Source: an optimization exercise on an open RTL-to-GDS flow (aim: small area). Production flows keep margins and buffers that such runs may drop. Where RTL was checked, it was by simulation tests only, not by an equivalence proof against the original. Some runs may be left out. An edit can pass the tests and still lose a function that they never use. For runs 2 and 3, only the layout was checked, not whether the RTL still works. No activity file was given, so power comes from the tool's default toggle rates.

<file path="design/flow/run.sh">
#!/bin/bash
# synth_recipe.tcl (not shown) runs the flow's synth.tcl, then flattens the netlist and writes it again
# the make line also repeats each setting of config.mk as NAME=value (left out here)
make -C /OpenROAD-flow-scripts/flow DESIGN_CONFIG=/design/flow/config.mk WORK_HOME=/design/flow/orfs CLKGATE_MAP_FILE= SYNTH_SCRIPT=/design/flow/synth_recipe.tcl finish
</file>
<file path="design/flow/design.v">
module Mux #(parameter N = 4)(
	input [N-1:0] A, B,
	input S,
	output [N-1:0] C
);
assign C = S? A: B;
endmodule 
module Adder #(parameter N = 4)(
    input [N-1:0] A,B,
    output [N-1:0] C
);
assign C = A+B;
endmodule
module Register #(parameter N = 10) (
	input clk, rst,
	input [N-1:0] D,
	input en,
	output logic [N-1:0] Q
);
always_ff @(posedge clk or posedge rst)
	if(rst) Q <= 10'h00;
	else if(en)
		Q <= D;
endmodule 
module Register_File(
    input  logic [3:0] A1, A2, A3,
    input  logic       clk,
    input  logic       rst,
    input  logic       WE3,
    input  logic [31:0] WD3,
    input  logic [31:0] R15,
    output logic [31:0] RD1, RD2
);
    logic [31:0] rf [14:0];   
    always_ff @(posedge clk) begin
        if (rst) begin
            for (int i = 0; i < 15; i++)
                rf[i] <= 32'h00000000;
        end else if (WE3) begin
            rf[A3] <= WD3;
        end
    end
    assign RD1 = (A1 == 4'b1111) ? R15 : rf[A1];
    assign RD2 = (A2 == 4'b1111) ? R15 : rf[A2];
endmodule
module Extender(
    input  logic [23:0] A,
    input  logic [1:0] ImmSrc,
    output logic [31:0] Out
);
 always_comb
    case(ImmSrc)
    2'b00: Out={24'b0,A[7:0]};
    2'b01: Out={20'b0,A[11:0]};
    2'b10: Out={{6{A[23]}},A[23:0],2'b00};
    default: Out=32'bx; 
    endcase
 endmodule
module ALU #(parameter N = 32)(
    input  logic [N-1:0] A,
    input  logic [N-1:0] B,
    input  logic [1:0]   ALUCtrl,
    output logic [N-1:0] Result,
    output logic [3:0]   Flags  
);
    logic [N:0] pre_Result;   
    logic [N:0] pre_Sub;      
    always_comb begin
        Result     = '0;
        pre_Result = '0;
        pre_Sub    = '0;
        Flags      = 4'b0000;
        case (ALUCtrl)
            2'b10: begin   
                Result = A & B;
            end
            2'b11: begin   
                Result = A | B;
            end
            2'b00: begin   
                pre_Result = {1'b0, A} + {1'b0, B};
                Result     = pre_Result[N-1:0];
                Flags[2]   = pre_Result[N];   
                Flags[3]   = (A[N-1] == B[N-1]) && (Result[N-1] != A[N-1]);  
            end
            2'b01: begin   
                pre_Sub    = {1'b0, A} - {1'b0, B};
                Result     = pre_Sub[N-1:0];
                Flags[2]   = pre_Sub[N];   
                Flags[3]   = (A[N-1] != B[N-1]) && (Result[N-1] != A[N-1]);  
            end
        endcase
        Flags[0] = (Result == 0);      
        Flags[1] = Result[N-1];        
    end
endmodule
module Condition_Check(
    input  logic [3:0] Flag,   
    input  logic [3:0] Cond,
    output logic       CondEx
);
logic V, C, N, Z;
assign {V, C, N, Z} = Flag;
always_comb begin
    case (Cond)
        4'b0000: CondEx = Z;                      
        4'b0001: CondEx = ~Z;                     
        4'b0010: CondEx = C;                      
        4'b0011: CondEx = ~C;                     
        4'b0100: CondEx = N;                      
        4'b0101: CondEx = ~N;                     
        4'b0110: CondEx = V;                      
        4'b0111: CondEx = ~V;                     
        4'b1000: CondEx = ~Z & C;                 
        4'b1001: CondEx = Z | ~C;                 
        4'b1010: CondEx = ~(N ^ V);               
        4'b1011: CondEx = N ^ V;                  
        4'b1100: CondEx = ~Z & ~(N ^ V);          
        4'b1101: CondEx = Z | (N ^ V);            
        4'b1110: CondEx = 1'b1;                   
        default: CondEx = 1'b0;                   
    endcase
end
endmodule
module Decoder (
	input logic [1:0] Op,
	input logic[5:0] Funct,
	input logic[3:0] Rd,
	output logic [1:0] FlagW,
	output logic PCS, RegW, MemW, MemtoReg, ALUSrc, 
	output logic [1:0] ImmSrc, RegSrc, ALUControl,
	output logic NoWrite
);
	logic Branch, ALUOP;
	PC_Logic pc_logic_inst(
		.Rd(Rd),
		.Branch(Branch), 
		.RegW(RegW),
		.PCS(PCS)
	);
	Main_Decoder main_decoder_inst(
		.Op(Op),
		.Funct(Funct),
		.Branch(Branch), 
		.RegW(RegW), 
		.MemW(MemW), 
		.MemtoReg(MemtoReg), 
		.ALUSrc(ALUSrc), 
		.ImmSrc(ImmSrc), 
		.RegSrc(RegSrc),
		.ALUOP(ALUOP)
	);
	ALU_Decoder alu_decoder_inst (
		.ALUOP(ALUOP),
		.Funct(Funct[4:0]),
		.ALUControl(ALUControl), 
		.FlagW(FlagW),
		.NoWrite(NoWrite)
	);
endmodule 
module PC_Logic (
	input logic [3:0] Rd,
	input logic Branch, RegW,
	output logic PCS
);
	assign PCS = ((Rd == 4'd15) & RegW) | Branch;
endmodule 
module Main_Decoder (
	input logic [1:0] Op,
	input logic [5:0] Funct,
	output logic Branch, RegW, MemW, MemtoReg, ALUSrc, 
	output logic [1:0] ImmSrc, RegSrc,
	output logic ALUOP
);
    always_comb begin
	     Branch = 0;
        RegW = 0;
        MemW = 0;
        MemtoReg = 0;
        ALUSrc = 0;
        ImmSrc = 2'b00;
        RegSrc = 2'b00;
        ALUOP = 0;
        case (Op)
            2'b00: begin
					 Branch = 0;
					 MemtoReg = 0;
					 MemW = 0;
					 RegW = 1;
					 ALUOP = 1;
                if (Funct[5] == 1'b0) begin
                    ALUSrc = 0;
                    RegSrc = 2'b00;
                end else begin
                    ALUSrc = 1;
                    ImmSrc = 2'b00;
                    RegSrc = 2'b00;  
                end
            end
            2'b01: begin
					 Branch = 0;
					 ALUSrc = 1;
					 ImmSrc = 2'b01;
					 ALUOP = 0;
                if (Funct[0] == 1'b0) begin
                    MemW  = 1;
                    RegW  = 0;
                    RegSrc = 2'b10;
                end else begin
						  MemtoReg = 1;
						  MemW = 0;
						  RegW = 1;
						  RegSrc = 2'b00;
                end
            end
            2'b10: begin
					 Branch = 1;
					 MemtoReg = 0;
					 MemW = 0;
					 ALUSrc = 1;
					 ImmSrc = 2'b10;
					 RegW = 0;
					 RegSrc = 2'b01;
					 ALUOP = 0;
            end
        endcase
    end
endmodule
module ALU_Decoder (
	input logic ALUOP,
	input logic [4:0] Funct,
	output logic [1:0] ALUControl, FlagW,
	output logic NoWrite
);
	always_comb begin
		 case (ALUOP)
			  1'b0: begin
					ALUControl = 2'b00;
					FlagW      = 2'b00;
					NoWrite    = 1'b0;
			  end
			  1'b1: begin
					case (Funct[4:1])
						 4'b0100: begin
							  ALUControl = 2'b00;
							  FlagW      = Funct[0] ? 2'b11 : 2'b00;
							  NoWrite    = 1'b0;
						 end
						 4'b0010: begin
							  ALUControl = 2'b01;
							  FlagW      = Funct[0] ? 2'b11 : 2'b00;
							  NoWrite    = 1'b0;
						 end
						 4'b0000: begin
							  ALUControl = 2'b10;
							  FlagW      = Funct[0] ? 2'b10 : 2'b00;
							  NoWrite    = 1'b0;
						 end
						 4'b1100: begin
							  ALUControl = 2'b11;
							  FlagW      = Funct[0] ? 2'b10 : 2'b00;
							  NoWrite    = 1'b0;
						 end
						 4'b1010: begin 
							  ALUControl = 2'b01;
							  FlagW = 2'b11;
							  NoWrite = 1'b1;
						 end
						 default: begin
							  ALUControl = 2'b00;
							  FlagW      = 2'b00;
							  NoWrite    = 1'b0;
						 end
					endcase
			  end
		 endcase
	end
endmodule 
module Control_Unit(
    input  logic [3:0] Cond,
    input  logic [1:0] Op,
    input  logic [5:0] Funct,
    input  logic [3:0] Rd,
    input  logic [3:0] Flags,
    input  logic       clk,
    input  logic       rst,
    output logic       PCSrc,
    output logic       MemtoReg,
    output logic       MemWrite,
    output logic [1:0] ALUControl,
    output logic       ALUSrc,
    output logic [1:0] ImmSrc,
    output logic       RegWrite,
    output logic [1:0] RegSrc
);
    logic       RegW;
    logic       MemW;
    logic       ALUOP;
    logic       Branch;
    logic       PCS;
    logic       CondEx;
    logic [1:0] FlagW;
    logic [3:0] ALUfLags;
	 logic NoWrite;
	Decoder decoder_inst (
		.Op(Op),
		.Funct(Funct),
		.Rd(Rd),
		.FlagW(FlagW),
		.PCS(PCS), 
		.RegW(RegW), 
		.MemW(MemW), 
		.MemtoReg(MemtoReg), 
		.ALUSrc(ALUSrc), 
		.ImmSrc(ImmSrc), 
		.RegSrc(RegSrc), 
		.ALUControl(ALUControl),
		.NoWrite(NoWrite)
	);
    Register #(2) Register_Flag1(
        .clk(clk), 
        .rst(rst),
        .D(Flags[3:2]),
        .en(FlagW[1] & CondEx),
        .Q(ALUfLags[3:2])
    );
    Register #(2) Register_Flag2(
        .clk(clk), 
        .rst(rst),
        .D(Flags[1:0]),
        .en(FlagW[0] & CondEx),
        .Q(ALUfLags[1:0])
    );
    Condition_Check inst_Condition_Check(
        .Flag(ALUfLags), 
        .Cond(Cond), 
        .CondEx(CondEx)
    );
    assign PCSrc     = PCS & CondEx & ~NoWrite;
    assign RegWrite  = RegW & CondEx;
    assign MemWrite  = MemW & CondEx;
endmodule
module CPU (
	input logic clk, rst,
	input logic [31:0] Instr,
	input logic [31:0] ReadData,
	output logic [31:0] WriteData,
	output logic MemWrite,
	output logic [31:0] PC,
	output logic [31:0] ALUResult,
	output logic [31:0] Result
);
	logic [3:0] RA1, RA2;
	logic [31:0] SrcA, SrcB;
	logic [31:0] next_PC, PCPlus4, PCPlus8;
	logic [31:0] ExtImm;
	logic PCSrc;
	logic MemtoReg;
	logic [1:0] ALUControl;
	logic ALUSrc;
	logic [1:0] ImmSrc;
	logic RegWrite;
	logic [1:0] RegSrc;
	logic [3:0] AluFlags;
	logic started;
	logic load_PC;
	always_ff @(posedge clk or posedge rst) begin
		if (rst)
			started <= 0;
		else
			started <= 1;
	end
	assign load_PC = started;
	Mux #(.N(32)) next_PC_inst (
		.A(Result),
		.B(PCPlus4),
		.S(PCSrc),
		.C(next_PC)
	);
	Register #(.N(32)) PC_Register (
		.clk(clk), 
		.rst(rst),
		.D(next_PC),
		.en(load_PC),
		.Q(PC)
	);
	Mux #(.N(4)) RA1_inst (
		.A(4'd15),
		.B(Instr[19:16]),
		.S(RegSrc[0]),
		.C(RA1)
	);
	Mux #(.N(4)) RA2_inst (
		.A(Instr[15:12]),
		.B(Instr[3:0]),
		.S(RegSrc[1]),
		.C(RA2)
	);
	Adder #(.N(32)) PCPlus4_inst (
		.A(PC),
		.B(32'd4),
		.C(PCPlus4)
	);
	Adder #(.N(32)) PCPlus8_inst (
		.A(32'd8),
		.B(PC),
		.C(PCPlus8)
	);
	Register_File Reg_file_inst (
		.A1(RA1),
		.A2(RA2),
		.A3(Instr[15:12]),
		.clk(clk),
		.rst(rst),
		.WE3(RegWrite),
		.R15(PCPlus8),
		.RD1(SrcA),
		.RD2(WriteData),
		.WD3(Result)
	);
	Extender Extender_ins (
		.A(Instr[23:0]),
		.ImmSrc(ImmSrc),
		.Out(ExtImm)
	);
	Mux #(.N(32)) ALUSrc_inst (
		.A(ExtImm),
		.B(WriteData),
		.S(ALUSrc),
		.C(SrcB)
	);
	ALU #(.N(32)) ALU_inst (
		.A(SrcA),
		.B(SrcB),
		.ALUCtrl(ALUControl),
		.Result(ALUResult),
		.Flags(AluFlags)
	);
	Mux #(.N(32)) MemToReg_inst (
		.A(ReadData),
		.B(ALUResult),
		.S(MemtoReg),
		.C(Result)
	);
	Control_Unit CU_Inst (
		.clk(clk),
		.rst(rst),
		.Cond(Instr[31:28]),
		.Op(Instr[27:26]),
		.Funct(Instr[25:20]),
		.Rd(Instr[15:12]),
		.Flags(AluFlags),
		.PCSrc(PCSrc),
		.MemtoReg(MemtoReg),
		.MemWrite(MemWrite),
		.ALUControl(ALUControl),
		.ALUSrc(ALUSrc),
		.ImmSrc(ImmSrc),
		.RegWrite(RegWrite),
		.RegSrc(RegSrc)
	);
endmodule
</file>
<file path="design/flow/config.mk">
export PLATFORM = sky130hd
export DESIGN_NAME = CPU
export DESIGN_NICKNAME = CPU
export VERILOG_FILES = /design/flow/design.v
export SDC_FILE = /design/flow/constraint.sdc
export NUM_CORES = 4
export LEC_CHECK = 0
export CAP_MARGIN = 20
export CORE_MARGIN = 2
export CORE_UTILIZATION = 40
export SLEW_MARGIN = 20
</file>
<file path="design/flow/constraint.sdc">
create_clock -name core_clock -period 20.0 [get_ports {clk}]
set_input_delay 4.0000 -clock core_clock [delete_from_list [all_inputs] [get_ports {clk}]]
set_output_delay 4.0000 -clock core_clock [all_outputs]
set_load 0.01 [all_outputs]
</file>
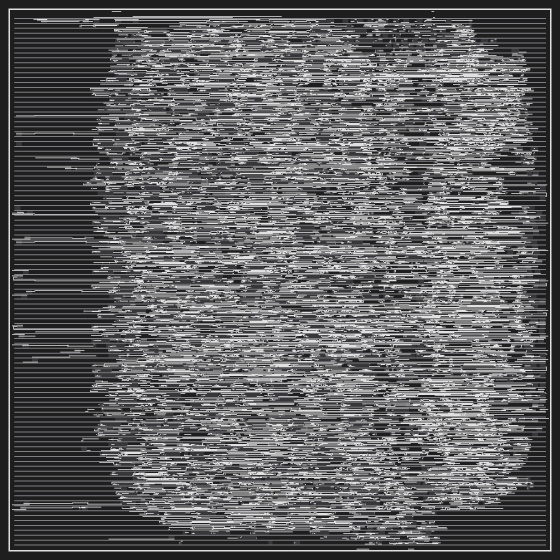
Run 1: the metal 1 layer
Supply wires on this layer in gray. Cells faint in the background.
main direction: horizontal
share of all routed wire: 40%

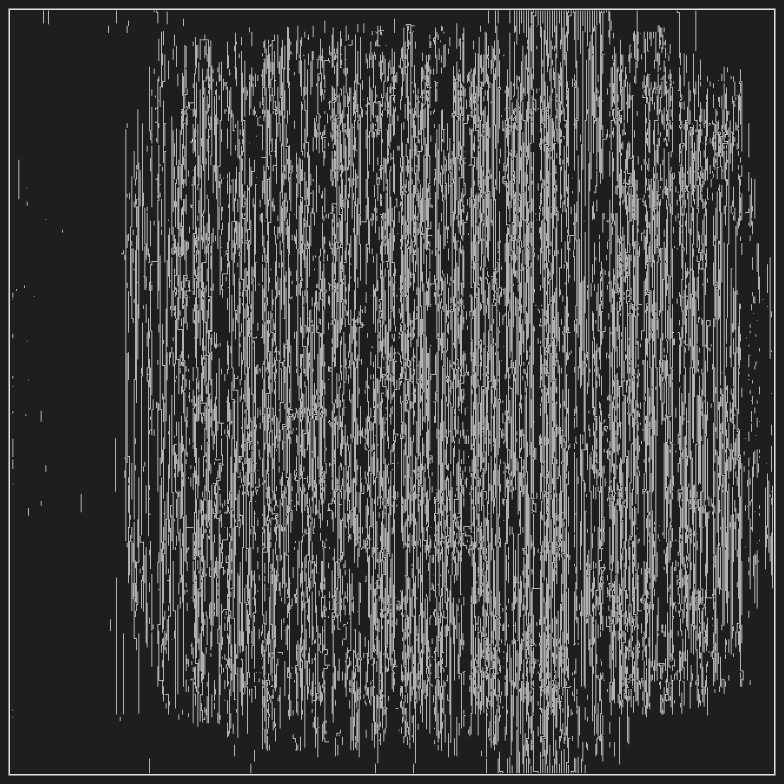
Run 1: signal wires on met2
main direction: vertical
share of all routed wire: 45%
longest straight run: 161 um

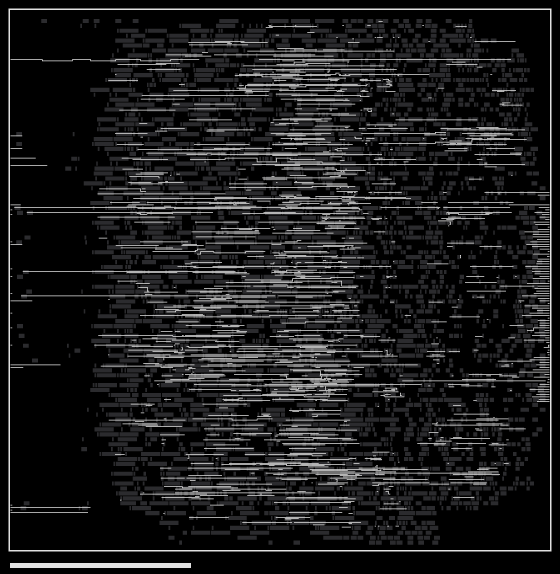
Run 1: M3 wires
Scale bar: 100 um. Cells faint in the background.
share of all routed wire: 11%
longest straight run: 150 um
wire length on this layer: 14900 um
nets with wire on the layer: 477
main direction: horizontal
met3 Usage GRT: 6.230%
Total Wirelength: 141700 um
Via Count: 29.93k

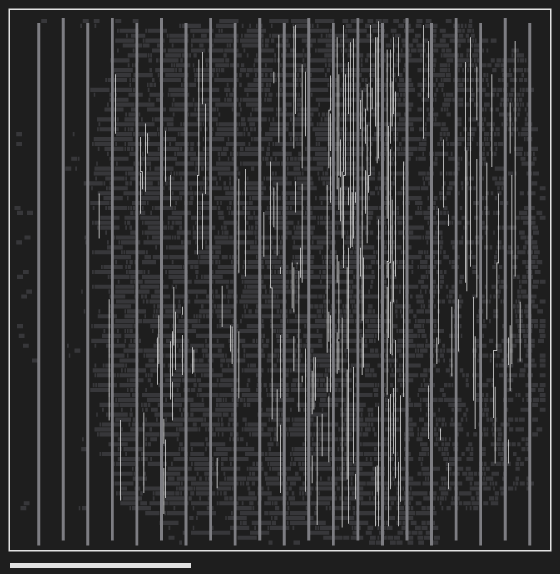
Run 1: metal 4
Scale bar: 100 um. Supply wires on this layer in gray. Cells faint in the background.
longest straight run: 152 um
nets with wire on the layer: 103
share of all routed wire: 5.2%
main direction: vertical

==> results.ini, run 1 <==
[logic_synthesis]
ys_ff_latch = 519
syn_nets = 3733
synth_fa_ha_area_share_pct = 3.976
synth_top_family_by_area = simple AND/OR/NAND/NOR gates
synth_xor_xnor_area_share_pct = 1.995
seq_area_frac_synth_pct = 44.40
synth_area_um2 = 34680
synth-warning-count = 9
synth_compound_area_share_pct = 14.73

[hold_path]
hp-class = register to register
worstHoldStart = CU_Inst.Register_Flag2.Q[0]

[route]
avgViaCountPerCell = 6.243
drc = 0
first_iter_violations = 3649

[floorplan]
die-area_um2 = 89080
placementRows = 107
initial_core_util_pct = 40.54
fp.dieH_um = 298.5
pin_count = 195
core_area_um2 = 85550

[setup_path]
critical_path.reg2reg.endpoint = Reg_file_inst.rf[1][31]
crit_path_top_delay_cell = mux2_8
cp-end-kind = output port
critPathArrivalTime_ns = 13.10
path_cells = clkdlybuf4s50_1 > inv_1 > ha_1 > nand2b_1 > mux2_8 > buf_4 > mux4_2 > mux4_2 > nor2_1 > nor2_1 > a31o_2 > ha_1 > nand4b_1 > nor4_1 > o211ai_1 > a21oi_2 > a21oi_1 > nor2_1 > mux2i_1 > a31oi_4 > mux2i_4 > buf_4 > inv_2 > clkdlybuf4s50_1
crit_end = Result[31]
r2r-start = PC_Register.Q[3]
crit_top_cell = nor2_1
path_class = input pin to output port
r2r_setup_slack_ns = 12.88
rr_worst_depth = 22
cpPeakStageDelay_ns = 0.85

[grt]
grtUsageTotal_pct = 30.99
antenna_found_initial = 1
grt_max_degree = 84
grt_pass1_wl_um = 203000

[clock_tree]
ctsResizeCount = 0
cts_buffer_depth = 3
post_cts_buffers = 0
cts_tree = done
numCtsBuffers = 53
clock_tree.root_cell = clkbuf_16
cts.clk_slew.worst_paths_ns = 0.06

[power_and_ir_drop]
p_total_mw = 4.099
switchingPower_mw = 1.673
irDropWorstVdd_mv = 0.06248
p_seq_share_pct = 33.5

[timing]
worstMarginPinSlew_ns = 0.9576
fin_crit_ns = 17.10
slew_violations = 0
finalSetupTns_ns = 0
slew_headroom_pct = 34.80
fin_skew_ns = 0.02745
setup_viol = 0

[placed_design]
dp_hpwl_um = 94400
gp_congestion = 0.9510
numPortBuffers = 194

[cells_and_area]
drive_above_1_share_pct = 12.77
regMostFlops = Reg_file_inst.rf
top_regs = Reg_file_inst.rf x482, PC_Register.Q x32
final_cell_mix = nor2_1 (676), edfxtp_1 (482), nand2_1 (333), o21ai_0 (196), clkdlybuf4s50_1 (191)
seqCellArea_um2 = 15400
syn_to_final_growth_pct = 13.63
layout.nets = 3786
final_common_cell = nor2_1
stdcell_count = 4793

[outcome]
outcome = finished clean

-- run 1: logic make-up (layout without fill, tap and decap cells) --
logic type               after synthesis  count (layout)
AO/OA/AOI/OAI                        767             767
XOR/XNOR                              79              79
adder cells (fa/ha/maj)              109             109
buffers and inverters                470             560
flip-flops                           519             519
multiplexers                         301             301
other                                  1               2
AND/OR/NAND/NOR                     1312            1312
-- run 1: critical path, delay by kind of cell --
kind,cells,cell delay [ns]
simple gates,6,2.11
compound gates,5,1.39
fa+ha+maj,2,0.90
buf+inv,6,2.20
mux,5,2.43
-- run 1: power groups by stage --
stage | Clock [mW] | Sequential (mW) | Combinational [mW]
after CTS | 0.955 | 1.37 | 1.74
after detailed placement | 0 | 1.39 | 1.73
final | 0.951 | 1.37 | 1.77
after floorplan | 0 | 1.35 | 0.986
after global placement | 0 | 1.39 | 1.74
after global routing | 0.991 | 1.38 | 1.88
-- run 1: metal layers --
metal  GRT usage [%]  up-vias  wire length, um
met5               0        -               13
met4           14.42        2             7322
met3           6.230      383            14870
met2           48.18     1863            63250
met1           41.65    14750            56250
li1                -    12930                -
-- run 1: synth_stat cells, types with 37 or more instances --
cell      instances  share of area, %
a211oi_1         49               1.1
nor2_1          681               7.4
mux4_2          117               7.6
buf_2            53              0.76
mux2i_1         110               3.2
nor3_1           63              0.91
o21ai_0         196               2.8
dfrtp_1          37               2.7
ha_1            107               3.9
edfxtp_1        482                42
xnor2_1          49               1.2
nand3_1          47              0.68
mux2_2           62               2.0
nor2b_1          47              0.85
inv_1           171               1.9
a31oi_1          99               1.8
a21oi_1         137               2.0
o22ai_1          38              0.69
nand2_1         351               3.8
clkbuf_1        221               2.4
-- run 1: through the flow --
stage | setup slack (ns) | utilization [%] | cell area [um2] | hold WS [ns]
floorplan | 6.630 | - | 34680 | 0.4628
global placement | 2.954 | 44.13 | 37750 | 0.5284
detailed placement | 2.966 | 44.16 | 37780 | 0.5226
CTS | 2.938 | 46.02 | 39370 | 0.5359
global route | 2.452 | 46.06 | 39410 | 0.5631
finish | 2.897 | 46.07 | 39410 | 0.5326
-- run 1: final cells by class --
class                      count  share of cell area (%)
antenna                        1                0.006350
clock buffer                  70                   3.581
clock inverter                22                  0.4382
inverter                     172                   1.638
multi-input combinational   2569                   44.66
sequential                   519                   39.08
tap                         1144                   3.632
timing repair buffer         296                   6.969
Run 1, static IR drop:
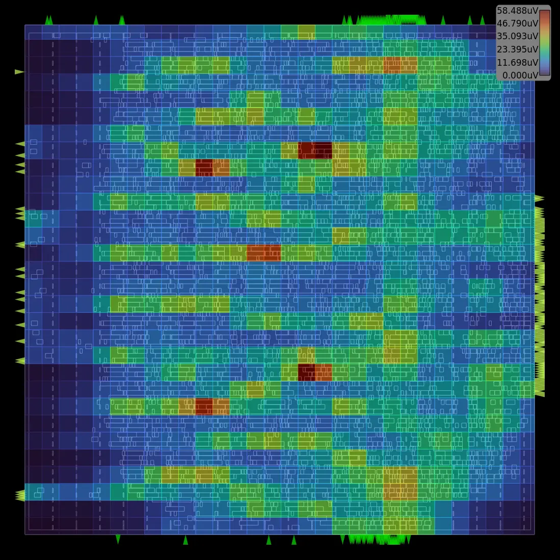

--- run 2 (changed files replaced; the others as in run 1) ---
removed: design/flow/run.sh
==> design/flow/design.v <==
module CPU (
	input  logic        clk, rst,
	input  logic [31:0] Instr,
	input  logic [31:0] ReadData,
	output logic [31:0] WriteData,
	output logic        MemWrite,
	output logic [31:0] PC,
	output logic [31:0] ALUResult,
	output logic [31:0] Result
);
	logic        started;
	logic [3:0]  flags;             
	logic [31:0] rf [0:14];         
	logic [3:0] cond, rn, rd, rm;
	logic [1:0] op;
	logic [5:0] funct;
	assign cond  = Instr[31:28];
	assign op    = Instr[27:26];
	assign funct = Instr[25:20];
	assign rn    = Instr[19:16];
	assign rd    = Instr[15:12];
	assign rm    = Instr[3:0];
	logic fV, fC, fN, fZ, condex;
	assign {fV, fC, fN, fZ} = flags;
	always_comb begin
		case (cond)
			4'b0000: condex = fZ;
			4'b0001: condex = ~fZ;
			4'b0010: condex = fC;
			4'b0011: condex = ~fC;
			4'b0100: condex = fN;
			4'b0101: condex = ~fN;
			4'b0110: condex = fV;
			4'b0111: condex = ~fV;
			4'b1000: condex = ~fZ & fC;
			4'b1001: condex = fZ | ~fC;
			4'b1010: condex = ~(fN ^ fV);
			4'b1011: condex = fN ^ fV;
			4'b1100: condex = ~fZ & ~(fN ^ fV);
			4'b1101: condex = fZ | (fN ^ fV);
			4'b1110: condex = 1'b1;
			default: condex = 1'b0;
		endcase
	end
	logic is_dp, is_ls, is_br;
	logic c_add, c_sub, c_and, c_orr, c_cmp;
	logic do_sub, do_log;
	logic regw, memw, memtoreg, alusrc, str;
	logic fw_vc, fw_nz;
	assign is_dp = (op == 2'b00);
	assign is_ls = (op == 2'b01);
	assign is_br = (op == 2'b10);
	assign c_add = (funct[4:1] == 4'b0100);
	assign c_sub = (funct[4:1] == 4'b0010);
	assign c_and = (funct[4:1] == 4'b0000);
	assign c_orr = (funct[4:1] == 4'b1100);
	assign c_cmp = (funct[4:1] == 4'b1010);
	assign do_sub   = is_dp & (c_sub | c_cmp);
	assign do_log   = is_dp & (c_and | c_orr);
	assign str      = is_ls & ~funct[0];
	assign regw     = is_dp | (is_ls & funct[0]);
	assign memw     = str;
	assign memtoreg = is_ls & funct[0];
	assign alusrc   = (is_dp & funct[5]) | is_ls | is_br;
	assign fw_vc    = is_dp & ((funct[0] & (c_add | c_sub | c_and | c_orr)) | c_cmp);
	assign fw_nz    = is_dp & ((funct[0] & (c_add | c_sub)) | c_cmp);
	logic [31:0] pc4, pc8;
	logic [31:3] inc;
	logic [32:3] ic;
	always_comb begin
		ic[3] = 1'b1;
		for (int i = 3; i < 32; i++) begin
			inc[i]  = PC[i] ^ ic[i];
			ic[i+1] = PC[i] & ic[i];
		end
	end
	assign pc8 = {inc, PC[2:0]};
	assign pc4 = {PC[2] ? inc : PC[31:3], ~PC[2], PC[1:0]};
	logic [3:0]  ra1, ra2;
	logic [31:0] rd1, rd2;
	assign ra1 = is_br ? 4'd15 : rn;
	assign ra2 = str ? rd : rm;
	always_comb begin
		rd1 = (ra1 == 4'd15) ? pc8 : 32'd0;
		rd2 = (ra2 == 4'd15) ? pc8 : 32'd0;
		for (int i = 0; i < 15; i++) begin
			rd1 = rd1 | ({32{ra1 == i[3:0]}} & rf[i]);
			rd2 = rd2 | ({32{ra2 == i[3:0]}} & rf[i]);
		end
	end
	assign WriteData = rd2;
	logic [31:0] imm, srcb, bx, sum, alu;
	logic        cout, v_add;
	always_comb begin
		if (is_br)      imm = {{6{Instr[23]}}, Instr[23:0], 2'b00};
		else if (is_ls) imm = {20'd0, Instr[11:0]};
		else            imm = {24'd0, Instr[7:0]};
	end
	assign srcb = alusrc ? imm : rd2;
	assign bx   = srcb ^ {32{do_sub}};
	localparam int K = 4;
	logic [32:0] c;
	logic [31:0] p, g;
	assign p = rd1 ^ bx;
	assign g = rd1 & bx;
	always_comb begin
		c[0] = do_sub;
		for (int i = 0; i < K; i++) begin
			sum[i]  = rd1[i] ^ bx[i] ^ c[i];
			c[i+1]  = (rd1[i] & bx[i]) | (rd1[i] & c[i]) | (bx[i] & c[i]);
		end
		for (int i = K; i < 32; i += 2) begin
			sum[i]   = p[i] ^ c[i];
			sum[i+1] = p[i+1] ^ (g[i] | (p[i] & c[i]));
			c[i+1]   = g[i] | (p[i] & c[i]);
			c[i+2]   = g[i+1] | (p[i+1] & g[i]) | (p[i+1] & p[i] & c[i]);
		end
	end
	assign cout = c[32];
	assign v_add = (rd1[31] == bx[31]) & (sum[31] != rd1[31]);
	logic s_sum, s_and, s_orr;
	assign s_sum = ~rst & ~do_log;
	assign s_and = ~rst & do_log & ~funct[4];
	assign s_orr = ~rst & do_log & funct[4];
	assign alu = ({32{s_sum}} & sum) | ({32{s_and}} & (rd1 & srcb)) | ({32{s_orr}} & (rd1 | srcb));
	assign ALUResult = alu;
	logic nV, nC, nN, nZ;
	assign nZ = (alu == 32'd0);
	assign nN = alu[31];
	assign nC = ~do_log & (cout ^ do_sub);
	assign nV = ~do_log & v_add;
	logic pcsrc, regwrite;
	assign Result   = (memtoreg & ~rst) ? ReadData : alu;
	assign MemWrite = memw & condex;
	assign regwrite = regw & condex;
	assign pcsrc    = (((rd == 4'd15) & regw & ~(is_dp & c_cmp)) | is_br) & condex;
	logic go, s_res, s_seq;
	assign go    = started & ~rst;
	assign s_res = go & pcsrc;
	assign s_seq = go & ~pcsrc;
	always_ff @(posedge clk) begin
		started <= ~rst;
		PC <= ({32{s_res}} & Result) | ({32{s_seq}} & pc4);
	end
	always_ff @(posedge clk) begin
		if (rst) flags <= 4'd0;
		else begin
			if (fw_vc & condex) flags[3:2] <= {nV, nC};
			if (fw_nz & condex) flags[1:0] <= {nN, nZ};
		end
	end
	logic [31:0] wd;
	assign wd = Result;    
	always_ff @(posedge clk) begin
		for (int i = 0; i < 15; i++)
			if (rst | (regwrite & (rd == i[3:0])))
				rf[i] <= wd;
	end
endmodule
==> design/flow/flow/run.sh <==
#!/bin/bash
# Own layout flow: the standard ORFS flow, with an area-oriented ABC mapping
# script (no buffering or gate upsizing in ABC) and minimum-size port buffers.
set -euo pipefail
W=$PWD
rm -rf "$W/scripts_own"
cp -r "$FLOW_HOME/scripts" "$W/scripts_own"
cp "$W/flow/abc.script" "$W/scripts_own/abc_speed.script"
bash "$W/standard.sh" \
  SCRIPTS_DIR="$W/scripts_own" \
  BUFFER_PORTS_ARGS="-buffer_cell sky130_fd_sc_hd__buf_1" \
  finish > "$W/orfs_make.log" 2>&1
==> design/flow/flow/abc.script <==
&get -n
&st
&dch -f
&nf -p -R 1000 -F 8 -A 8
&put
&get -n
&st
&dch -f
&nf -p -R 1000
&put
topo
==> design/flow/standard.sh <==
#!/bin/bash
# synth_recipe.tcl (not shown) runs the flow's synth.tcl, then flattens the netlist and writes it again
# the make line also repeats each setting of config.mk as NAME=value (left out here)
make -C /OpenROAD-flow-scripts/flow DESIGN_CONFIG=/design/flow/config.mk WORK_HOME=/design/flow/orfs CLKGATE_MAP_FILE= SYNTH_SCRIPT=/design/flow/synth_recipe.tcl "${@:-finish}"
==> design/flow/config.mk <==
export PLATFORM = sky130hd
export DESIGN_NAME = CPU
export DESIGN_NICKNAME = CPU
export VERILOG_FILES = /design/flow/design.v
export SDC_FILE = /design/flow/constraint.sdc
export NUM_CORES = 4
export LEC_CHECK = 0
export CAP_MARGIN = 0
export CORE_MARGIN = 2
export CORE_UTILIZATION = 35
export CTS_BUF_LIST = sky130_fd_sc_hd__clkbuf_4 sky130_fd_sc_hd__clkbuf_8
export PLACE_DENSITY = 0.5
export SLEW_MARGIN = 0
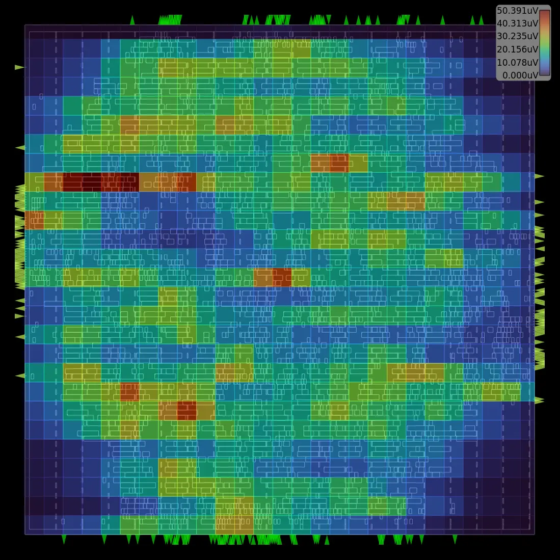
Run 2: static IR drop
Tot Pwr: 3.581 mW
Int Power: 2.393 mW

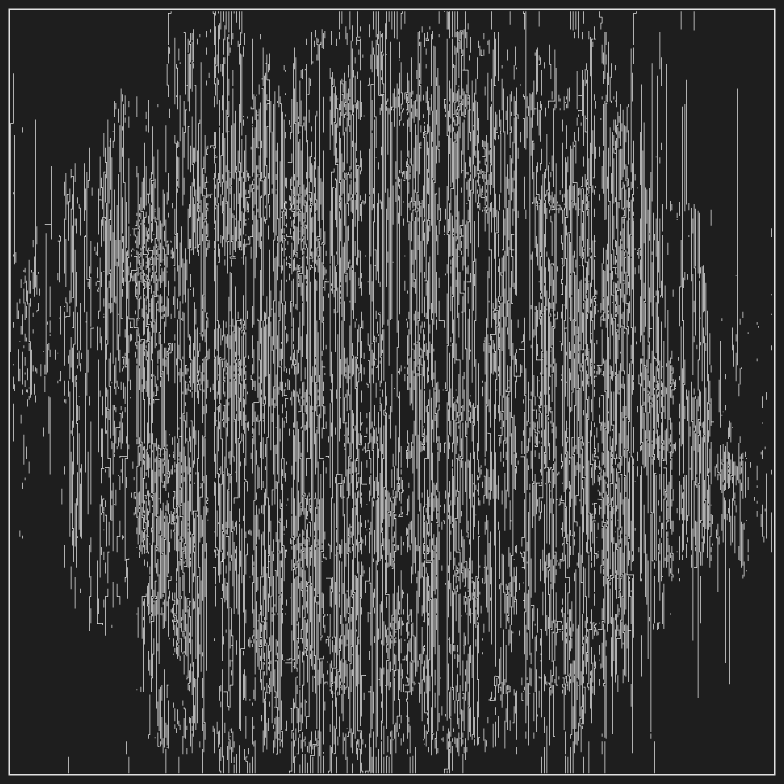
Run 2: signal wires on met2
share of all routed wire: 44%
nets with wire on the layer: 2074
wire length on this layer: 51.0 mm
longest straight run: 111 um
main direction: vertical
GR Layer Usage met2: 48.82%
Via Count: 21.63k

==> results.ini, run 2 <==
[clock_tree]
cts_tree = done
cts.clk_slew.worst_paths_ns = 0.05  ; about the same
numCtsBuffers = 92  ; +74%
clock_tree.root_cell = clkbuf_8
cts_buffer_depth = 3  ; unchanged

[grt]
grt_max_degree = 44  ; -48%
antenna_found_initial = 2  ; +1
grt_pass1_wl_um = 160100  ; -21%
grtUsageTotal_pct = 32.03  ; +1.0 points

[logic_synthesis]
yosysMostFrequentCell = edfxtp_1
ys_ff_latch = 517  ; -0.39%
yosysTopAreaCellShare_pct = 59.37  ; +18 points
synthCells = 1821
synth.distinct_cells = 45
synth.area.top_cells = edfxtp_1 (59%), a222oi_1 (9.0%), a22oi_1 (4.0%), dfxtp_1 (3.1%), ha_1 (2.8%)
syn_nets = 1959  ; -48%
seq_area_frac_synth_pct = 62.42  ; +18 points
ys_top_cells_by_count = edfxtp_1 (480), a222oi_1 (219), nand2_1 (161), a22oi_1 (128), nor2_1 (94)
synth_top_flop_cell = edfxtp_1
synth_area_um2 = 24280  ; -30%
synth-warning-count = 2  ; -7

[route]
wirelength_um = 116400  ; -18%
avgViaCountPerCell = 6.705  ; +7.4%
drc = 0  ; unchanged
first_iter_violations = 5000  ; +37%

[timing]
finalSetupTns_ns = 0  ; unchanged
setup_viol = 0  ; unchanged
fin_skew_ns = 0.04983  ; +0.02239 ns
slew_headroom_pct = 14.13  ; -21 points
slew_violations = 0  ; unchanged
fin_crit_ns = 19.01  ; +1.905 ns
fin_ws_ns = 0.9912  ; -1.905 ns
fin_crit_sh_pct = 95.04
rsz0062_at_grt = false
worstMarginPinSlew_ns = 1.279  ; +0.3219 ns

[cells_and_area]
regMostFlops = rf
stdcell_count = 3226  ; -33%
final_common_cell = edfxtp_1
top_regs = rf x480, PC x32, flags x4
final_util_pct = 42.95  ; -3.1 points
layout.nets = 2355  ; -38%
seqCellArea_um2 = 15160  ; -1.6%
syn_to_final_growth_pct = 21.34
drive_above_1_share_pct = 14.73  ; +2.0 points

[setup_path]
required_ns = 16.00
critPathArrivalTime_ns = 15.01  ; +1.91 ns
cp-end-kind = output port
path_class = input pin to output port
cpPeakStageDelay_ns = 0.59  ; -0.26 ns
crit_top_cell = nor2_1
crit_path_top_delay_cell = nor2_4

[power_and_ir_drop]
irDropWorstVdd_mv = 0.05944  ; -4.9%
switchingPower_mw = 1.188  ; -29%
p_seq_share_pct = 47.1  ; +14 points

[floorplan]
core_area_um2 = 68590  ; -20%
die-area_um2 = 71490  ; -20%
pin_count = 195  ; unchanged
initial_core_util_pct = 35.40  ; -5.1 points
fp.dieH_um = 267.4  ; -10%
placementRows = 96  ; -10%

[placed_design]
dp_hpwl_um = 77150  ; -18%
numPortBuffers = 194  ; unchanged
gp_congestion = 0.9755  ; +2.6%
pre_cts_slack_ns = 0.03937  ; -2.926 ns
dp.cells = 3054

[hold_path]
hp-class = register to register

[outcome]
outcome = finished clean

## run 2: path summary, 6_finish.rpt
check / startpoint / endpoint / slack (ns) / cells after the start
setup / recovery: Instr[26] / Result[31] / 0.99 / 43
hold / removal: flags[3] / flags[3] / 0.57 / 2
setup reg to reg: PC[3] / flags[0] / 8.81 / 44
hold reg to reg: flags[3] / flags[3] / 0.57 / 2
## run 2: cells by family (layout without fill, tap and decap cells)
group,count (synthesis),count (layout),synth area share (%)
adders and majority gates,72,72,4.236
AOI/OAI and AO/OA,613,613,20.04
muxes,42,42,1.773
other,0,1,0
and+or+nand+nor,443,443,8.390
xor gates and xnor gates,51,51,1.840
DFF,517,517,62.42
buffers and inverters,83,556,1.299
## run 2: what timing repair did
| action | in CTS | in global routing |
|---|---|---|
| gates resized for setup | 1 | 9 |
| endpoints found under the setup margin | 1 | 9 |
| buffers inserted | 0 | 0 |
| pin swaps | 0 | 1 |
## run 2: stage by stage
step	hold WS, ns	cell area (um2)
floorplan	0.4881	24280
CTS	0.5506	29430
global placement	0.5405	27350
finish	0.5678	29460
detailed placement	0.5399	27350
global route	0.5910	29460
## run 2: cell type report
class / instances / area share [%]
antenna: 1 / 0.008495
clock buffer: 139 / 5.836
clock inverter: 32 / 1.202
inverter: 82 / 1.045
multi-input combinational: 1221 / 31.26
sequential: 517 / 51.45
tap: 931 / 3.954
timing repair buffer: 303 / 5.250
## run 2: critical path, delay by kind of cell
kind,cells,cell delay (ns)
compound gates,18,5.94
xor+xnor,2,0.43
fa+ha+maj,4,0.90
buf+inv,2,0.38
mux,1,0.33
simple gates,16,3.00
## run 2: per-layer routing
metal | up-vias | global-route usage [%] | routed length (um)
met4 | 0 | 16.96 | 7024
met3 | 407 | 8.100 | 14860
met5 | - | 0 | 0
met2 | 1903 | 48.82 | 51010
met1 | 10670 | 42.02 | 43510
li1 | 8653 | - | -
## run 2: power by group through the flow
| stage | Clock (mW) | Combinational, mW | Sequential, mW |
|---|---|---|---|
| finish | 1.11 | 0.785 | 1.69 |
| global route | 1.16 | 0.837 | 1.70 |
| CTS | 1.11 | 0.770 | 1.68 |
| detailed placement | 0 | 0.767 | 1.69 |
| global placement | 0 | 0.761 | 1.70 |
| floorplan | 0 | 0.407 | 1.63 |
Run 2, metal 4:
Scale bar: 100 um. Supply wires on this layer in gray. Cells faint in the background.
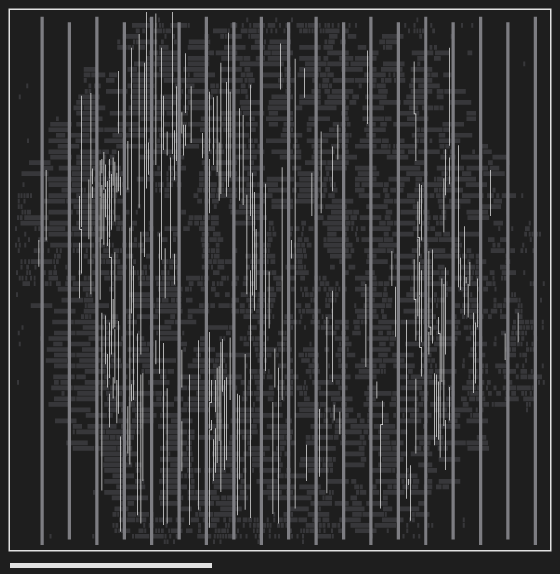

==> run 3, diff against run 2 <==
--- a/design/flow/flow/run.sh
+++ b/design/flow/flow/run.sh
@@ -9,4 +9,5 @@
 bash "$W/standard.sh" \
   SCRIPTS_DIR="$W/scripts_own" \
   BUFFER_PORTS_ARGS="-buffer_cell sky130_fd_sc_hd__buf_1" \
+  RECOVER_POWER=100 \
   finish > "$W/orfs_make.log" 2>&1
--- a/design/flow/config.mk
+++ b/design/flow/config.mk
@@ -9,5 +9,6 @@
 export CORE_MARGIN = 2
 export CORE_UTILIZATION = 35
 export CTS_BUF_LIST = sky130_fd_sc_hd__clkbuf_4 sky130_fd_sc_hd__clkbuf_8
+export GPL_TIMING_DRIVEN = 0
 export PLACE_DENSITY = 0.5
 export SLEW_MARGIN = 0
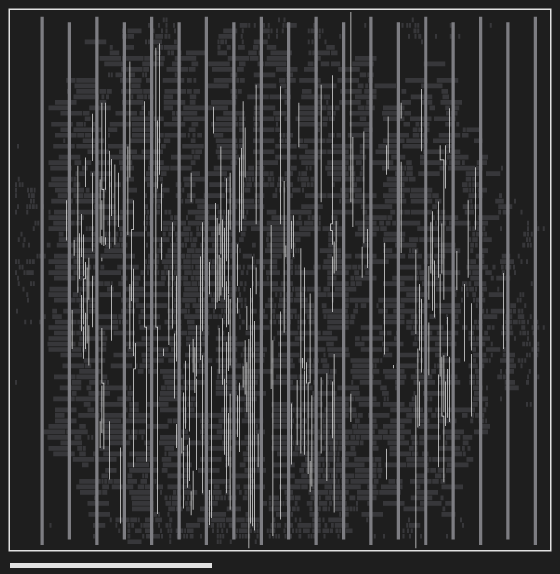
Run 3: metal 4
Scale bar: 100 um. Supply wires on this layer in gray. Cells faint in the background.
share of all routed wire: 6.1%
nets with wire on the layer: 106
main direction: vertical
Via Count: 21.67k
Total Wirelength: 114700 um

==> results.ini, run 3 <==
[logic_synthesis]
synth_area_um2 = 24280  ; unchanged
synth_top_flop_cell = edfxtp_1
ys_ff_latch = 517  ; unchanged
syn_nets = 1959  ; unchanged
seq_area_frac_synth_pct = 62.42  ; unchanged
synth.area.top_cells = edfxtp_1 (59%), a222oi_1 (9.0%), a22oi_1 (4.0%), dfxtp_1 (3.1%), ha_1 (2.8%)
yosysMostFrequentCell = edfxtp_1
yosysTopAreaCellShare_pct = 59.37  ; unchanged
synth-warning-count = 2  ; unchanged
ys_top_cells_by_count = edfxtp_1 (480), a222oi_1 (219), nand2_1 (161), a22oi_1 (128), nor2_1 (94)
synth.distinct_cells = 45  ; unchanged
synthCells = 1821  ; unchanged

[setup_path]
cpPeakStageDelay_ns = 0.48  ; -0.11 ns
path_class = input pin to output port
critPathArrivalTime_ns = 15.46  ; +0.45 ns
crit_fanout = 16
crit_top_cell = nor2_1
required_ns = 16.00  ; about the same
cp-end-kind = output port
crit_path_top_delay_cell = fa_1

[cells_and_area]
drive_above_1_share_pct = 12.38  ; -2.4 points
final_common_cell = edfxtp_1
seqCellArea_um2 = 15150  ; about the same
stdcell_count = 3228  ; +0.062%
multi_input_area_um2 = 9209
syn_to_final_growth_pct = 23.38
layout.nets = 2360  ; +0.21%
top_regs = rf x480, PC x32, flags x4
regMostFlops = rf
stdcell_area_um2 = 29950  ; +1.7%

[timing]
rsz0062_at_grt = false
slew_violations = 420  ; +420
fin_crit_ns = 19.46  ; +0.4525 ns
setup_viol = 0  ; unchanged
worstMarginPinSlew_ns = 2.906  ; +1.626 ns
slew_headroom_pct = -93.97  ; -110 points
hold_slack_ns = 0.5317  ; -0.03609 ns
finalSetupTns_ns = 0  ; unchanged
final-hold-violation-count = 0
fin_crit_sh_pct = 97.31  ; +2.3 points
fmax_mhz = 51.38
fin_skew_ns = 0.05994  ; +0.01010 ns

[grt]
grt_max_degree = 35  ; -20%
grt_pass1_wl_um = 157300  ; -1.7%
overflow = 0
antenna_found_initial = 5  ; +3

[power_and_ir_drop]
internal-power_mw = 2.311  ; -3.4%
p_total_mw = 3.451  ; -3.6%
switchingPower_mw = 1.140  ; -4.0%
powerDensity_nw_per_um2 = 115.2
p_comb_share_pct = 22.4
p_seq_share_pct = 48.2  ; +1.1 points
irDropWorstVdd_mv = 0.05928  ; -0.28%

[placed_design]
gp_congestion = 0.8533  ; -13%
dpl_cell_area_um2 = 28230  ; +3.2%
dp.cells = 3033  ; -0.69%
dp_hpwl_um = 74140  ; -3.9%
numPortBuffers = 194  ; unchanged

[route]
top_layer = met5
ant_nets = 0
wl_met2_um = 51270  ; +0.52%
drc = 0  ; unchanged
first_iter_violations = 4539  ; -9.2%
wl_met3_um = 14940  ; +0.59%
avgViaCountPerCell = 6.713  ; +0.11%
wl_met1_um = 41450  ; -4.7%

[clock_tree]
clock_sinks = 517
numCtsBuffers = 87  ; -5.4%
htreeDepth = 3
clock_tree.root_cell = clkbuf_8
cts.clk_slew.worst_paths_ns = 0.06  ; about the same
cts_buffer_depth = 3  ; unchanged
cts_tree = done

[floorplan]
placementRows = 96  ; unchanged
die-area_um2 = 71490  ; unchanged
fp.dieH_um = 267.4  ; unchanged
initial_core_util_pct = 35.40  ; unchanged
pin_count = 195  ; unchanged
core_area_um2 = 68590  ; unchanged

[flow_run]
drv_cap = 22

[outcome]
outcome = failed layout checks
so_faults = max-capacitance violations, max-slew violations

[hold_path]
hp-class = register to register

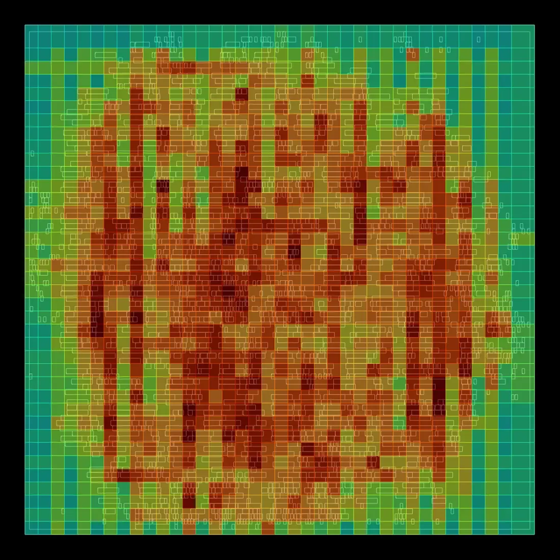
Run 3: congestion heat map
GRT met1 Usage: 40.09%
GR Layer Usage met2: 48.68%
met3 Usage GRT: 8.064%
Total GRT Usage: 31.57%

-- run 3: cell count changes in the layout (fill, tap and decap cells not counted), sizes merged --
cell,change
buf,-35
bufinv,-1
diode,+2
clkinv,+9
clkinvlp,-3
inv,+5
clkbuf,+25
-- run 3: area by class of cell --
| type | count | share of cell area (%) |
|---|---|---|
| Timing Repair Buffer | 312 | 7.565 |
| Inverter | 82 | 1.028 |
| Sequential cell | 517 | 50.59 |
| Clock buffer | 119 | 4.925 |
| Buffer | 1 | 0.02506 |
| Multi-Input combinational cell | 1221 | 30.74 |
| Clock inverter | 42 | 1.207 |
| Antenna cell | 3 | 0.02506 |
| Tap cell | 931 | 3.889 |
-- run 3: timing repair --
action,in CTS,in global routing
setup buffers,20,11
gates cloned,0,0
pin swaps,11,5
resized for setup,19,5
endpoints found under the setup margin,18,7
hold buffers,0,0
-- run 3: kinds of logic after synthesis --
group | share of synthesized area (%)
adders and majority gates | 4.236
xor gates and xnor gates | 1.840
buffers and inverters | 1.299
DFF | 62.42
and+or+nand+nor | 8.390
AOI/OAI and AO/OA | 20.04
muxes | 1.773
-- run 3: worst max-delay path: cells and delay by family --
| family | cells | cell delay (ns) |
|---|---|---|
| muxes | 1 | 0.39 |
| AOI/OAI and AO/OA | 17 | 5.51 |
| adders and majority gates | 4 | 1.16 |
| buffers and inverters | 4 | 1.09 |
| and+or+nand+nor | 19 | 3.28 |
-- run 3: metal layers --
metal | up-vias | GRT usage (%)
met2 | 1840 | 48.68
met5 | - | 0
met4 | 4 | 18.69
met3 | 434 | 8.064
li1 | 8677 | -
met1 | 10710 | 40.09
-- run 3: power by group through the flow --
stage                     clock network, mW  registers [mW]  logic, mW
after CTS                              1.02            1.65      0.778
after detailed placement                  0            1.67      0.764
after floorplan                           0            1.63      0.407
after global placement                    0            1.68      0.695
after global routing                   1.07            1.68      0.826
final                                  1.02            1.66      0.772
-- run 3: metrics by stage --
stage          util (%)  worst slack [ns]
5_1_grt           43.67           0.03691
6_report          43.67            0.5388
3_5_place_dp      41.17            -2.936
4_1_cts           44.19          0.003507
2_1_floorplan         -             1.701
3_3_place_gp      38.16            -6.655
-- run 3: worst paths after layout --
kind	startpoint	end	slack, ns	depth (start not counted)
min	PC[0]	PC[0]	0.53	2
min reg2reg	PC[0]	PC[0]	0.53	2
max reg2reg	PC[2]	PC[31]	8.30	40
max	Instr[26]	Result[28]	0.54	45
==> run 4, diff against run 3 <==
--- a/design/flow/design.v
+++ b/design/flow/design.v
@@ -64,7 +64,7 @@
 	assign alusrc   = (is_dp & funct[5]) | is_ls | is_br;
 	assign fw_vc    = is_dp & ((funct[0] & (c_add | c_sub | c_and | c_orr)) | c_cmp);
 	assign fw_nz    = is_dp & ((funct[0] & (c_add | c_sub)) | c_cmp);
-	logic [31:0] pc4, pc8;
+	logic [31:0] pc8;
 	logic [31:3] inc;
 	logic [32:3] ic;
 	always_comb begin
@@ -75,19 +75,29 @@
 		end
 	end
 	assign pc8 = {inc, PC[2:0]};
-	assign pc4 = {PC[2] ? inc : PC[31:3], ~PC[2], PC[1:0]};
 	logic [3:0]  ra1, ra2;
 	logic [31:0] rd1, rd2;
 	assign ra1 = is_br ? 4'd15 : rn;
 	assign ra2 = str ? rd : rm;
+	logic [15:0] sel1, sel2;
 	always_comb begin
-		rd1 = (ra1 == 4'd15) ? pc8 : 32'd0;
-		rd2 = (ra2 == 4'd15) ? pc8 : 32'd0;
-		for (int i = 0; i < 15; i++) begin
-			rd1 = rd1 | ({32{ra1 == i[3:0]}} & rf[i]);
-			rd2 = rd2 | ({32{ra2 == i[3:0]}} & rf[i]);
+		for (int i = 0; i < 16; i++) begin
+			sel1[i] = (ra1 == i[3:0]);
+			sel2[i] = (ra2 == i[3:0]);
 		end
 	end
+	logic [31:0] q1 [0:5];
+	logic [31:0] q2 [0:5];
+	always_comb begin
+		for (int k = 0; k < 5; k++) begin
+			q1[k] = ~(({32{sel1[3*k]}} & rf[3*k]) | ({32{sel1[3*k+1]}} & rf[3*k+1]) | ({32{sel1[3*k+2]}} & rf[3*k+2]));
+			q2[k] = ~(({32{sel2[3*k]}} & rf[3*k]) | ({32{sel2[3*k+1]}} & rf[3*k+1]) | ({32{sel2[3*k+2]}} & rf[3*k+2]));
+		end
+		q1[5] = ~({32{sel1[15]}} & pc8);
+		q2[5] = ~({32{sel2[15]}} & pc8);
+	end
+	assign rd1 = ~(q1[0] & q1[1] & q1[2] & q1[3] & q1[4] & q1[5]);
+	assign rd2 = ~(q2[0] & q2[1] & q2[2] & q2[3] & q2[4] & q2[5]);
 	assign WriteData = rd2;
 	logic [31:0] imm, srcb, bx, sum, alu;
 	logic        cout, v_add;
@@ -140,7 +150,8 @@
 	assign s_seq = go & ~pcsrc;
 	always_ff @(posedge clk) begin
 		started <= ~rst;
-		PC <= ({32{s_res}} & Result) | ({32{s_seq}} & pc4);
+		PC[31:3] <= ({29{s_res}} & Result[31:3]) | ({29{s_seq & PC[2]}} & inc) | ({29{s_seq & ~PC[2]}} & PC[31:3]);
+		PC[2:0]  <= ({3{s_res}} & Result[2:0]) | ({3{s_seq}} & {~PC[2], PC[1:0]});
 	end
 	always_ff @(posedge clk) begin
 		if (rst) flags <= 4'd0;
==> design/flow/flow/run.sh (replaced) <==
#!/bin/bash
# Own layout flow: the standard ORFS flow (standard.sh) with
#  - an area-oriented ABC mapping script (no buffering or gate upsizing in ABC),
#  - minimum-size port buffers,
#  - a clock tree without dummy loads and with larger sink clusters,
set -euo pipefail
W=$PWD
rm -rf "$W/scripts_own"
cp -r "$FLOW_HOME/scripts" "$W/scripts_own"
cp "$W/flow/abc.script" "$W/scripts_own/abc_speed.script"
bash "$W/standard.sh" \
  SCRIPTS_DIR="$W/scripts_own" \
  BUFFER_PORTS_ARGS="-buffer_cell sky130_fd_sc_hd__buf_1" \
  CTS_ARGS="-sink_clustering_enable -repair_clock_nets -dont_use_dummy_load -buf_list {sky130_fd_sc_hd__clkbuf_4 sky130_fd_sc_hd__clkbuf_8} -sink_clustering_size 14 -sink_clustering_max_diameter 60" \
  finish > "$W/orfs_make.log" 2>&1
--- a/design/flow/config.mk
+++ b/design/flow/config.mk
@@ -9,6 +9,5 @@
 export CORE_MARGIN = 2
 export CORE_UTILIZATION = 35
 export CTS_BUF_LIST = sky130_fd_sc_hd__clkbuf_4 sky130_fd_sc_hd__clkbuf_8
-export GPL_TIMING_DRIVEN = 0
 export PLACE_DENSITY = 0.5
 export SLEW_MARGIN = 0
==> results.ini, run 4 <==
[outcome]
outcome = finished clean

[grt]
grt_pass1_wl_um = 147500  ; -6.2%
antenna_found_initial = 3  ; -2
grt_pass1_vias = 19710
grt_max_degree = 33  ; -5.7%
grtUsageTotal_pct = 29.64  ; -1.9 points
overflow = 0  ; unchanged

[timing]
fin_crit_ns = 18.92  ; -0.5461 ns
slew_headroom_pct = 11.48  ; +110 points
worstMarginPinSlew_ns = 1.323  ; -1.582 ns
hold_slack_ns = 0.4622  ; -0.06952 ns
fin_crit_sh_pct = 94.58  ; -2.7 points
slew_violations = 0  ; -100%
finalSetupTns_ns = 0  ; unchanged
setup_viol = 0  ; unchanged
rsz0062_at_grt = false
fin_skew_ns = 0.08676  ; +0.02683 ns
fmax_mhz = 52.87  ; +2.9%
final-hold-violation-count = 0  ; unchanged

[logic_synthesis]
seq_area_frac_synth_pct = 63.36  ; +0.94 points
synth_top_flop_cell = edfxtp_1
synth-simple-area-share_pct = 9.201  ; +0.81 points
synth_area_um2 = 23920  ; -1.5%
synth_top_family_by_area = compound AO/OA/AOI/OAI gates
synth.distinct_cells = 45  ; unchanged
synth_xor_xnor_area_share_pct = 1.831  ; -0.0090 points
synth_edf_count = 480
synth_mux_area_share_pct = 1.051  ; -0.72 points
ys_top_cells_by_count = edfxtp_1 (480), a222oi_1 (320), nand2_1 (196), nor2_1 (93), a21oi_1 (68)
syn_nets = 1878  ; -4.1%
ys_ff_latch = 517  ; unchanged
synthCells = 1740  ; -4.4%
synth_top_area_cell = edfxtp_1
yosysTopAreaCellShare_pct = 60.26  ; +0.89 points
async_flop_share_pct = 0
yosysMostFrequentCell = edfxtp_1
synth-warning-count = 4  ; +2
avgSynthCellArea_um2 = 13.75
synth.area.top_cells = edfxtp_1 (60%), a222oi_1 (13%), dfxtp_1 (3.1%), nand2_1 (3.1%), ha_1 (2.9%)
synth_fa_ha_area_share_pct = 4.300  ; +0.064 points
synth_compound_area_share_pct = 19.30  ; -0.74 points

[floorplan]
die-area_um2 = 70450  ; -1.5%
initial_core_util_pct = 35.49  ; +0.092 points
dieWidth_um = 265.4
core_area_um2 = 67400  ; -1.7%
placementRows = 95  ; -1.0%
fp.dieH_um = 265.4  ; -0.73%
pin_count = 195  ; unchanged

[setup_path]
crit_top_cell = nor2_1
crit_fanout = 15  ; -1
startpoint_type = input pin
critPathArrivalTime_ns = 14.92  ; -0.54 ns
required_ns = 16.00  ; about the same
crit_path_top_delay_cell = nor2b_1
path_class = input pin to output port
cpPeakStageDelay_ns = 0.45  ; -0.03 ns
rr_worst_depth = 42  ; +5.0%
cp-end-kind = output port

[placed_design]
dpl_cell_area_um2 = 26950  ; -4.6%
numPortBuffers = 194  ; unchanged
dp_hpwl_um = 70710  ; -4.6%
dp.cells = 2910  ; -4.1%
gp_congestion = 0.9416  ; +10%

[cells_and_area]
final_common_cell = edfxtp_1
largest_reg_flops = 480
stdcell_count = 2962  ; -8.2%
top_regs = rf x480, PC x32, flags x4
layout.nets = 2226  ; -5.7%
fill_cells = 6205
regMostFlops = rf
stdcell_area_um2 = 27660  ; -7.7%
drive_above_1_share_pct = 10.35  ; -2.0 points
final_cell_mix = edfxtp_1 (480), a222oi_1 (320), buf_1 (194), nand2_1 (193), buf_4 (104)
syn_to_final_growth_pct = 15.64

[route]
ant_nets = 0  ; unchanged
wl_met3_um = 14270  ; -4.5%
wl_per_cell_um = 36.22
top_layer = met4
first_iter_violations = 5525  ; +22%
wl_met2_um = 46830  ; -8.7%
wl_met1_um = 41400  ; -0.13%
avgViaCountPerCell = 6.907  ; +2.9%
wirelength_um = 107300  ; -6.5%
drc = 0  ; unchanged
vias = 20460  ; -5.6%
drt_first_pass_iters = 15

[clock_tree]
post_cts_buffers = 0  ; -100%
cts_tree = done
clock_latency_ns = 0.70
cts_buffer_depth = 3  ; unchanged
clock_tree.root_cell = clkbuf_8
cts_hold_buffers = 0  ; unchanged
clock_sinks = 517  ; unchanged
htreeDepth = 2  ; -1
numCtsBuffers = 49  ; -44%
cts.clk_slew.worst_paths_ns = 0.05  ; about the same

[flow_run]
drv_cap = 0  ; -100%

[power_and_ir_drop]
leakage_nw = 9.264
irDropWorstVdd_mv = 0.05228  ; -12%

[hold_path]
hp-class = register to register
hold_depth = 2  ; unchanged

[run 4: cell count changes after synthesis, sizes merged, moves of 23 or more]
| cell | before | now |
|---|---|---|
| a222oi | 219 | 320 |
| nand3 | 93 | 41 |
| a22oi | 128 | 38 |
| a221oi | 39 | 0 |
| nand2 | 161 | 196 |
| mux2i | 34 | 6 |
| clkinv | 82 | 59 |
| o21ai | 89 | 60 |
[run 4: final timing paths]
path,start,to,slack [ns]
max,Instr[26],Result[31],1.08
max reg2reg,PC[3],flags[0],8.68
min,PC[13],PC[13],0.46
min reg2reg,PC[13],PC[13],0.46
[run 4: per-stage QoR]
step | util [%] | worst slack (ns)
after global routing | 41.04 | 0.04148
final | 41.04 | 1.085
after global placement | 39.98 | 0.3458
after floorplan | - | 1.539
after detailed placement | 39.98 | 0.1943
after CTS | 40.98 | 0.1395
[run 4: where the power goes]
group          internal (mW)  switching (mW)
registers               1.55           0.140
clock network          0.217           0.354
logic                  0.226           0.576
total                   1.99            1.07
[run 4: timing repair]
action,4_1_cts,5_1_grt
endpoints found under the hold margin,0,0
gates resized for setup,0,11
endpoints found under the setup margin,0,5
[run 4: final cells by class]
cell class,count,area (um2),share of cell area (%)
Tap cell,873,1092,3.949
Multi-Input combinational cell,1163,9001,32.54
Sequential cell,517,15150,54.79
Clock buffer,49,674.4,2.438
Inverter,59,221.5,0.8006
Timing Repair Buffer,298,1509,5.455
Antenna cell,3,7.507,0.02714
[run 4: kinds of logic after synthesis]
kind of cell,Yosys count
adders and majority gates,72
and+or+nand+nor,468
muxes,23
AOI/OAI and AO/OA,550
DFF,517
xor gates and xnor gates,50
buffers and inverters,60
[run 4: layer usage]
metal / global-route usage (%) / up-vias
li1: - / 8285
met1: 41.00 / 10240
met2: 44.70 / 1682
met3: 6.915 / 251
met4: 12.48 / 0
met5: 0 / -
[run 4: worst max-delay path, delay by kind of cell]
kind,cells,cell delay [ns]
adder cells (fa/ha/maj),4,1.10
AO/OA/AOI/OAI,16,4.92
XOR/XNOR,2,0.33
AND/OR/NAND/NOR,19,2.91
multiplexers,1,0.40
buffers and inverters,6,1.24
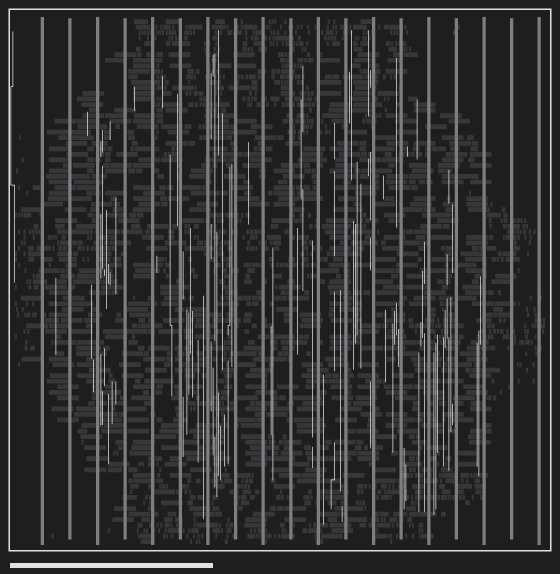
Run 4: metal 4
Scale bar: 100 um. Supply wires on this layer in gray. Cells faint in the background.
main direction: vertical
longest straight run: 141 um
share of all routed wire: 4.5%

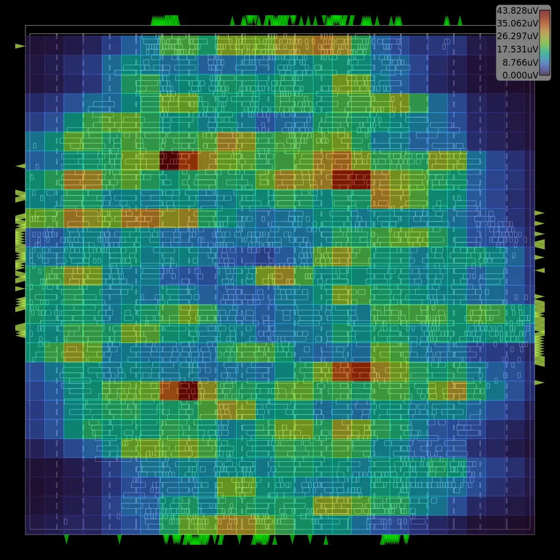
Run 4: static IR drop
pwr dens: 110.8 nW/um2
Int Power: 1.995 mW
net switching power: 1.070 mW
Tot Pwr: 3.065 mW

==> run 5, diff against run 4 <==
==> design/flow/config.mk (replaced) <==
export PLATFORM = sky130hd
export DESIGN_NAME = CPU
export DESIGN_NICKNAME = CPU
export VERILOG_FILES = /design/flow/design.v
export SDC_FILE = /design/flow/constraint.sdc
export NUM_CORES = 4
export LEC_CHECK = 0
export CAP_MARGIN = 10
export CORE_MARGIN = 2
export CORE_UTILIZATION = 58
export PLACE_DENSITY = 0.72
export SLEW_MARGIN = 10
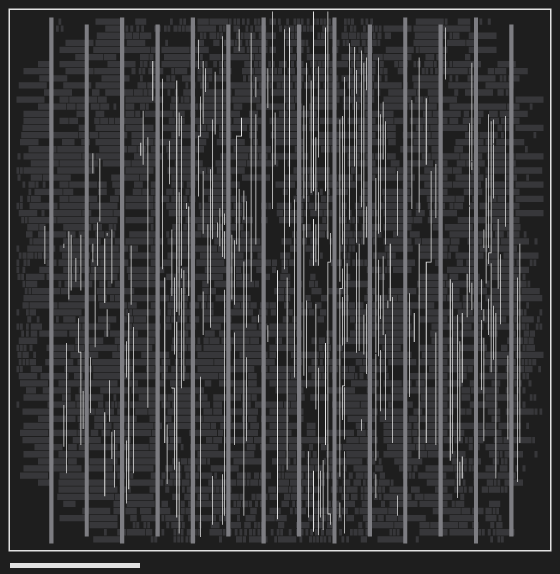
Run 5: metal 4
Scale bar: 50 um. Supply wires on this layer in gray. Cells faint in the background.
Via Count: 20.65k
Total Wirelength: 92670 um

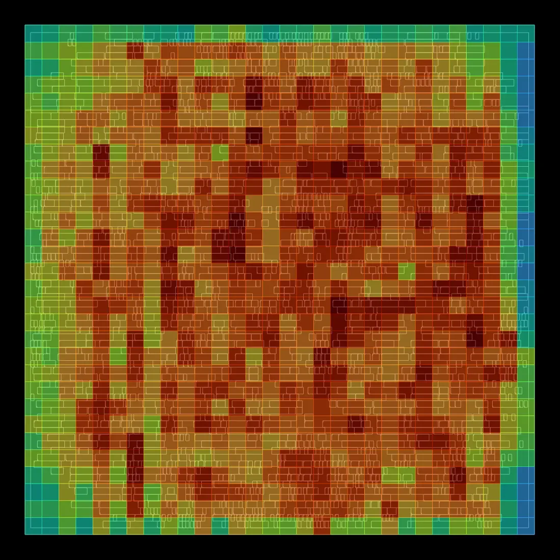
Run 5: congestion heat map
met3 Usage GRT: 12.83%
Util after Layout: 66.32%

==> results.ini, run 5 <==
[floorplan]
placementRows = 74  ; -22%
pin_count = 195  ; unchanged
die-area_um2 = 42880  ; -39%
fp.dieH_um = 207.1  ; -22%

[route]
drc = 0  ; unchanged
top_layer = met5
first_iter_violations = 5659  ; +2.4%
wl_met2_um = 39200  ; -16%
drt_first_pass_iters = 13  ; -2

[cells_and_area]
layout.nets = 2208  ; -0.81%
regMostFlops = rf
largest_reg_flops = 480  ; unchanged
drive_above_1_share_pct = 9.284  ; -1.1 points

[timing]
rsz0062_at_grt = false
slew_violations = 0  ; unchanged
worstMarginPinSlew_ns = 1.281  ; -0.04256 ns
fin_ws_ns = 1.067  ; -0.01834 ns
finalSetupTns_ns = 0  ; unchanged
fin_skew_ns = 0.09041  ; +0.003644 ns
slew_headroom_pct = 14.63  ; +3.1 points

[power_and_ir_drop]
switchingPower_mw = 1.025  ; -4.2%
p_comb_share_pct = 25.5  ; -0.7 points
irDropWorstVdd_mv = 0.07167  ; +37%
powerDensity_nw_per_um2 = 111.3  ; +0.49%
leakage_nw = 9.157  ; -1.2%
p_sw_share_pct = 34.07  ; -0.85 points
p_seq_share_pct = 56.2  ; +1.0 points

[setup_path]
crit_family = compound AO/OA/AOI/OAI gates
cpPeakStageDelay_ns = 0.71  ; +0.26 ns
crit_top_cell = nor2_1
rr_worst_depth = 43  ; +2.4%
critical_path.reg2reg.endpoint = flags[0]
cp-end-kind = output port
required_ns = 16.00  ; about the same
r2r_setup_slack_ns = 8.66  ; -0.02 ns
path_class = input pin to output port
crit_buf_inv = 3  ; -3
r2r-start = rf[1][0]
startpoint_type = input pin
critPathArrivalTime_ns = 14.93  ; about the same

[clock_tree]
cts.clk_slew.worst_paths_ns = 0.07  ; +0.02 ns
htreeDepth = 2  ; unchanged
clock_sinks = 517  ; unchanged
numCtsBuffers = 47  ; -4.1%
clock_tree.root_cell = clkbuf_8
clock_latency_ns = 0.69  ; about the same
cts_hold_buffers = 0  ; unchanged

[logic_synthesis]
ys_top_cells_by_count = edfxtp_1 (480), a222oi_1 (320), nand2_1 (196), nor2_1 (93), a21oi_1 (68)
synth-warning-count = 4  ; unchanged
synth_area_um2 = 23920  ; unchanged
avgSynthCellArea_um2 = 13.75  ; unchanged
synth-simple-area-share_pct = 9.201  ; unchanged
synth_top_family_by_area = compound AO/OA/AOI/OAI gates
ys_ff_latch = 517  ; unchanged
synth.distinct_cells = 45  ; unchanged
synth_edf_count = 480  ; unchanged
synth_fa_ha_area_share_pct = 4.300  ; unchanged
syn_nets = 1878  ; unchanged

[hold_path]
worstHoldStart = PC[26]

[placed_design]
gp_congestion = 1.002  ; +6.4%
dp_hpwl_um = 60200  ; -15%
pre_cts_slack_ns = 0.4690  ; +0.2747 ns

[grt]
overflow = 0  ; unchanged
grtUsageTotal_pct = 42.17  ; +13 points
grt_pass1_wl_um = 131700  ; -11%
grt_pass1_vias = 19950  ; +1.2%

[outcome]
outcome = finished clean

[flow_run]
drv_cap = 0  ; unchanged

-- run 5: cell types whose count changed in the layout (fill, tap and decap cells not counted), moves of 2 or more --
cell      delta
buf_4       -16
nor2_4      -10
nor2_2       +9
o21ai_0      +5
nand2b_1     +4
nand2b_2     -4
o21ai_1      -4
clkbuf_8     -2
-- run 5: worst max-delay path by stage --
stage / start / end / slack [ns] / cells past startpoint
final: Instr[26] / Result[30] / 1.07 / 46
after global routing: Instr[26] / Result[30] / 0.15 / 46
after CTS: Instr[26] / Result[30] / 0.43 / 47
after detailed placement: Instr[26] / Result[30] / 0.47 / 47
after global placement: Instr[26] / Result[31] / 0.81 / 48
after floorplan: Instr[26] / Result[30] / 1.54 / 43
-- run 5: layer usage --
metal  GRT usage (%)  up-vias
met4           27.46        4
met2           60.49     2187
met5               0        -
li1                -     8249
met1           55.97     9758
met3           12.83      449
-- run 5: repair_timing --
item | in CTS | in global routing
gates resized for setup | 0 | 5
buffers inserted | 0 | 0
endpoints found under the setup margin | 0 | 7
-- run 5: logic make-up after synthesis --
logic type	after synthesis
adder cells (fa/ha/maj)	72
AO/OA/AOI/OAI	550
AND/OR/NAND/NOR	468
multiplexers	23
XOR/XNOR	50
buffers and inverters	60
flip-flops	517
-- run 5: final cells by class --
class | instances | area (um2)
sequential | 517 | 15150
multi-input combinational | 1163 | 8935
fill | 3071 | 13720
inverter | 59 | 221.5
antenna | 2 | 5.005
clock buffer | 47 | 646.9
timing repair buffer | 282 | 1389
tap | 532 | 665.6
-- run 5: stage by stage --
stage                     hold WS [ns]  utilization (%)  std cells  power (mW)  cell area [um2]
after floorplan                 0.4780                -       1740       2.086            23920
after global placement          0.4430            64.67       2553       2.401            26350
after detailed placement        0.4545            64.67       2553       2.436            26350
after CTS                       0.4636            66.26       2600       2.968            26990
after global routing            0.4775            66.31       2601       3.106            27010
final                           0.4630            66.32       2602       3.008            27020
-- run 5: power groups by stage --
stage | registers, mW | clock network (mW) | logic (mW)
6_report | 1.69 | 0.552 | 0.766
5_1_grt | 1.71 | 0.584 | 0.812
4_1_cts | 1.68 | 0.550 | 0.739
3_5_place_dp | 1.70 | 0 | 0.736
3_3_place_gp | 1.69 | 0 | 0.715
2_1_floorplan | 1.66 | 0 | 0.426
Run 5, the metal 1 layer:
Supply wires on this layer in gray. Cells faint in the background.
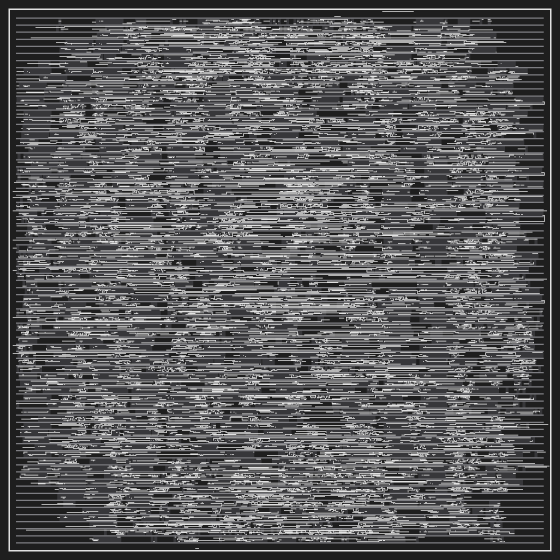

==> run 6, diff against run 5 <==
--- a/design/flow/config.mk
+++ b/design/flow/config.mk
@@ -7,6 +7,6 @@
 export LEC_CHECK = 0
 export CAP_MARGIN = 10
 export CORE_MARGIN = 2
-export CORE_UTILIZATION = 58
-export PLACE_DENSITY = 0.72
+export CORE_UTILIZATION = 50
+export PLACE_DENSITY = 0.65
 export SLEW_MARGIN = 10
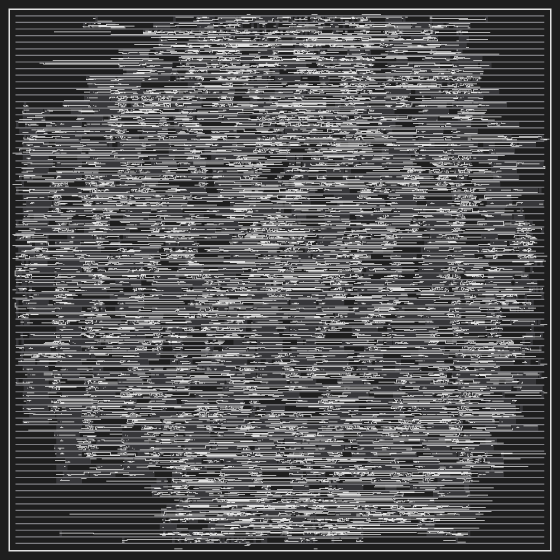
Run 6: the metal 1 layer
Supply wires on this layer in gray. Cells faint in the background.
wire length on this layer: 31.9 mm
share of all routed wire: 33%
main direction: horizontal
GRT met1 Usage: 48.33%
Total Wirelength: 95730 um
Via Count: 20.58k

==> results.ini, run 6 <==
[logic_synthesis]
synth-warning-count = 4  ; unchanged
yosysTopAreaCellShare_pct = 60.26
seq_area_frac_synth_pct = 63.36
synth_top_flop_cell = edfxtp_1
synth_edf_count = 480  ; unchanged
ys_ff_latch = 517  ; unchanged
avgSynthCellArea_um2 = 13.75  ; unchanged
synthCells = 1740
ys_top_cells_by_count = edfxtp_1 (480), a222oi_1 (320), nand2_1 (196), nor2_1 (93), a21oi_1 (68)
yosysMostFrequentCell = edfxtp_1
synth.area.top_cells = edfxtp_1 (60%), a222oi_1 (13%), dfxtp_1 (3.1%), nand2_1 (3.1%), ha_1 (2.9%)
synth_top_area_cell = edfxtp_1
syn_nets = 1878  ; unchanged
synth_area_um2 = 23920  ; unchanged
synth.distinct_cells = 45  ; unchanged
async_flop_share_pct = 0

[floorplan]
die-area_um2 = 49600  ; +16%
fp.dieH_um = 222.7  ; +7.6%
initial_core_util_pct = 50.41
placementRows = 80  ; +8.1%
core_area_um2 = 47450
dieWidth_um = 222.7
pin_count = 195  ; unchanged

[route]
wl_per_cell_um = 35.73
first_iter_violations = 5326  ; -5.9%
avgViaCountPerCell = 7.681
drc = 0  ; unchanged
drt_first_pass_iters = 15  ; +2
ant_nets = 0

[grt]
antenna_found_initial = 8
grt_max_degree = 33
overflow = 0  ; unchanged
grtUsageTotal_pct = 37.69  ; -4.5 points
grt_pass1_vias = 19770  ; -0.91%
grt.busiest_layer = met2
gr-usage-met3_pct = 9.521  ; -3.3 points
grt_pass1_wl_um = 134000  ; +1.7%

[timing]
worstMarginPinSlew_ns = 1.262  ; -0.01852 ns
slew_violations = 0  ; unchanged
fin_skew_ns = 0.06265  ; -0.02776 ns
final-hold-violation-count = 0
setup_viol = 0
finalSetupTns_ns = 0  ; unchanged
slew_headroom_pct = 15.09  ; +0.46 points
fmax_mhz = 52.08
fin_crit_ns = 19.20
fin_crit_sh_pct = 96.01

[setup_path]
crit_path_top_delay_cell = or2_0
critical_path.reg2reg.endpoint = flags[0]
rr_worst_depth = 42  ; -2.3%
startpoint_type = input pin
cp-end-kind = output port
required_ns = 16.00  ; about the same
crit_top_cell = nor2_1
cpPeakStageDelay_ns = 0.54  ; -0.17 ns
critPathArrivalTime_ns = 15.20  ; +0.27 ns
path_class = input pin to output port
r2r-start = rf[8][0]
crit_fanout = 19
r2r_setup_slack_ns = 8.55  ; -0.11 ns

[flow_run]
drv_cap = 0  ; unchanged

[cells_and_area]
top_regs = rf x480, PC x32, flags x4
layout.nets = 2202  ; -0.27%
syn_to_final_growth_pct = 13.47
regMostFlops = rf
largest_reg_flops = 480  ; unchanged
final_common_cell = edfxtp_1
drive_above_1_share_pct = 9.263  ; -0.021 points
final_cell_mix = edfxtp_1 (480), a222oi_1 (320), buf_1 (194), nand2_1 (193), buf_4 (82)

[power_and_ir_drop]
irDropWorstVdd_mv = 0.09176  ; +28%
p_total_mw = 3.033  ; +0.83%
powerDensity_nw_per_um2 = 111.7  ; +0.36%
leakage_nw = 9.130  ; -0.29%

[clock_tree]
clock_sinks = 517  ; unchanged
ctsResizeCount = 1  ; +1
cts_tree = done
cts_hold_buffers = 0  ; unchanged
post_cts_buffers = 0  ; unchanged
cts_buffer_depth = 3
htreeDepth = 2  ; unchanged
cts.clk_slew.worst_paths_ns = 0.05  ; -0.02 ns
clock_latency_ns = 0.68  ; about the same
clock_tree.root_cell = clkbuf_8
numCtsBuffers = 47  ; unchanged

[placed_design]
gp_congestion = 1.028  ; +2.6%
numPortBuffers = 194
dp_hpwl_um = 61250  ; +1.7%

[hold_path]
hold_depth = 2
hp-class = register to register
min_to = PC[12]
worstHoldStart = PC[12]

[outcome]
outcome = finished clean

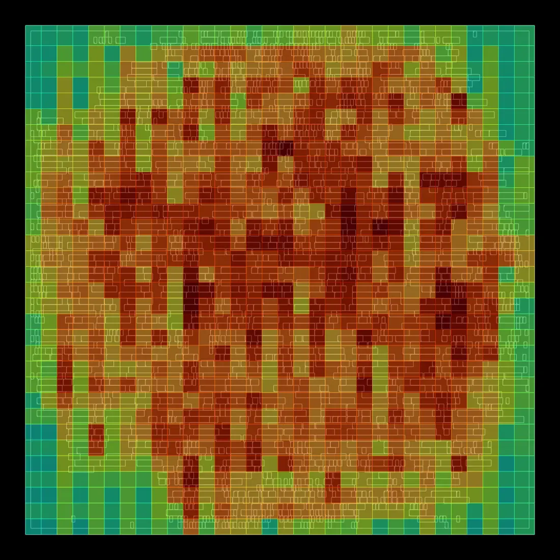
Run 6: congestion heat map
GR Layer Usage met2: 57.33%
Util after Layout: 57.21%

==> run 6: logic make-up (layout without fill, tap and decap cells) <==
family / after synthesis / count (layout) / share of synthesized area [%]
AOI/OAI and AO/OA: 550 / 550 / 19.30
xor gates and xnor gates: 50 / 50 / 1.831
adders and majority gates: 72 / 72 / 4.300
buffers and inverters: 60 / 382 / 0.9573
DFF: 517 / 517 / 63.36
muxes: 23 / 23 / 1.051
other: 0 / 2 / 0
and+or+nand+nor: 468 / 468 / 9.201
==> run 6: worst max-delay path by stage <==
stage | startpoint | end | slack (ns)
finish | Instr[26] | Result[31] | 0.80
CTS | Instr[26] | Result[31] | 0.06
global placement | Instr[26] | Result[31] | 0.50
floorplan | Instr[26] | Result[30] | 1.54
detailed placement | Instr[26] | Result[31] | -0.04
global route | Instr[26] | Result[31] | -0.02
==> run 6: cell type report <==
type                    instances  area [um2]
fillers                      3926       20300
inverters                      59       221.5
repair buffers                276        1344
clock buffers                  47       646.9
well taps                     615       769.5
multi-input cells            1163        9001
flip-flops and latches        517       15150
diodes                          2       5.005
==> run 6: metal layers <==
layer  share of wire, %  vias up
li1                   -     8238
met1                 33     9854
met2                 44     2056
met3                 16      418
met4                6.8       12
met5              0.081        -
==> run 6: stage by stage <==
step / worst slack, ns / instances / hold WS, ns / utilization [%] / cell area (um2)
2_1_floorplan: 1.539 / 1740 / 0.4780 / - / 23920
3_3_place_gp: 0.4979 / 2630 / 0.4437 / 55.77 / 26460
3_5_place_dp: -0.04012 / 2630 / 0.4503 / 55.77 / 26460
4_1_cts: 0.06210 / 2677 / 0.4575 / 57.13 / 27110
5_1_grt: -0.02234 / 2677 / 0.4791 / 57.20 / 27140
6_report: 0.7979 / 2679 / 0.4540 / 57.21 / 27140
==> run 6: critical path, delay by kind of cell <==
kind	cells	cell delay, ns
AOI/OAI and AO/OA	16	5.44
buffers and inverters	5	0.91
and+or+nand+nor	19	3.12
adders and majority gates	4	1.03
xor gates and xnor gates	2	0.31
muxes	1	0.35
==> run 6: report_power, final <==
part / leakage, nW / total (mW) / internal (mW) / switching, mW
Combinational: 3.60 / 0.784 / 0.225 / 0.560
Clock: 0.338 / 0.556 / 0.209 / 0.347
Sequential: 5.20 / 1.69 / 1.55 / 0.143
Total: 9.13 / 3.03 / 1.98 / 1.05
==> run 7, diff against run 6 <==
--- a/design/flow/flow/run.sh
+++ b/design/flow/flow/run.sh
@@ -11,5 +11,5 @@
 bash "$W/standard.sh" \
   SCRIPTS_DIR="$W/scripts_own" \
   BUFFER_PORTS_ARGS="-buffer_cell sky130_fd_sc_hd__buf_1" \
-  CTS_ARGS="-sink_clustering_enable -repair_clock_nets -dont_use_dummy_load -buf_list {sky130_fd_sc_hd__clkbuf_4 sky130_fd_sc_hd__clkbuf_8} -sink_clustering_size 14 -sink_clustering_max_diameter 60" \
+  CTS_ARGS="-sink_clustering_enable -repair_clock_nets -dont_use_dummy_load -buf_list {sky130_fd_sc_hd__clkbuf_4 sky130_fd_sc_hd__clkbuf_8} -sink_clustering_size 16 -sink_clustering_max_diameter 65" \
   finish > "$W/orfs_make.log" 2>&1
--- a/design/flow/config.mk
+++ b/design/flow/config.mk
@@ -7,6 +7,6 @@
 export LEC_CHECK = 0
 export CAP_MARGIN = 10
 export CORE_MARGIN = 2
-export CORE_UTILIZATION = 50
-export PLACE_DENSITY = 0.65
+export CORE_UTILIZATION = 58
+export PLACE_DENSITY = 0.72
 export SLEW_MARGIN = 10
==> results.ini, run 7 <==
[hold_path]
hold_depth = 2  ; unchanged
worstHoldStart = PC[26]
min_to = PC[26]
hp-class = register to register

[clock_tree]
cts_buffer_depth = 3  ; unchanged
clock_sinks = 517  ; unchanged
clock_tree.root_cell = clkbuf_8
numCtsBuffers = 43  ; -8.5%
htreeDepth = 2  ; unchanged
cts.clk_slew.worst_paths_ns = 0.07  ; +0.02 ns
clock_latency_ns = 0.68  ; about the same
cts_tree = done
post_cts_buffers = 0  ; unchanged

[route]
drt_first_pass_iters = 13  ; -2
first_iter_violations = 6125  ; +15%
wl_per_cell_um = 35.65  ; -0.25%
avgViaCountPerCell = 7.975  ; +3.8%
drc = 0  ; unchanged

[timing]
fin_skew_ns = 0.07236  ; +0.009715 ns
slew_headroom_pct = 12.50  ; -2.6 points
setup_viol = 0  ; unchanged
fin_crit_sh_pct = 95.03  ; -0.98 points
finalSetupTns_ns = 0  ; unchanged
final-hold-violation-count = 0  ; unchanged
fmax_mhz = 52.62  ; +1.0%
worstMarginPinSlew_ns = 1.312  ; +0.05048 ns
fin_crit_ns = 19.01  ; -0.1965 ns
slew_violations = 0  ; unchanged

[setup_path]
crit_fanout = 19  ; unchanged
critPathArrivalTime_ns = 15.01  ; -0.19 ns
r2r-start = rf[1][0]
startpoint = Instr[26]
critical_path.reg2reg.endpoint = flags[0]
required_ns = 16.00  ; about the same
startpoint_type = input pin
cpPeakStageDelay_ns = 0.76  ; +0.22 ns
cp-end-kind = output port
path_class = input pin to output port
crit_top_cell = nor2_1
rr_worst_depth = 43  ; +2.4%

[logic_synthesis]
async_flop_share_pct = 0  ; unchanged
yosysMostFrequentCell = edfxtp_1
synthCells = 1740  ; unchanged
synth.distinct_cells = 45  ; unchanged
avgSynthCellArea_um2 = 13.75  ; unchanged
syn_nets = 1878  ; unchanged
yosysTopAreaCellShare_pct = 60.26  ; unchanged
seq_area_frac_synth_pct = 63.36  ; unchanged
synth.area.top_cells = edfxtp_1 (60%), a222oi_1 (13%), dfxtp_1 (3.1%), nand2_1 (3.1%), ha_1 (2.9%)
ys_ff_latch = 517  ; unchanged
synth_top_area_cell = edfxtp_1
synth_area_um2 = 23920  ; unchanged
synth_top_flop_cell = edfxtp_1
synth-warning-count = 4  ; unchanged
synth_edf_count = 480  ; unchanged

[floorplan]
pin_count = 195  ; unchanged
die-area_um2 = 42880  ; -14%
placementRows = 74  ; -7.5%
core_area_um2 = 40740  ; -14%
fp.dieH_um = 207.1  ; -7.0%
initial_core_util_pct = 58.71  ; +8.3 points
dieWidth_um = 207.1  ; -7.0%

[placed_design]
numPortBuffers = 194  ; unchanged
dp_hpwl_um = 60200  ; -1.7%
gp_congestion = 1.002  ; -2.5%

[power_and_ir_drop]
leakage_nw = 9.128  ; about the same
clkPwrFrac_pct = 17.7  ; -0.6 points
p_seq_share_pct = 56.7  ; +0.9 points
irDropWorstVdd_mv = 0.07408  ; -19%
p_sw_share_pct = 34.11  ; -0.46 points
switchingPower_mw = 1.018  ; -2.9%
powerDensity_nw_per_um2 = 110.6  ; -0.99%
internal-power_mw = 1.966  ; -0.92%
p_comb_share_pct = 25.6  ; -0.3 points

[outcome]
outcome = finished clean

[grt]
grt_pass1_vias = 19790  ; +0.13%
overflow = 0  ; unchanged
grt_pass1_wl_um = 131200  ; -2.2%
grt_max_degree = 35  ; +6.1%
grtUsageTotal_pct = 42.02  ; +4.3 points
antenna_found_initial = 5  ; -3

[cells_and_area]
regMostFlops = rf
fill_cells = 3071  ; -22%
final_util_pct = 66.20  ; +9.0 points
largest_reg_flops = 480  ; unchanged
final_common_cell = edfxtp_1
layout.nets = 2204  ; +0.091%
stdcell_area_um2 = 26970  ; -0.64%
top_regs = rf x480, PC x32, flags x4
final_cell_mix = edfxtp_1 (480), a222oi_1 (320), buf_1 (194), nand2_1 (193), buf_4 (88)
drive_above_1_share_pct = 9.109  ; -0.15 points

[flow_run]
drv_cap = 0  ; unchanged

## run 7: cell counts after synthesis
No cell type changed its count.
## run 7: through the flow
stage | power [mW] | cells | worst slack, ns | hold slack, ns
floorplan | 2.086 | 1740 | 1.539 | 0.4780
global placement | 2.401 | 2553 | 0.8141 | 0.4430
detailed placement | 2.436 | 2553 | 0.4690 | 0.4545
CTS | 2.941 | 2596 | 0.4255 | 0.4636
global route | 3.081 | 2600 | 0.1439 | 0.4747
finish | 2.984 | 2601 | 0.9944 | 0.4626
## run 7: power by group through the flow
| stage | combinational (mW) | sequential, mW | clock [mW] |
|---|---|---|---|
| final | 0.765 | 1.69 | 0.528 |
| after global routing | 0.811 | 1.71 | 0.560 |
| after CTS | 0.738 | 1.68 | 0.525 |
| after detailed placement | 0.736 | 1.70 | 0 |
| after global placement | 0.715 | 1.69 | 0 |
| after floorplan | 0.426 | 1.66 | 0 |
## run 7: logic make-up (layout without fill, tap and decap cells)
family          count (synthesis)  in the layout  synth area share [%]
xor+xnor                       50             50                 1.831
fa+ha+maj                      72             72                 4.300
other cells                     0              5                     0
compound gates                550            550                 19.30
simple gates                  468            468                 9.201
mux                            23             23                 1.051
flops                         517            517                 63.36
buf+inv                        60            384                0.9573
## run 7: per-layer routing
layer	vias up	wire, um	part of all wire (%)	GRT usage, %
met5	-	22	0.024	0
met4	4	6576	7.1	25.39
met3	437	15950	17	12.81
met2	2208	39580	43	60.90
met1	9844	30590	33	56.00
li1	8250	-	-	-
## run 7: final cells by class
class,instances,area (um2),share of cell area (%)
Tap cell,532,665.6,2.468
Sequential cell,517,15150,56.19
Timing Repair Buffer,282,1389,5.150
Clock buffer,43,591.8,2.194
Antenna cell,5,12.51,0.04639
Inverter,59,221.5,0.8212
Multi-Input combinational cell,1163,8935,33.13
## run 7: worst max-delay path by stage
stage                 end  cells past startpoint
6_report       Result[30]                     44
5_1_grt        Result[30]                     46
4_1_cts        Result[30]                     47
3_5_place_dp   Result[30]                     47
3_3_place_gp   Result[31]                     48
2_1_floorplan  Result[30]                     43
## run 7: timing repair
item | in CTS | in global routing
endpoints found under the setup margin | 0 | 7
gates resized for setup | 0 | 5
hold buffers | 0 | 0
## run 7: critical path, delay by kind of cell
kind / cells / cell delay (ns)
compound gates: 18 / 5.25
xor+xnor: 1 / 0.26
fa+ha+maj: 3 / 1.00
buf+inv: 4 / 1.01
mux: 1 / 0.35
simple gates: 17 / 3.13
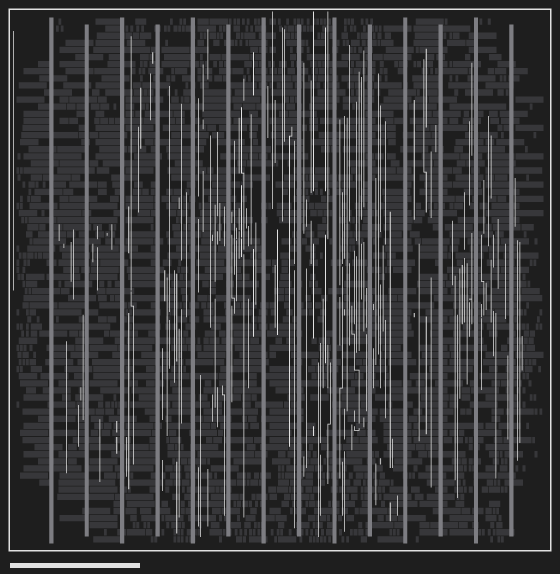
Run 7: metal 4
Scale bar: 50 um. Supply wires on this layer in gray. Cells faint in the background.
share of all routed wire: 7.1%
main direction: vertical
longest straight run: 119 um
wire length on this layer: 6580 um
Total Wirelength: 92720 um
Via Count: 20.74k

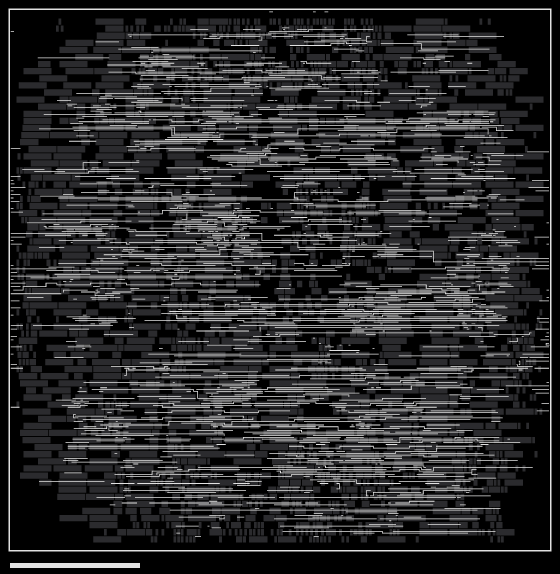
Run 7: M3 wires
Scale bar: 50 um. Cells faint in the background.
share of all routed wire: 17%
main direction: horizontal
nets with wire on the layer: 525
longest straight run: 118 um

==> run 8, diff against run 7 <==
==> design/flow/flow/abc.script (replaced) <==
&get -n
&st
&dch -f
&nf -p -R 1000 -F 8 -A 8 -E 50
&put
&get -n
&st
&dch -f
&nf -p -R 1000 -E 50
&put
topo
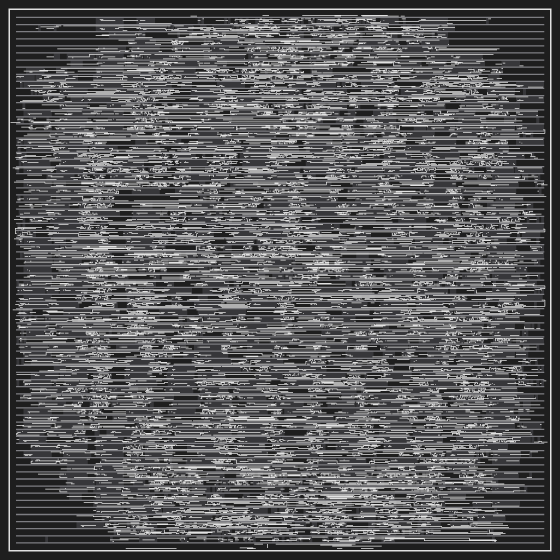
Run 8: the metal 1 layer
Supply wires on this layer in gray. Cells faint in the background.
wire length on this layer: 30.5 mm
nets with wire on the layer: 2011

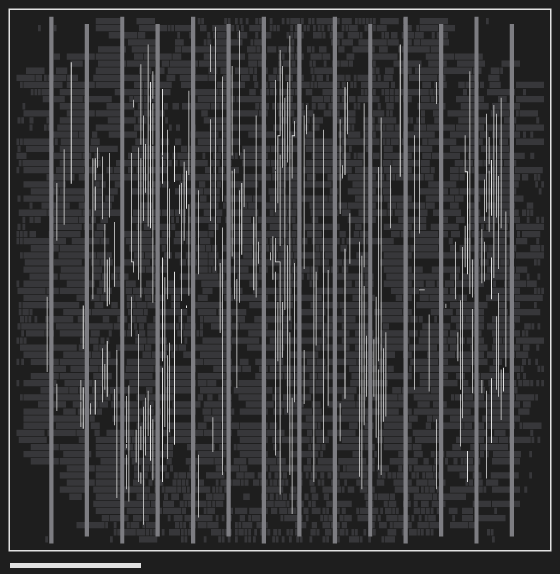
Run 8: metal 4
Scale bar: 50 um. Supply wires on this layer in gray. Cells faint in the background.
wire length on this layer: 6090 um
nets with wire on the layer: 113
share of all routed wire: 6.7%
longest straight run: 141 um
main direction: vertical

==> results.ini, run 8 <==
[logic_synthesis]
synth-warning-count = 4  ; unchanged
avgSynthCellArea_um2 = 13.98  ; +1.7%
synth_edf_count = 480  ; unchanged
synth.area.top_cells = edfxtp_1 (60%), a222oi_1 (15%), dfxtp_1 (3.1%), ha_1 (2.9%), nand2_1 (1.8%)
ys_ff_latch = 517  ; unchanged
synth_area_um2 = 23870  ; -0.20%
synthCells = 1707  ; -1.9%
yosysTopAreaCellShare_pct = 60.38  ; +0.12 points
syn_nets = 1845  ; -1.8%
synth.distinct_cells = 49  ; +8.9%
yosysMostFrequentCell = edfxtp_1
seq_area_frac_synth_pct = 63.49  ; +0.13 points
synth_top_flop_cell = edfxtp_1

[route]
drc = 0  ; unchanged
wl_per_cell_um = 36.04  ; +1.1%
wirelength_um = 91650  ; -1.2%
avgViaCountPerCell = 8.104  ; +1.6%
vias = 20610  ; -0.65%
first_iter_violations = 6087  ; -0.62%
drt_first_pass_iters = 14  ; +1

[timing]
slew_headroom_pct = 10.56  ; -1.9 points
worstMarginPinSlew_ns = 1.337  ; +0.02431 ns
fin_skew_ns = 0.08215  ; +0.009790 ns
fmax_mhz = 52.65  ; about the same
hold_slack_ns = 0.5204  ; +0.05770 ns
fin_crit_ns = 18.99  ; -0.01154 ns
final-hold-violation-count = 0  ; unchanged
finalSetupTns_ns = 0  ; unchanged
fin_crit_sh_pct = 94.97  ; about the same
slew_violations = 0  ; unchanged

[placed_design]
dp_hpwl_um = 57790  ; -4.0%
gp_congestion = 0.9997  ; -0.26%

[setup_path]
cp-end-kind = output port
crit_top_cell = nor2_1
cpPeakStageDelay_ns = 0.50  ; -0.26 ns
crit_fanout = 15  ; -4
startpoint_type = input pin

[floorplan]
fp.dieH_um = 206.9  ; about the same
pin_count = 195  ; unchanged
core_area_um2 = 40740  ; unchanged
initial_core_util_pct = 58.59  ; -0.12 points
placementRows = 74  ; unchanged
die-area_um2 = 42800  ; -0.20%
dieWidth_um = 206.9  ; about the same

[clock_tree]
post_cts_buffers = 0  ; unchanged
cts_buffer_depth = 3  ; unchanged
numCtsBuffers = 41  ; -4.7%
cts.clk_slew.worst_paths_ns = 0.06  ; about the same
cts_hold_buffers = 0  ; unchanged
clock_tree.root_cell = clkbuf_8
htreeDepth = 2  ; unchanged
clock_sinks = 517  ; unchanged

[flow_run]
drv_cap = 0  ; unchanged

[outcome]
outcome = finished clean

[cells_and_area]
fill_cells = 3030  ; -1.3%
layout.nets = 2150  ; -2.5%
multi_input_area_um2 = 8746  ; -2.1%
largest_reg_flops = 480  ; unchanged
final_cell_mix = edfxtp_1 (480), a222oi_1 (346), buf_1 (194), nand2_1 (106), clkinv_1 (92)
seqCellArea_um2 = 15150  ; unchanged
final_common_cell = edfxtp_1
regMostFlops = rf
drive_above_1_share_pct = 8.408  ; -0.70 points

[grt]
grtUsageTotal_pct = 42.75  ; +0.74 points
grt_pass1_wl_um = 130400  ; -0.61%
overflow = 0  ; unchanged
grt_pass1_vias = 19560  ; -1.1%
antenna_found_initial = 1  ; -4
grt_max_degree = 40  ; +14%

[power_and_ir_drop]
leakage_nw = 8.882  ; -2.7%
irDropWorstVdd_mv = 0.08380  ; +13%
powerDensity_nw_per_um2 = 111.0  ; +0.33%

[hold_path]
hp-class = register to register

run 8: metrics by stage:
step | cell area, um2 | instances | setup slack (ns) | util [%] | total power [mW]
after floorplan | 23870 | 1707 | 1.830 | - | 2.071
after global placement | 26120 | 2500 | 0.2175 | 64.11 | 2.404
after detailed placement | 26120 | 2500 | -0.1009 | 64.11 | 2.425
after CTS | 26690 | 2541 | 0.1539 | 65.51 | 2.923
after global routing | 26730 | 2542 | 0.02249 | 65.62 | 3.065
final | 26740 | 2543 | 1.006 | 65.63 | 2.968
run 8: layout make-up:
| type | instances | area share (%) |
|---|---|---|
| multi-input combinational | 1097 | 32.71 |
| antenna | 1 | 0.009359 |
| sequential | 517 | 56.68 |
| inverter | 92 | 1.292 |
| clock buffer | 41 | 2.111 |
| timing repair buffer | 263 | 4.708 |
| tap | 532 | 2.490 |
run 8: kinds of logic (layout without fill, tap and decap cells):
kind of cell	after synthesis	in the layout	share of synthesized area (%)
xor+xnor	48	48	1.761
fa+ha+maj	72	72	4.309
mux	23	23	1.033
compound gates	560	560	20.01
buf+inv	93	396	1.478
other cells	0	1	0
simple gates	394	394	7.925
flops	517	517	63.49
run 8: final timing paths:
kind / from / end / slack (ns) / cells after the start
max: Instr[26] / Result[31] / 1.01 / 45
min: flags[3] / flags[3] / 0.52 / 2
max reg2reg: rf[3][0] / PC[31] / 9.91 / 41
min reg2reg: flags[3] / flags[3] / 0.52 / 2
run 8: where the power goes:
part | switching (mW) | total (mW) | internal [mW]
Sequential | 0.145 | 1.69 | 1.54
Combinational | 0.537 | 0.757 | 0.219
Clock | 0.338 | 0.522 | 0.184
Total | 1.02 | 2.97 | 1.95
run 8: routing by layer:
metal	track usage, %	wire (um)	vias to the layer above	part of all wire, %
met1	56.06	30500	9775	33
met2	63.65	39780	2286	43
met4	24.49	6091	2	6.6
li1	-	-	8136	-
met3	12.87	15240	410	17
met5	0	41	-	0.045
run 8: timing repair:
item,in CTS,in global routing
hold endpoints to repair,0,0
pin swaps,0,0
gates resized for setup,1,6
endpoints found under the setup margin,2,11
run 8: critical path: cells and delay by family:
family	cells	cell delay [ns]
xor+xnor	1	0.16
fa+ha+maj	4	1.13
compound gates	18	6.00
mux	1	0.40
simple gates	18	2.74
buf+inv	3	0.52
==> run 9, diff against run 8 <==
==> design/flow/flow/abc.script (replaced) <==
&get -n
&st
&dch -f
&nf -p -R 1000 -F 8 -A 8 -E 100
&put
&get -n
&st
&dch -f
&nf -p -R 1000 -E 100
&put
topo
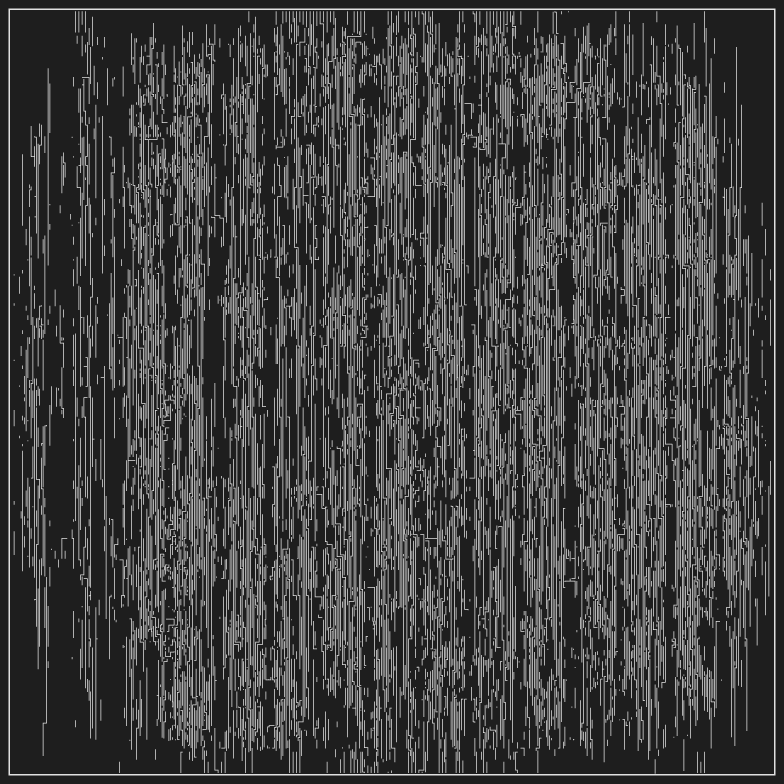
Run 9: signal wires on met2
GR Layer Usage met2: 59.95%
Total Wirelength: 95050 um
Via Count: 20.80k

==> results.ini, run 9 <==
[cells_and_area]
drive_above_1_share_pct = 9.091  ; +0.68 points
multi_input_area_um2 = 8741  ; about the same
num_antenna_cells = 0  ; -1
largest_reg_flops = 480  ; unchanged
layout.nets = 2142  ; -0.37%
final_common_cell = edfxtp_1
stdcell_area_um2 = 26800  ; +0.23%
regMostFlops = rf
fill_cells = 3011  ; -0.63%
seqCellArea_um2 = 15150  ; unchanged

[floorplan]
core_area_um2 = 40740  ; unchanged
placementRows = 74  ; unchanged
dieWidth_um = 206.8  ; about the same
pin_count = 195  ; unchanged
fp.dieH_um = 206.8  ; about the same
die-area_um2 = 42750  ; -0.11%

[hold_path]
hp-class = register to register

[clock_tree]
cts.clk_slew.worst_paths_ns = 0.11  ; +0.05 ns
post_cts_buffers = 0  ; unchanged
clock_sinks = 517  ; unchanged
numCtsBuffers = 43  ; +4.9%
clock_tree.root_cell = clkbuf_8
htreeDepth = 2  ; unchanged
cts_hold_buffers = 0  ; unchanged
cts_buffer_depth = 3  ; unchanged

[logic_synthesis]
ys_ff_latch = 517  ; unchanged
synthCells = 1688  ; -1.1%
synth-warning-count = 4  ; unchanged
avgSynthCellArea_um2 = 14.13  ; +1.0%
yosysTopAreaCellShare_pct = 60.45  ; +0.063 points
synth.distinct_cells = 45  ; -8.2%
yosysMostFrequentCell = edfxtp_1
seq_area_frac_synth_pct = 63.55  ; +0.067 points
synth_edf_count = 480  ; unchanged
synth_area_um2 = 23850  ; -0.10%
syn_nets = 1826  ; -1.0%

[timing]
hold_slack_ns = 0.5145  ; -0.005892 ns
fmax_mhz = 52.64  ; about the same
slew_headroom_pct = 10.84  ; +0.27 points
fin_crit_ns = 19.00  ; +0.003600 ns
fin_ws_ns = 1.002  ; -0.003600 ns
worstMarginPinSlew_ns = 1.333  ; -0.004052 ns
slew_violations = 0  ; unchanged
fin_crit_sh_pct = 94.99  ; about the same

[route]
drc = 0  ; unchanged
wl_per_cell_um = 37.51  ; +4.1%
drt_first_pass_iters = 15  ; +1
avgViaCountPerCell = 8.208  ; +1.3%
first_iter_violations = 6741  ; +11%

[placed_design]
dp_hpwl_um = 58470  ; +1.2%
dp.cells = 2490  ; -0.40%
dpl_cell_area_um2 = 26160  ; +0.16%

[setup_path]
cpPeakStageDelay_ns = 0.51  ; about the same
crit_top_cell = nor2_1
cp-end-kind = output port
startpoint_type = input pin

[grt]
grtUsageTotal_pct = 44.21  ; +1.5 points
grt_pass1_vias = 19530  ; -0.19%
grt_pass1_wl_um = 133100  ; +2.1%
grt_max_degree = 39  ; -2.5%

[power_and_ir_drop]
irDropWorstVdd_mv = 0.07575  ; -9.6%
p_total_mw = 2.988  ; +0.68%
leakage_nw = 8.898  ; +0.17%
powerDensity_nw_per_um2 = 111.5  ; +0.45%

[outcome]
outcome = finished clean

[flow_run]
drv_cap = 0  ; unchanged

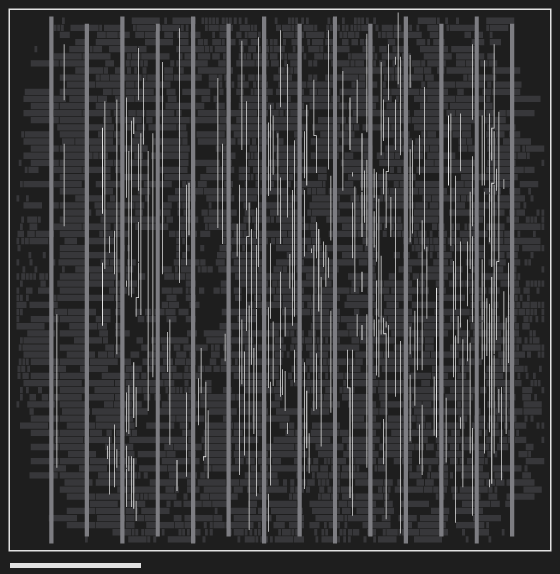
Run 9: metal 4
Scale bar: 50 um. Supply wires on this layer in gray. Cells faint in the background.

==> run 9: final timing paths <==
kind,startpoint,to,slack [ns],cells past startpoint
max,Instr[26],Result[30],1.00,41
min,flags[3],flags[3],0.51,2
max reg2reg,rf[10][1],flags[0],9.81,39
min reg2reg,flags[3],flags[3],0.51,2
==> run 9: critical path, delay by kind of cell <==
family	cells	cell delay, ns
simple gates	16	2.75
mux	2	0.76
fa+ha+maj	3	0.93
compound gates	16	5.60
xor+xnor	1	0.23
buf+inv	3	0.68
==> run 9: layer usage <==
layer  wire [um]  vias up  track usage [%]  share of wire (%)
met5          13        -                0              0.014
met4        6552        2            24.92                6.9
met3       18770      474            17.43                 20
met2       37820     2401            59.95                 40
met1       31890     9814            60.71                 34
li1            -     8109                -                  -
==> run 9: through the flow <==
step,util [%],TNS (ns)
2_1_floorplan,-,0
3_3_place_gp,64.21,0
3_5_place_dp,64.21,-0.05582
4_1_cts,65.66,0
5_1_grt,65.78,0
6_report,65.78,0
==> run 9: timing repair <==
action	in CTS	in global routing
endpoints found under the setup margin	1	11
pin swaps	0	0
gates resized for setup	1	8
==> run 9: area by class of cell <==
class | instances | share of cell area, %
clock buffer | 43 | 2.208
inverter | 85 | 1.191
multi-input combinational | 1085 | 32.62
sequential | 517 | 56.55
tap | 532 | 2.484
timing repair buffer | 272 | 4.949
==> run 9: cell families (layout without fill, tap and decap cells) <==
kind of cell,after synthesis,count (layout),share of synthesized area [%]
buffers and inverters,86,400,1.370
xor gates and xnor gates,49,49,1.800
muxes,28,28,1.270
and+or+nand+nor,382,382,7.839
adders and majority gates,72,72,4.313
DFF,517,517,63.55
AOI/OAI and AO/OA,554,554,19.86
==> run 9: power by group <==
part | total, mW | switching (mW) | internal (mW)
Sequential | 1.69 | 0.142 | 1.55
Clock | 0.527 | 0.335 | 0.193
Combinational | 0.771 | 0.549 | 0.222
Total | 2.99 | 1.03 | 1.96
==> run 10, diff against run 9 <==
--- a/design/flow/flow/run.sh
+++ b/design/flow/flow/run.sh
@@ -11,5 +11,5 @@
 bash "$W/standard.sh" \
   SCRIPTS_DIR="$W/scripts_own" \
   BUFFER_PORTS_ARGS="-buffer_cell sky130_fd_sc_hd__buf_1" \
-  CTS_ARGS="-sink_clustering_enable -repair_clock_nets -dont_use_dummy_load -buf_list {sky130_fd_sc_hd__clkbuf_4 sky130_fd_sc_hd__clkbuf_8} -sink_clustering_size 16 -sink_clustering_max_diameter 65" \
+  CTS_ARGS="-sink_clustering_enable -repair_clock_nets -dont_use_dummy_load -buf_list {sky130_fd_sc_hd__clkbuf_4 sky130_fd_sc_hd__clkbuf_8} -sink_clustering_size 17 -sink_clustering_max_diameter 80" \
   finish > "$W/orfs_make.log" 2>&1
==> design/flow/flow/abc.script (replaced) <==
&get -n
&st
&dch -f
&nf -p -R 1000 -F 8 -A 8
&put
&get -n
&st
&dch -f
&nf -p -R 1000
&put
topo
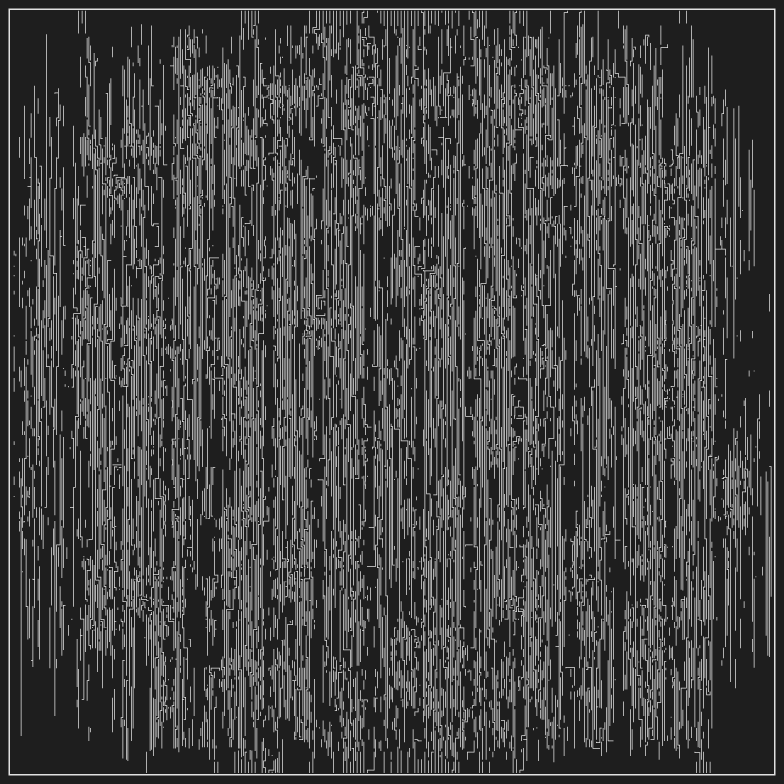
Run 10: signal wires on met2
Total Wirelength: 92690 um
GR Layer Usage met2: 60.98%

==> results.ini, run 10 <==
[timing]
final-hold-violation-count = 0
fin_skew_ns = 0.06259
slew_violations = 0  ; unchanged
hold_slack_ns = 0.4656  ; -0.04881 ns
fmax_mhz = 52.70  ; +0.12%
fin_crit_sh_pct = 94.87  ; -0.12 points
slew_headroom_pct = 13.39  ; +2.6 points
worstMarginPinSlew_ns = 1.299  ; -0.03360 ns
fin_crit_ns = 18.97  ; -0.02321 ns
rsz0062_at_grt = false
finalSetupTns_ns = 0  ; unchanged
setup_viol = 0

[setup_path]
path_class = input pin to output port
crit_buf_inv = 5  ; +2
crit_top_cell = nor2_1
path_depth = 46  ; +12%
cp-end-kind = output port
r2r-start = rf[1][0]
critPathArrivalTime_ns = 14.97
startpoint_type = input pin
rr_worst_depth = 43  ; +10%
crit_fanout = 19
startpoint = Instr[26]
crit_family = compound AO/OA/AOI/OAI gates
crit_path_top_delay_cell = fa_1
required_ns = 16.00
cpPeakStageDelay_ns = 0.48  ; -0.03 ns

[cells_and_area]
stdcell_area_um2 = 26890  ; +0.33%
final_cell_mix = edfxtp_1 (480), a222oi_1 (320), buf_1 (194), nand2_1 (193), buf_4 (88)
final_common_cell = edfxtp_1
syn_to_final_growth_pct = 12.41
largest_reg_flops = 480  ; unchanged
drive_above_1_share_pct = 8.844  ; -0.25 points
layout.nets = 2198  ; +2.6%
regMostFlops = rf
final_util_pct = 66.00  ; +0.22 points
top_regs = rf x480, PC x32, flags x4

[logic_synthesis]
avgSynthCellArea_um2 = 13.75  ; -2.7%
seq_area_frac_synth_pct = 63.36  ; -0.20 points
synth_area_um2 = 23920  ; +0.31%
synth_top_flop_cell = edfxtp_1
synth_top_area_cell = edfxtp_1
syn_nets = 1878  ; +2.8%
yosysTopAreaCellShare_pct = 60.26  ; -0.19 points
synth.distinct_cells = 45  ; unchanged
synth.area.top_cells = edfxtp_1 (60%), a222oi_1 (13%), dfxtp_1 (3.1%), nand2_1 (3.1%), ha_1 (2.9%)
ys_top_cells_by_count = edfxtp_1 (480), a222oi_1 (320), nand2_1 (196), nor2_1 (93), a21oi_1 (68)
yosysMostFrequentCell = edfxtp_1
synthCells = 1740  ; +3.1%
synth_edf_count = 480  ; unchanged
synth-warning-count = 4  ; unchanged
ys_ff_latch = 517  ; unchanged
async_flop_share_pct = 0

[placed_design]
gp_congestion = 1.002
dpl_cell_area_um2 = 26350  ; +0.72%
numPortBuffers = 194
dp_hpwl_um = 60200  ; +3.0%

[floorplan]
fp.dieH_um = 207.1  ; +0.15%
placementRows = 74  ; unchanged
die-area_um2 = 42880  ; +0.31%
core_area_um2 = 40740  ; unchanged
initial_core_util_pct = 58.71
pin_count = 195  ; unchanged
dieWidth_um = 207.1  ; +0.15%

[power_and_ir_drop]
powerDensity_nw_per_um2 = 110.0  ; -1.4%
p_seq_share_pct = 57.2  ; +0.7 points
p_sw_share_pct = 34.37  ; +0.048 points
clkPwrFrac_pct = 16.9  ; -0.7 points
p_comb_share_pct = 25.9  ; about the same
irDropWorstVdd_mv = 0.07438  ; -1.8%
leakage_nw = 9.086  ; +2.1%
internal-power_mw = 1.940  ; -1.1%
switchingPower_mw = 1.016  ; -0.92%
p_total_mw = 2.957  ; -1.1%

[clock_tree]
htreeDepth = 2  ; unchanged
clock_tree.root_cell = clkbuf_8
cts.clk_slew.worst_paths_ns = 0.09  ; -0.02 ns
clock_sinks = 517  ; unchanged
cts_hold_buffers = 0  ; unchanged
ctsResizeCount = 0  ; -1
clock_latency_ns = 0.67
post_cts_buffers = 0  ; unchanged
cts_tree = done
numCtsBuffers = 37  ; -14%
cts_buffer_depth = 3  ; unchanged

[grt]
grt_max_degree = 35  ; -10%
antenna_found_initial = 5
grt_pass1_vias = 19820  ; +1.5%
grt_pass1_wl_um = 131400  ; -1.2%
overflow = 0

[route]
wl_per_cell_um = 35.74  ; -4.7%
ant_nets = 0
vias = 20650  ; -0.72%
drt_first_pass_iters = 12  ; -3
avgViaCountPerCell = 7.964  ; -3.0%
drc = 0  ; unchanged
first_iter_violations = 6139  ; -8.9%

[hold_path]
worstHoldStart = PC[26]
hp-class = register to register
hold_depth = 2  ; unchanged

[flow_run]
drv_cap = 0  ; unchanged

[outcome]
outcome = finished clean

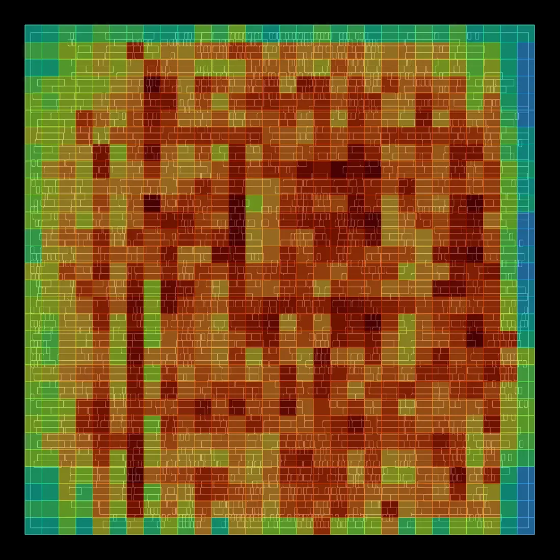
Run 10: congestion heat map
met3 Usage GRT: 12.86%
Total GRT Usage: 42.08%
GRT met1 Usage: 56.36%

-- run 10: cell types whose count changed after synthesis, moves of 20 or more --
cell,delta
a22oi_1,+20
a222oi_1,-26
clkinv_1,-26
and3_1,-28
nand4_1,+23
nand2_1,+85
-- run 10: path summary, 6_finish.rpt --
path / end / slack, ns
worst max-delay path: Result[30] / 1.03
worst min-delay path: PC[26] / 0.47
worst max register to register: flags[0] / 8.58
worst min register to register: PC[26] / 0.47
-- run 10: tightest hold or removal path, stage by stage, from the launching register on --
cell	delay, ns
dfxtp_1	0.34
nand2_1	0.06
nand2_1	0.04
-- run 10: cell type report --
type / instances / area, um2
sequential: 517 / 15150
timing repair buffer: 282 / 1389
inverter: 59 / 221.5
clock buffer: 37 / 509.2
antenna: 3 / 7.507
tap: 532 / 665.6
fill: 3080 / 13850
multi-input combinational: 1163 / 8940
-- run 10: per-stage QoR --
step	setup slack (ns)	cells
after floorplan	1.539	1740
after global placement	0.8141	2553
after detailed placement	0.4690	2553
after CTS	0.4272	2590
after global routing	0.09217	2593
final	1.026	2593
-- run 10: power by group through the flow --
stage | registers, mW | clock network (mW) | logic [mW]
floorplan | 1.66 | 0 | 0.426
global placement | 1.69 | 0 | 0.715
detailed placement | 1.70 | 0 | 0.736
CTS | 1.68 | 0.493 | 0.739
global route | 1.71 | 0.530 | 0.812
finish | 1.69 | 0.499 | 0.767
-- run 10: layer usage --
layer	global-route usage, %	vias to the layer above	wire [um]
met5	0	-	39
met4	24.73	6	6784
met3	12.86	460	15820
met2	60.98	2233	39360
met1	56.36	9719	30680
li1	-	8232	-
-- run 10: kinds of logic (layout without fill, tap and decap cells) --
group | after synthesis | count (layout) | synth area share (%)
compound gates | 550 | 550 | 19.30
flops | 517 | 517 | 63.36
simple gates | 468 | 468 | 9.201
fa+ha+maj | 72 | 72 | 4.300
buf+inv | 60 | 378 | 0.9573
xor+xnor | 50 | 50 | 1.831
mux | 23 | 23 | 1.051
other cells | 0 | 3 | 0
==> run 11, diff against run 10 <==
==> design/flow/flow/abc.script (replaced) <==
&get -n
&st
&dch -f
&nf -p -R 1000 -F 8 -A 8 -E 50
&put
&get -n
&st
&dch -f
&nf -p -R 1000 -E 50
&put
topo
==> results.ini, run 11 <==
[setup_path]
critPathArrivalTime_ns = 14.94  ; -0.03 ns
crit_fanout = 15  ; -4
startpoint_type = input pin
crit_path_top_delay_cell = a311oi_4
path_class = input pin to output port
required_ns = 16.00  ; about the same
crit_top_cell = nor2_1
cp-end-kind = output port
cpPeakStageDelay_ns = 0.48  ; about the same

[timing]
worstMarginPinSlew_ns = 1.357  ; +0.05821 ns
fin_crit_ns = 18.94  ; -0.03815 ns
fin_skew_ns = 0.04774  ; -0.01485 ns
fin_crit_sh_pct = 94.68  ; -0.19 points
final-hold-violation-count = 0  ; unchanged
hold_slack_ns = 0.5202  ; +0.05451 ns
finalSetupTns_ns = 0  ; unchanged
fmax_mhz = 52.81  ; +0.20%
slew_headroom_pct = 9.189  ; -4.2 points
setup_viol = 0  ; unchanged
fin_ws_ns = 1.064  ; +0.03815 ns
slew_violations = 0  ; unchanged
rsz0062_at_grt = false

[cells_and_area]
regMostFlops = rf
syn_to_final_growth_pct = 11.71
drive_above_1_share_pct = 8.180  ; -0.66 points
top_regs = rf x480, PC x32, flags x4
num_antenna_cells = 0  ; -3
final_cell_mix = edfxtp_1 (480), a222oi_1 (346), buf_1 (194), nand2_1 (106), clkinv_1 (92)
layout.nets = 2145  ; -2.4%
stdcell_count = 2537  ; -2.2%
final_common_cell = edfxtp_1
largest_reg_flops = 480  ; unchanged

[logic_synthesis]
seq_area_frac_synth_pct = 63.49  ; +0.13 points
ys_ff_latch = 517  ; unchanged
ys_top_cells_by_count = edfxtp_1 (480), a222oi_1 (346), nand2_1 (116), nor2_1 (95), clkinv_1 (92)
synth.distinct_cells = 49  ; +8.9%
synth_edf_count = 480  ; unchanged
synth.area.top_cells = edfxtp_1 (60%), a222oi_1 (15%), dfxtp_1 (3.1%), ha_1 (2.9%), nand2_1 (1.8%)
yosysTopAreaCellShare_pct = 60.38  ; +0.12 points
synth-warning-count = 4  ; unchanged
synth_area_um2 = 23870  ; -0.20%
synth_top_flop_cell = edfxtp_1
synth_top_area_cell = edfxtp_1
syn_nets = 1845  ; -1.8%
async_flop_share_pct = 0  ; unchanged
synthCells = 1707  ; -1.9%
avgSynthCellArea_um2 = 13.98  ; +1.7%
yosysMostFrequentCell = edfxtp_1

[placed_design]
numPortBuffers = 194  ; unchanged
dp_hpwl_um = 57790  ; -4.0%
dp.cells = 2500  ; -2.1%
gp_congestion = 0.9997  ; -0.26%
pre_cts_slack_ns = -0.1009  ; -0.5699 ns

[clock_tree]
numCtsBuffers = 36  ; -2.7%
clock_tree.root_cell = clkbuf_8
cts_buffer_depth = 3  ; unchanged
htreeDepth = 2  ; unchanged
clock_sinks = 517  ; unchanged
post_cts_buffers = 0  ; unchanged
cts.clk_slew.worst_paths_ns = 0.11  ; +0.02 ns
cts_tree = done
clock_latency_ns = 0.67  ; about the same

[route]
drt_first_pass_iters = 14  ; +2
wl_per_cell_um = 36.17  ; +1.2%
first_iter_violations = 5918  ; -3.6%
avgViaCountPerCell = 8.052  ; +1.1%
ant_nets = 0  ; unchanged
drc = 0  ; unchanged

[flow_run]
drv_cap = 0  ; unchanged

[grt]
overflow = 0  ; unchanged
grt_pass1_vias = 19510  ; -1.5%
antenna_found_initial = 3  ; -2
grt_max_degree = 40  ; +14%
grtUsageTotal_pct = 42.66  ; +0.59 points
grt_pass1_wl_um = 130100  ; -1.0%

[floorplan]
dieWidth_um = 206.9  ; about the same
pin_count = 195  ; unchanged
fp.dieH_um = 206.9  ; about the same
initial_core_util_pct = 58.59  ; -0.12 points
die-area_um2 = 42800  ; -0.20%
placementRows = 74  ; unchanged
core_area_um2 = 40740  ; unchanged

[power_and_ir_drop]
p_comb_share_pct = 25.7  ; -0.2 points
p_sw_share_pct = 34.48  ; +0.11 points
leakage_nw = 8.846  ; -2.6%
switchingPower_mw = 1.013  ; -0.26%
p_seq_share_pct = 57.5  ; +0.3 points
irDropWorstVdd_mv = 0.09437  ; +27%
clkPwrFrac_pct = 16.8  ; about the same

[hold_path]
hp-class = register to register

[outcome]
outcome = finished clean

==> run 11: cell count changes after synthesis, sizes merged, moves of 7 or more <==
cell and change:
nand2 -80, clkinv +33, a222oi +26, and3 +25, nand4 -21, a22oi -20, nand3 +20, xnor2 -16
xor2 +14, and2 -9, o211ai -7
==> run 11: logic make-up after synthesis <==
| group | after synthesis | synth area share [%] |
|---|---|---|
| compound gates | 560 | 20.01 |
| flops | 517 | 63.49 |
| simple gates | 394 | 7.925 |
| buf+inv | 93 | 1.478 |
| fa+ha+maj | 72 | 4.309 |
| xor+xnor | 48 | 1.761 |
| mux | 23 | 1.033 |
==> run 11: metal layers <==
layer | GRT usage, % | share of wire [%]
met4 | 23.78 | 6.9
met5 | 0 | 0.019
met2 | 63.24 | 43
met1 | 55.70 | 33
met3 | 13.97 | 17
==> run 11: worst paths after layout <==
check	start	endpoint	slack [ns]	depth (start not counted)
worst min register to register	flags[3]	flags[3]	0.52	2
worst max register to register	rf[3][0]	PC[31]	9.92	41
worst min-delay path	flags[3]	flags[3]	0.52	2
worst max-delay path	Instr[26]	Result[31]	1.06	45
==> run 11: repair_timing <==
item,CTS,global route
gates resized for setup,1,6
endpoints found under the setup margin,2,11
hold buffers,0,0
cloned,0,0
==> run 11: cell type report <==
class                      instances  area [um2]
sequential                       517       15150
fill                            3043       14070
multi-input combinational       1097        8746
timing repair buffer             263        1259
tap                              532       665.6
clock buffer                      36       495.5
inverter                          92       345.3
==> run 11: critical path: cells and delay by family <==
kind,cells,cell delay [ns]
mux,1,0.40
xor+xnor,1,0.16
fa+ha+maj,4,1.12
simple gates,18,2.73
compound gates,18,5.98
buf+inv,3,0.51
==> run 11: power by group through the flow <==
| stage | clock network, mW | logic (mW) | registers (mW) |
|---|---|---|---|
| after floorplan | 0 | 0.419 | 1.65 |
| after global placement | 0 | 0.714 | 1.69 |
| after detailed placement | 0 | 0.727 | 1.70 |
| after CTS | 0.490 | 0.731 | 1.67 |
| after global routing | 0.526 | 0.807 | 1.71 |
| final | 0.493 | 0.757 | 1.69 |
==> run 11: metrics by stage <==
stage,area (um2),utilization (%),power [mW]
6_report,26670,65.45,2.939
5_1_grt,26670,65.45,3.039
4_1_cts,26620,65.34,2.895
3_5_place_dp,26120,64.11,2.425
3_3_place_gp,26120,64.11,2.404
2_1_floorplan,23870,-,2.071
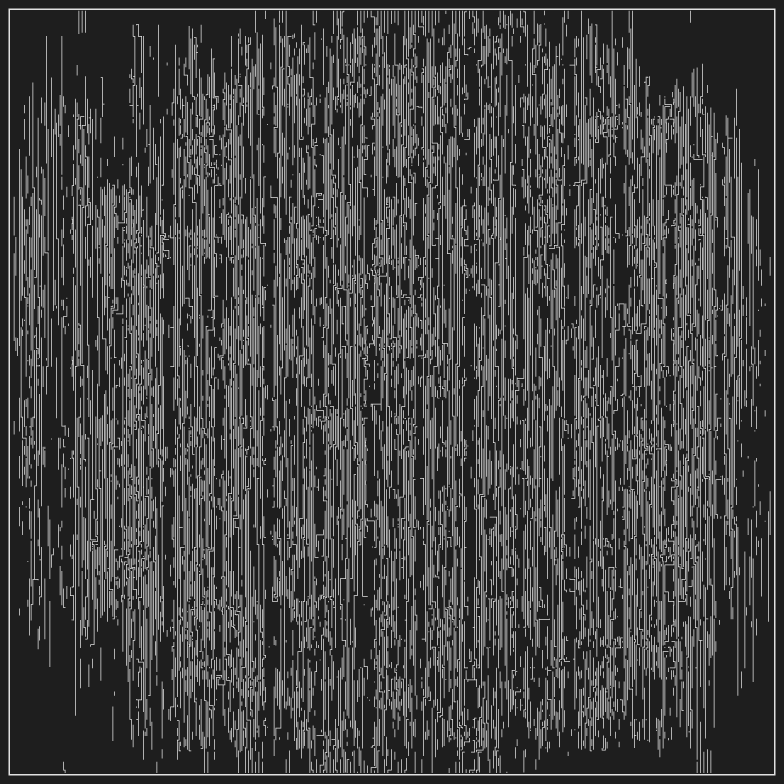
Run 11: signal wires on met2
main direction: vertical
share of all routed wire: 43%
longest straight run: 94.6 um
wire length on this layer: 39.4 mm
Total Wirelength: 91770 um
Via Count: 20.43k
GR Layer Usage met2: 63.24%

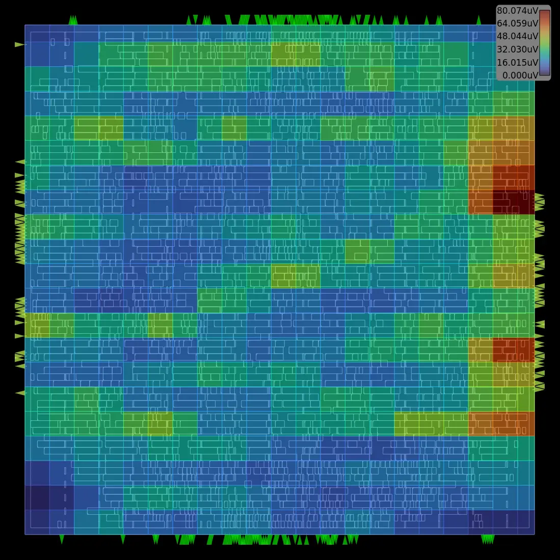
Run 11: static IR drop
Tot Pwr: 2.939 mW
Int Power: 1.926 mW
pwr dens: 110.2 nW/um2

==> run 12, diff against run 11 <==
==> design/flow/flow/abc.script (replaced) <==
&get -n
&st
&dch -f
&nf -p -R 1000 -F 8 -A 8 -E 100
&put
&get -n
&st
&dch -f
&nf -p -R 1000 -E 100
&put
topo
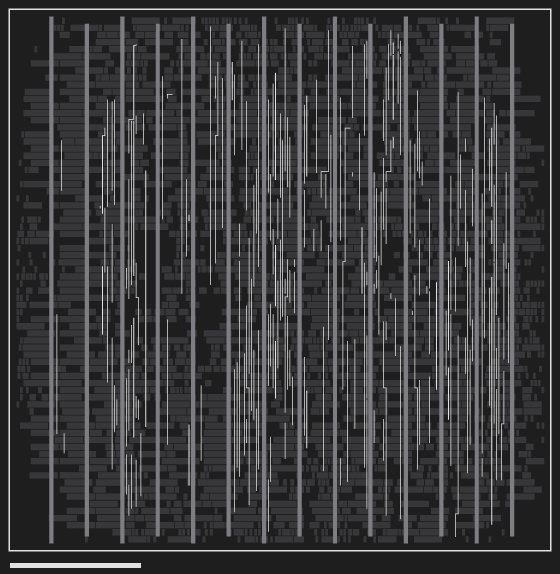
Run 12: metal 4
Scale bar: 50 um. Supply wires on this layer in gray. Cells faint in the background.
main direction: vertical
wire length on this layer: 6430 um
Total Wirelength: 95580 um
Via Count: 20.80k

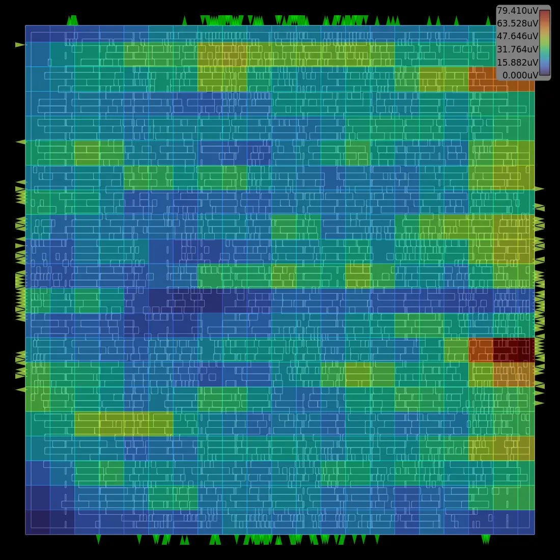
Run 12: static IR drop
Tot Pwr: 2.966 mW
pwr dens: 111.0 nW/um2

==> results.ini, run 12 <==
[hold_path]
min_to = flags[3]
worstHoldStart = flags[3]

[floorplan]
pin_count = 195  ; unchanged
core_area_um2 = 40740  ; unchanged
initial_core_util_pct = 58.53  ; -0.061 points
fp.dieH_um = 206.8  ; about the same
dieWidth_um = 206.8  ; about the same
die-area_um2 = 42750  ; -0.11%

[logic_synthesis]
yosysTopAreaCellShare_pct = 60.45  ; +0.063 points
avgSynthCellArea_um2 = 14.13  ; +1.0%
ys_ff_latch = 517  ; unchanged
synth_top_flop_cell = edfxtp_1
syn_nets = 1826  ; -1.0%
synth_area_um2 = 23850  ; -0.10%
synth_fa_ha_area_share_pct = 4.313  ; +0.0045 points
synth_mux_area_share_pct = 1.270  ; +0.24 points
synth_top_area_cell = edfxtp_1
yosysMostFrequentCell = edfxtp_1
ys_top_cells_by_count = edfxtp_1 (480), a222oi_1 (346), nand2_1 (111), clkinv_1 (85), nor2_1 (82)
synthCells = 1688  ; -1.1%
synth_compound_area_share_pct = 19.86  ; -0.15 points
synth_edf_count = 480  ; unchanged
synth-simple-area-share_pct = 7.839  ; -0.086 points

[clock_tree]
clock_tree.root_cell = clkbuf_8
post_cts_buffers = 0  ; unchanged
clock_latency_ns = 0.66  ; about the same
numCtsBuffers = 37  ; +2.8%
ctsResizeCount = 1  ; unchanged
cts_buffer_depth = 3  ; unchanged
cts_hold_buffers = 0  ; unchanged
cts.clk_slew.worst_paths_ns = 0.09  ; -0.02 ns
cts_tree = done

[route]
ant_nets = 0  ; unchanged
wl_met1_um = 31760  ; +4.9%
drt_first_pass_iters = 12  ; -2
drc = 0  ; unchanged
top_layer = met5
wl_met3_um = 19320  ; +23%
wl_met2_um = 38070  ; -3.3%
first_iter_violations = 6678  ; +13%

[power_and_ir_drop]
irDropWorstVdd_mv = 0.07010  ; -26%
leakage_nw = 8.855  ; about the same

[timing]
setup_viol = 0  ; unchanged
fin_skew_ns = 0.05023  ; +0.002493 ns
slew_violations = 0  ; unchanged
hold_slack_ns = 0.5165  ; -0.003642 ns
rsz0062_at_grt = false
final-hold-violation-count = 0  ; unchanged
slew_headroom_pct = 14.32  ; +5.1 points
worstMarginPinSlew_ns = 1.281  ; -0.07664 ns

[cells_and_area]
syn_to_final_growth_pct = 12.07
multi_input_area_um2 = 8743  ; about the same
regMostFlops = rf
seqCellArea_um2 = 15150  ; unchanged
top_regs = rf x480, PC x32, flags x4
drive_above_1_share_pct = 8.868  ; +0.69 points
final_cell_mix = edfxtp_1 (480), a222oi_1 (346), buf_1 (194), nand2_1 (101), clkinv_1 (85)
largest_reg_flops = 480  ; unchanged
final_common_cell = edfxtp_1
stdcell_area_um2 = 26720  ; +0.22%
fill_cells = 3032  ; -0.36%
layout.nets = 2136  ; -0.42%

[setup_path]
r2r_setup_slack_ns = 9.75  ; -0.17 ns
crit_path_top_delay_cell = a222oi_1
crit_fanout = 20  ; +5
rr_worst_depth = 39  ; -4.9%
critical_path.reg2reg.endpoint = flags[0]
required_ns = 16.00  ; about the same
startpoint_type = input pin
path_class = input pin to output port
crit_family = compound AO/OA/AOI/OAI gates
cpPeakStageDelay_ns = 0.51  ; +0.03 ns
cp-end-kind = output port

[placed_design]
dpl_cell_area_um2 = 26160  ; +0.16%
dp.cells = 2490  ; -0.40%
pre_cts_slack_ns = -0.05582  ; +0.04507 ns
dp_hpwl_um = 58470  ; +1.2%
gp_congestion = 0.9472  ; -5.3%
numPortBuffers = 194  ; unchanged

[grt]
grtUsageTotal_pct = 44.42  ; +1.8 points
grt_max_degree = 39  ; -2.5%
antenna_found_initial = 2  ; -1
grt_pass1_wl_um = 133100  ; +2.3%
overflow = 0  ; unchanged

[flow_run]
drv_cap = 0  ; unchanged

[outcome]
outcome = finished clean

==> run 12: cell types whose count changed in the layout (fill, tap and decap cells not counted), sizes merged, moves of 6 or more <==
cell and delta:
a21oi +6, buf +9, clkinv -7, nor2 -13
o21ai -6, xnor2 +7, xor2 -6
==> run 12: worst reg2reg max path, delay by kind of cell (launching register included) <==
kind,cells,cell delay (ns)
flip-flops,1,0.41
XOR/XNOR,2,0.33
AO/OA/AOI/OAI,17,5.62
adder cells (fa/ha/maj),4,1.03
buffers and inverters,1,0.19
AND/OR/NAND/NOR,15,2.60
==> run 12: power breakdown <==
part           leakage, nW  switching, mW  total, mW  internal (mW)
logic                 3.39          0.551      0.774          0.222
registers             5.20          0.142       1.69           1.55
clock network        0.266          0.335      0.503          0.167
==> run 12: through the flow <==
step | total power, mW | utilization (%) | setup TNS (ns)
floorplan | 2.075 | - | 0
global placement | 2.406 | 64.21 | 0
detailed placement | 2.431 | 64.21 | -0.05582
CTS | 2.908 | 65.46 | 0
global route | 3.056 | 65.58 | 0
finish | 2.966 | 65.60 | 0
==> run 12: routing by layer <==
layer  vias up  global-route usage (%)
met4         2                   24.54
met3       460                   17.24
li1       8104                       -
met1      9795                   61.11
met5         -                  0.6912
met2      2443                   60.48
==> run 12: worst max path at each step <==
stage,from,end,cells past startpoint
after floorplan,Instr[27],Result[31],38
after global placement,Instr[26],Result[30],42
after detailed placement,Instr[26],Result[30],41
after CTS,Instr[26],Result[30],42
after global routing,Instr[26],Result[30],41
final,Instr[26],Result[30],41
==> run 12: cell families after synthesis <==
| kind of cell | count (synthesis) |
|---|---|
| AND/OR/NAND/NOR | 382 |
| XOR/XNOR | 49 |
| AO/OA/AOI/OAI | 554 |
| flip-flops | 517 |
| buffers and inverters | 86 |
| multiplexers | 28 |
| adder cells (fa/ha/maj) | 72 |
==> run 12: final cells by class <==
cell class	instances	area share (%)
well taps	532	2.491
multi-input cells	1085	32.72
flip-flops and latches	517	56.71
inverters	85	1.194
diodes	2	0.01873
clock buffers	37	1.906
repair buffers	272	4.963

==> afterwards: timing with drivers on the ports <==
How much do the figures lean on ideal ports? The routed layouts below were timed once more, with nothing changed but the port constraints.
Step 1: set_driving_cell puts a clkbuf_16 on clk and a buf_2 on each other input, an assumption about the parent block.
Step 2 times the ports against the registers' clock, not the clock port: input delays grow and output delays shrink by t, the midpoint of the rising clock arrivals with the driver on.
Slacks: no drivers / after step 1 / after step 2; pairs: no drivers / after step 1.
run	shift t [ns]	setup WS [ns]
run 1	0.679	2.897 / 2.871 / 2.871
run 2	0.748	0.991 / 0.961 / 0.961
run 3	0.758	0.539 / 0.511 / 0.511
run 4	0.715	1.085 / 1.057 / 1.057
run 5	0.701	1.067 / 0.978 / 0.978
run 6	0.703	0.798 / 0.776 / 0.776
run 7	0.698	0.994 / 0.906 / 0.906
run 8	0.699	1.006 / 0.980 / 0.980
run 9	0.689	1.002 / 0.971 / 0.971
run 10	0.690	1.026 / 0.945 / 0.945
run 11	0.704	1.064 / 1.037 / 1.037
run 12	0.692	0.918 / 0.887 / 0.887
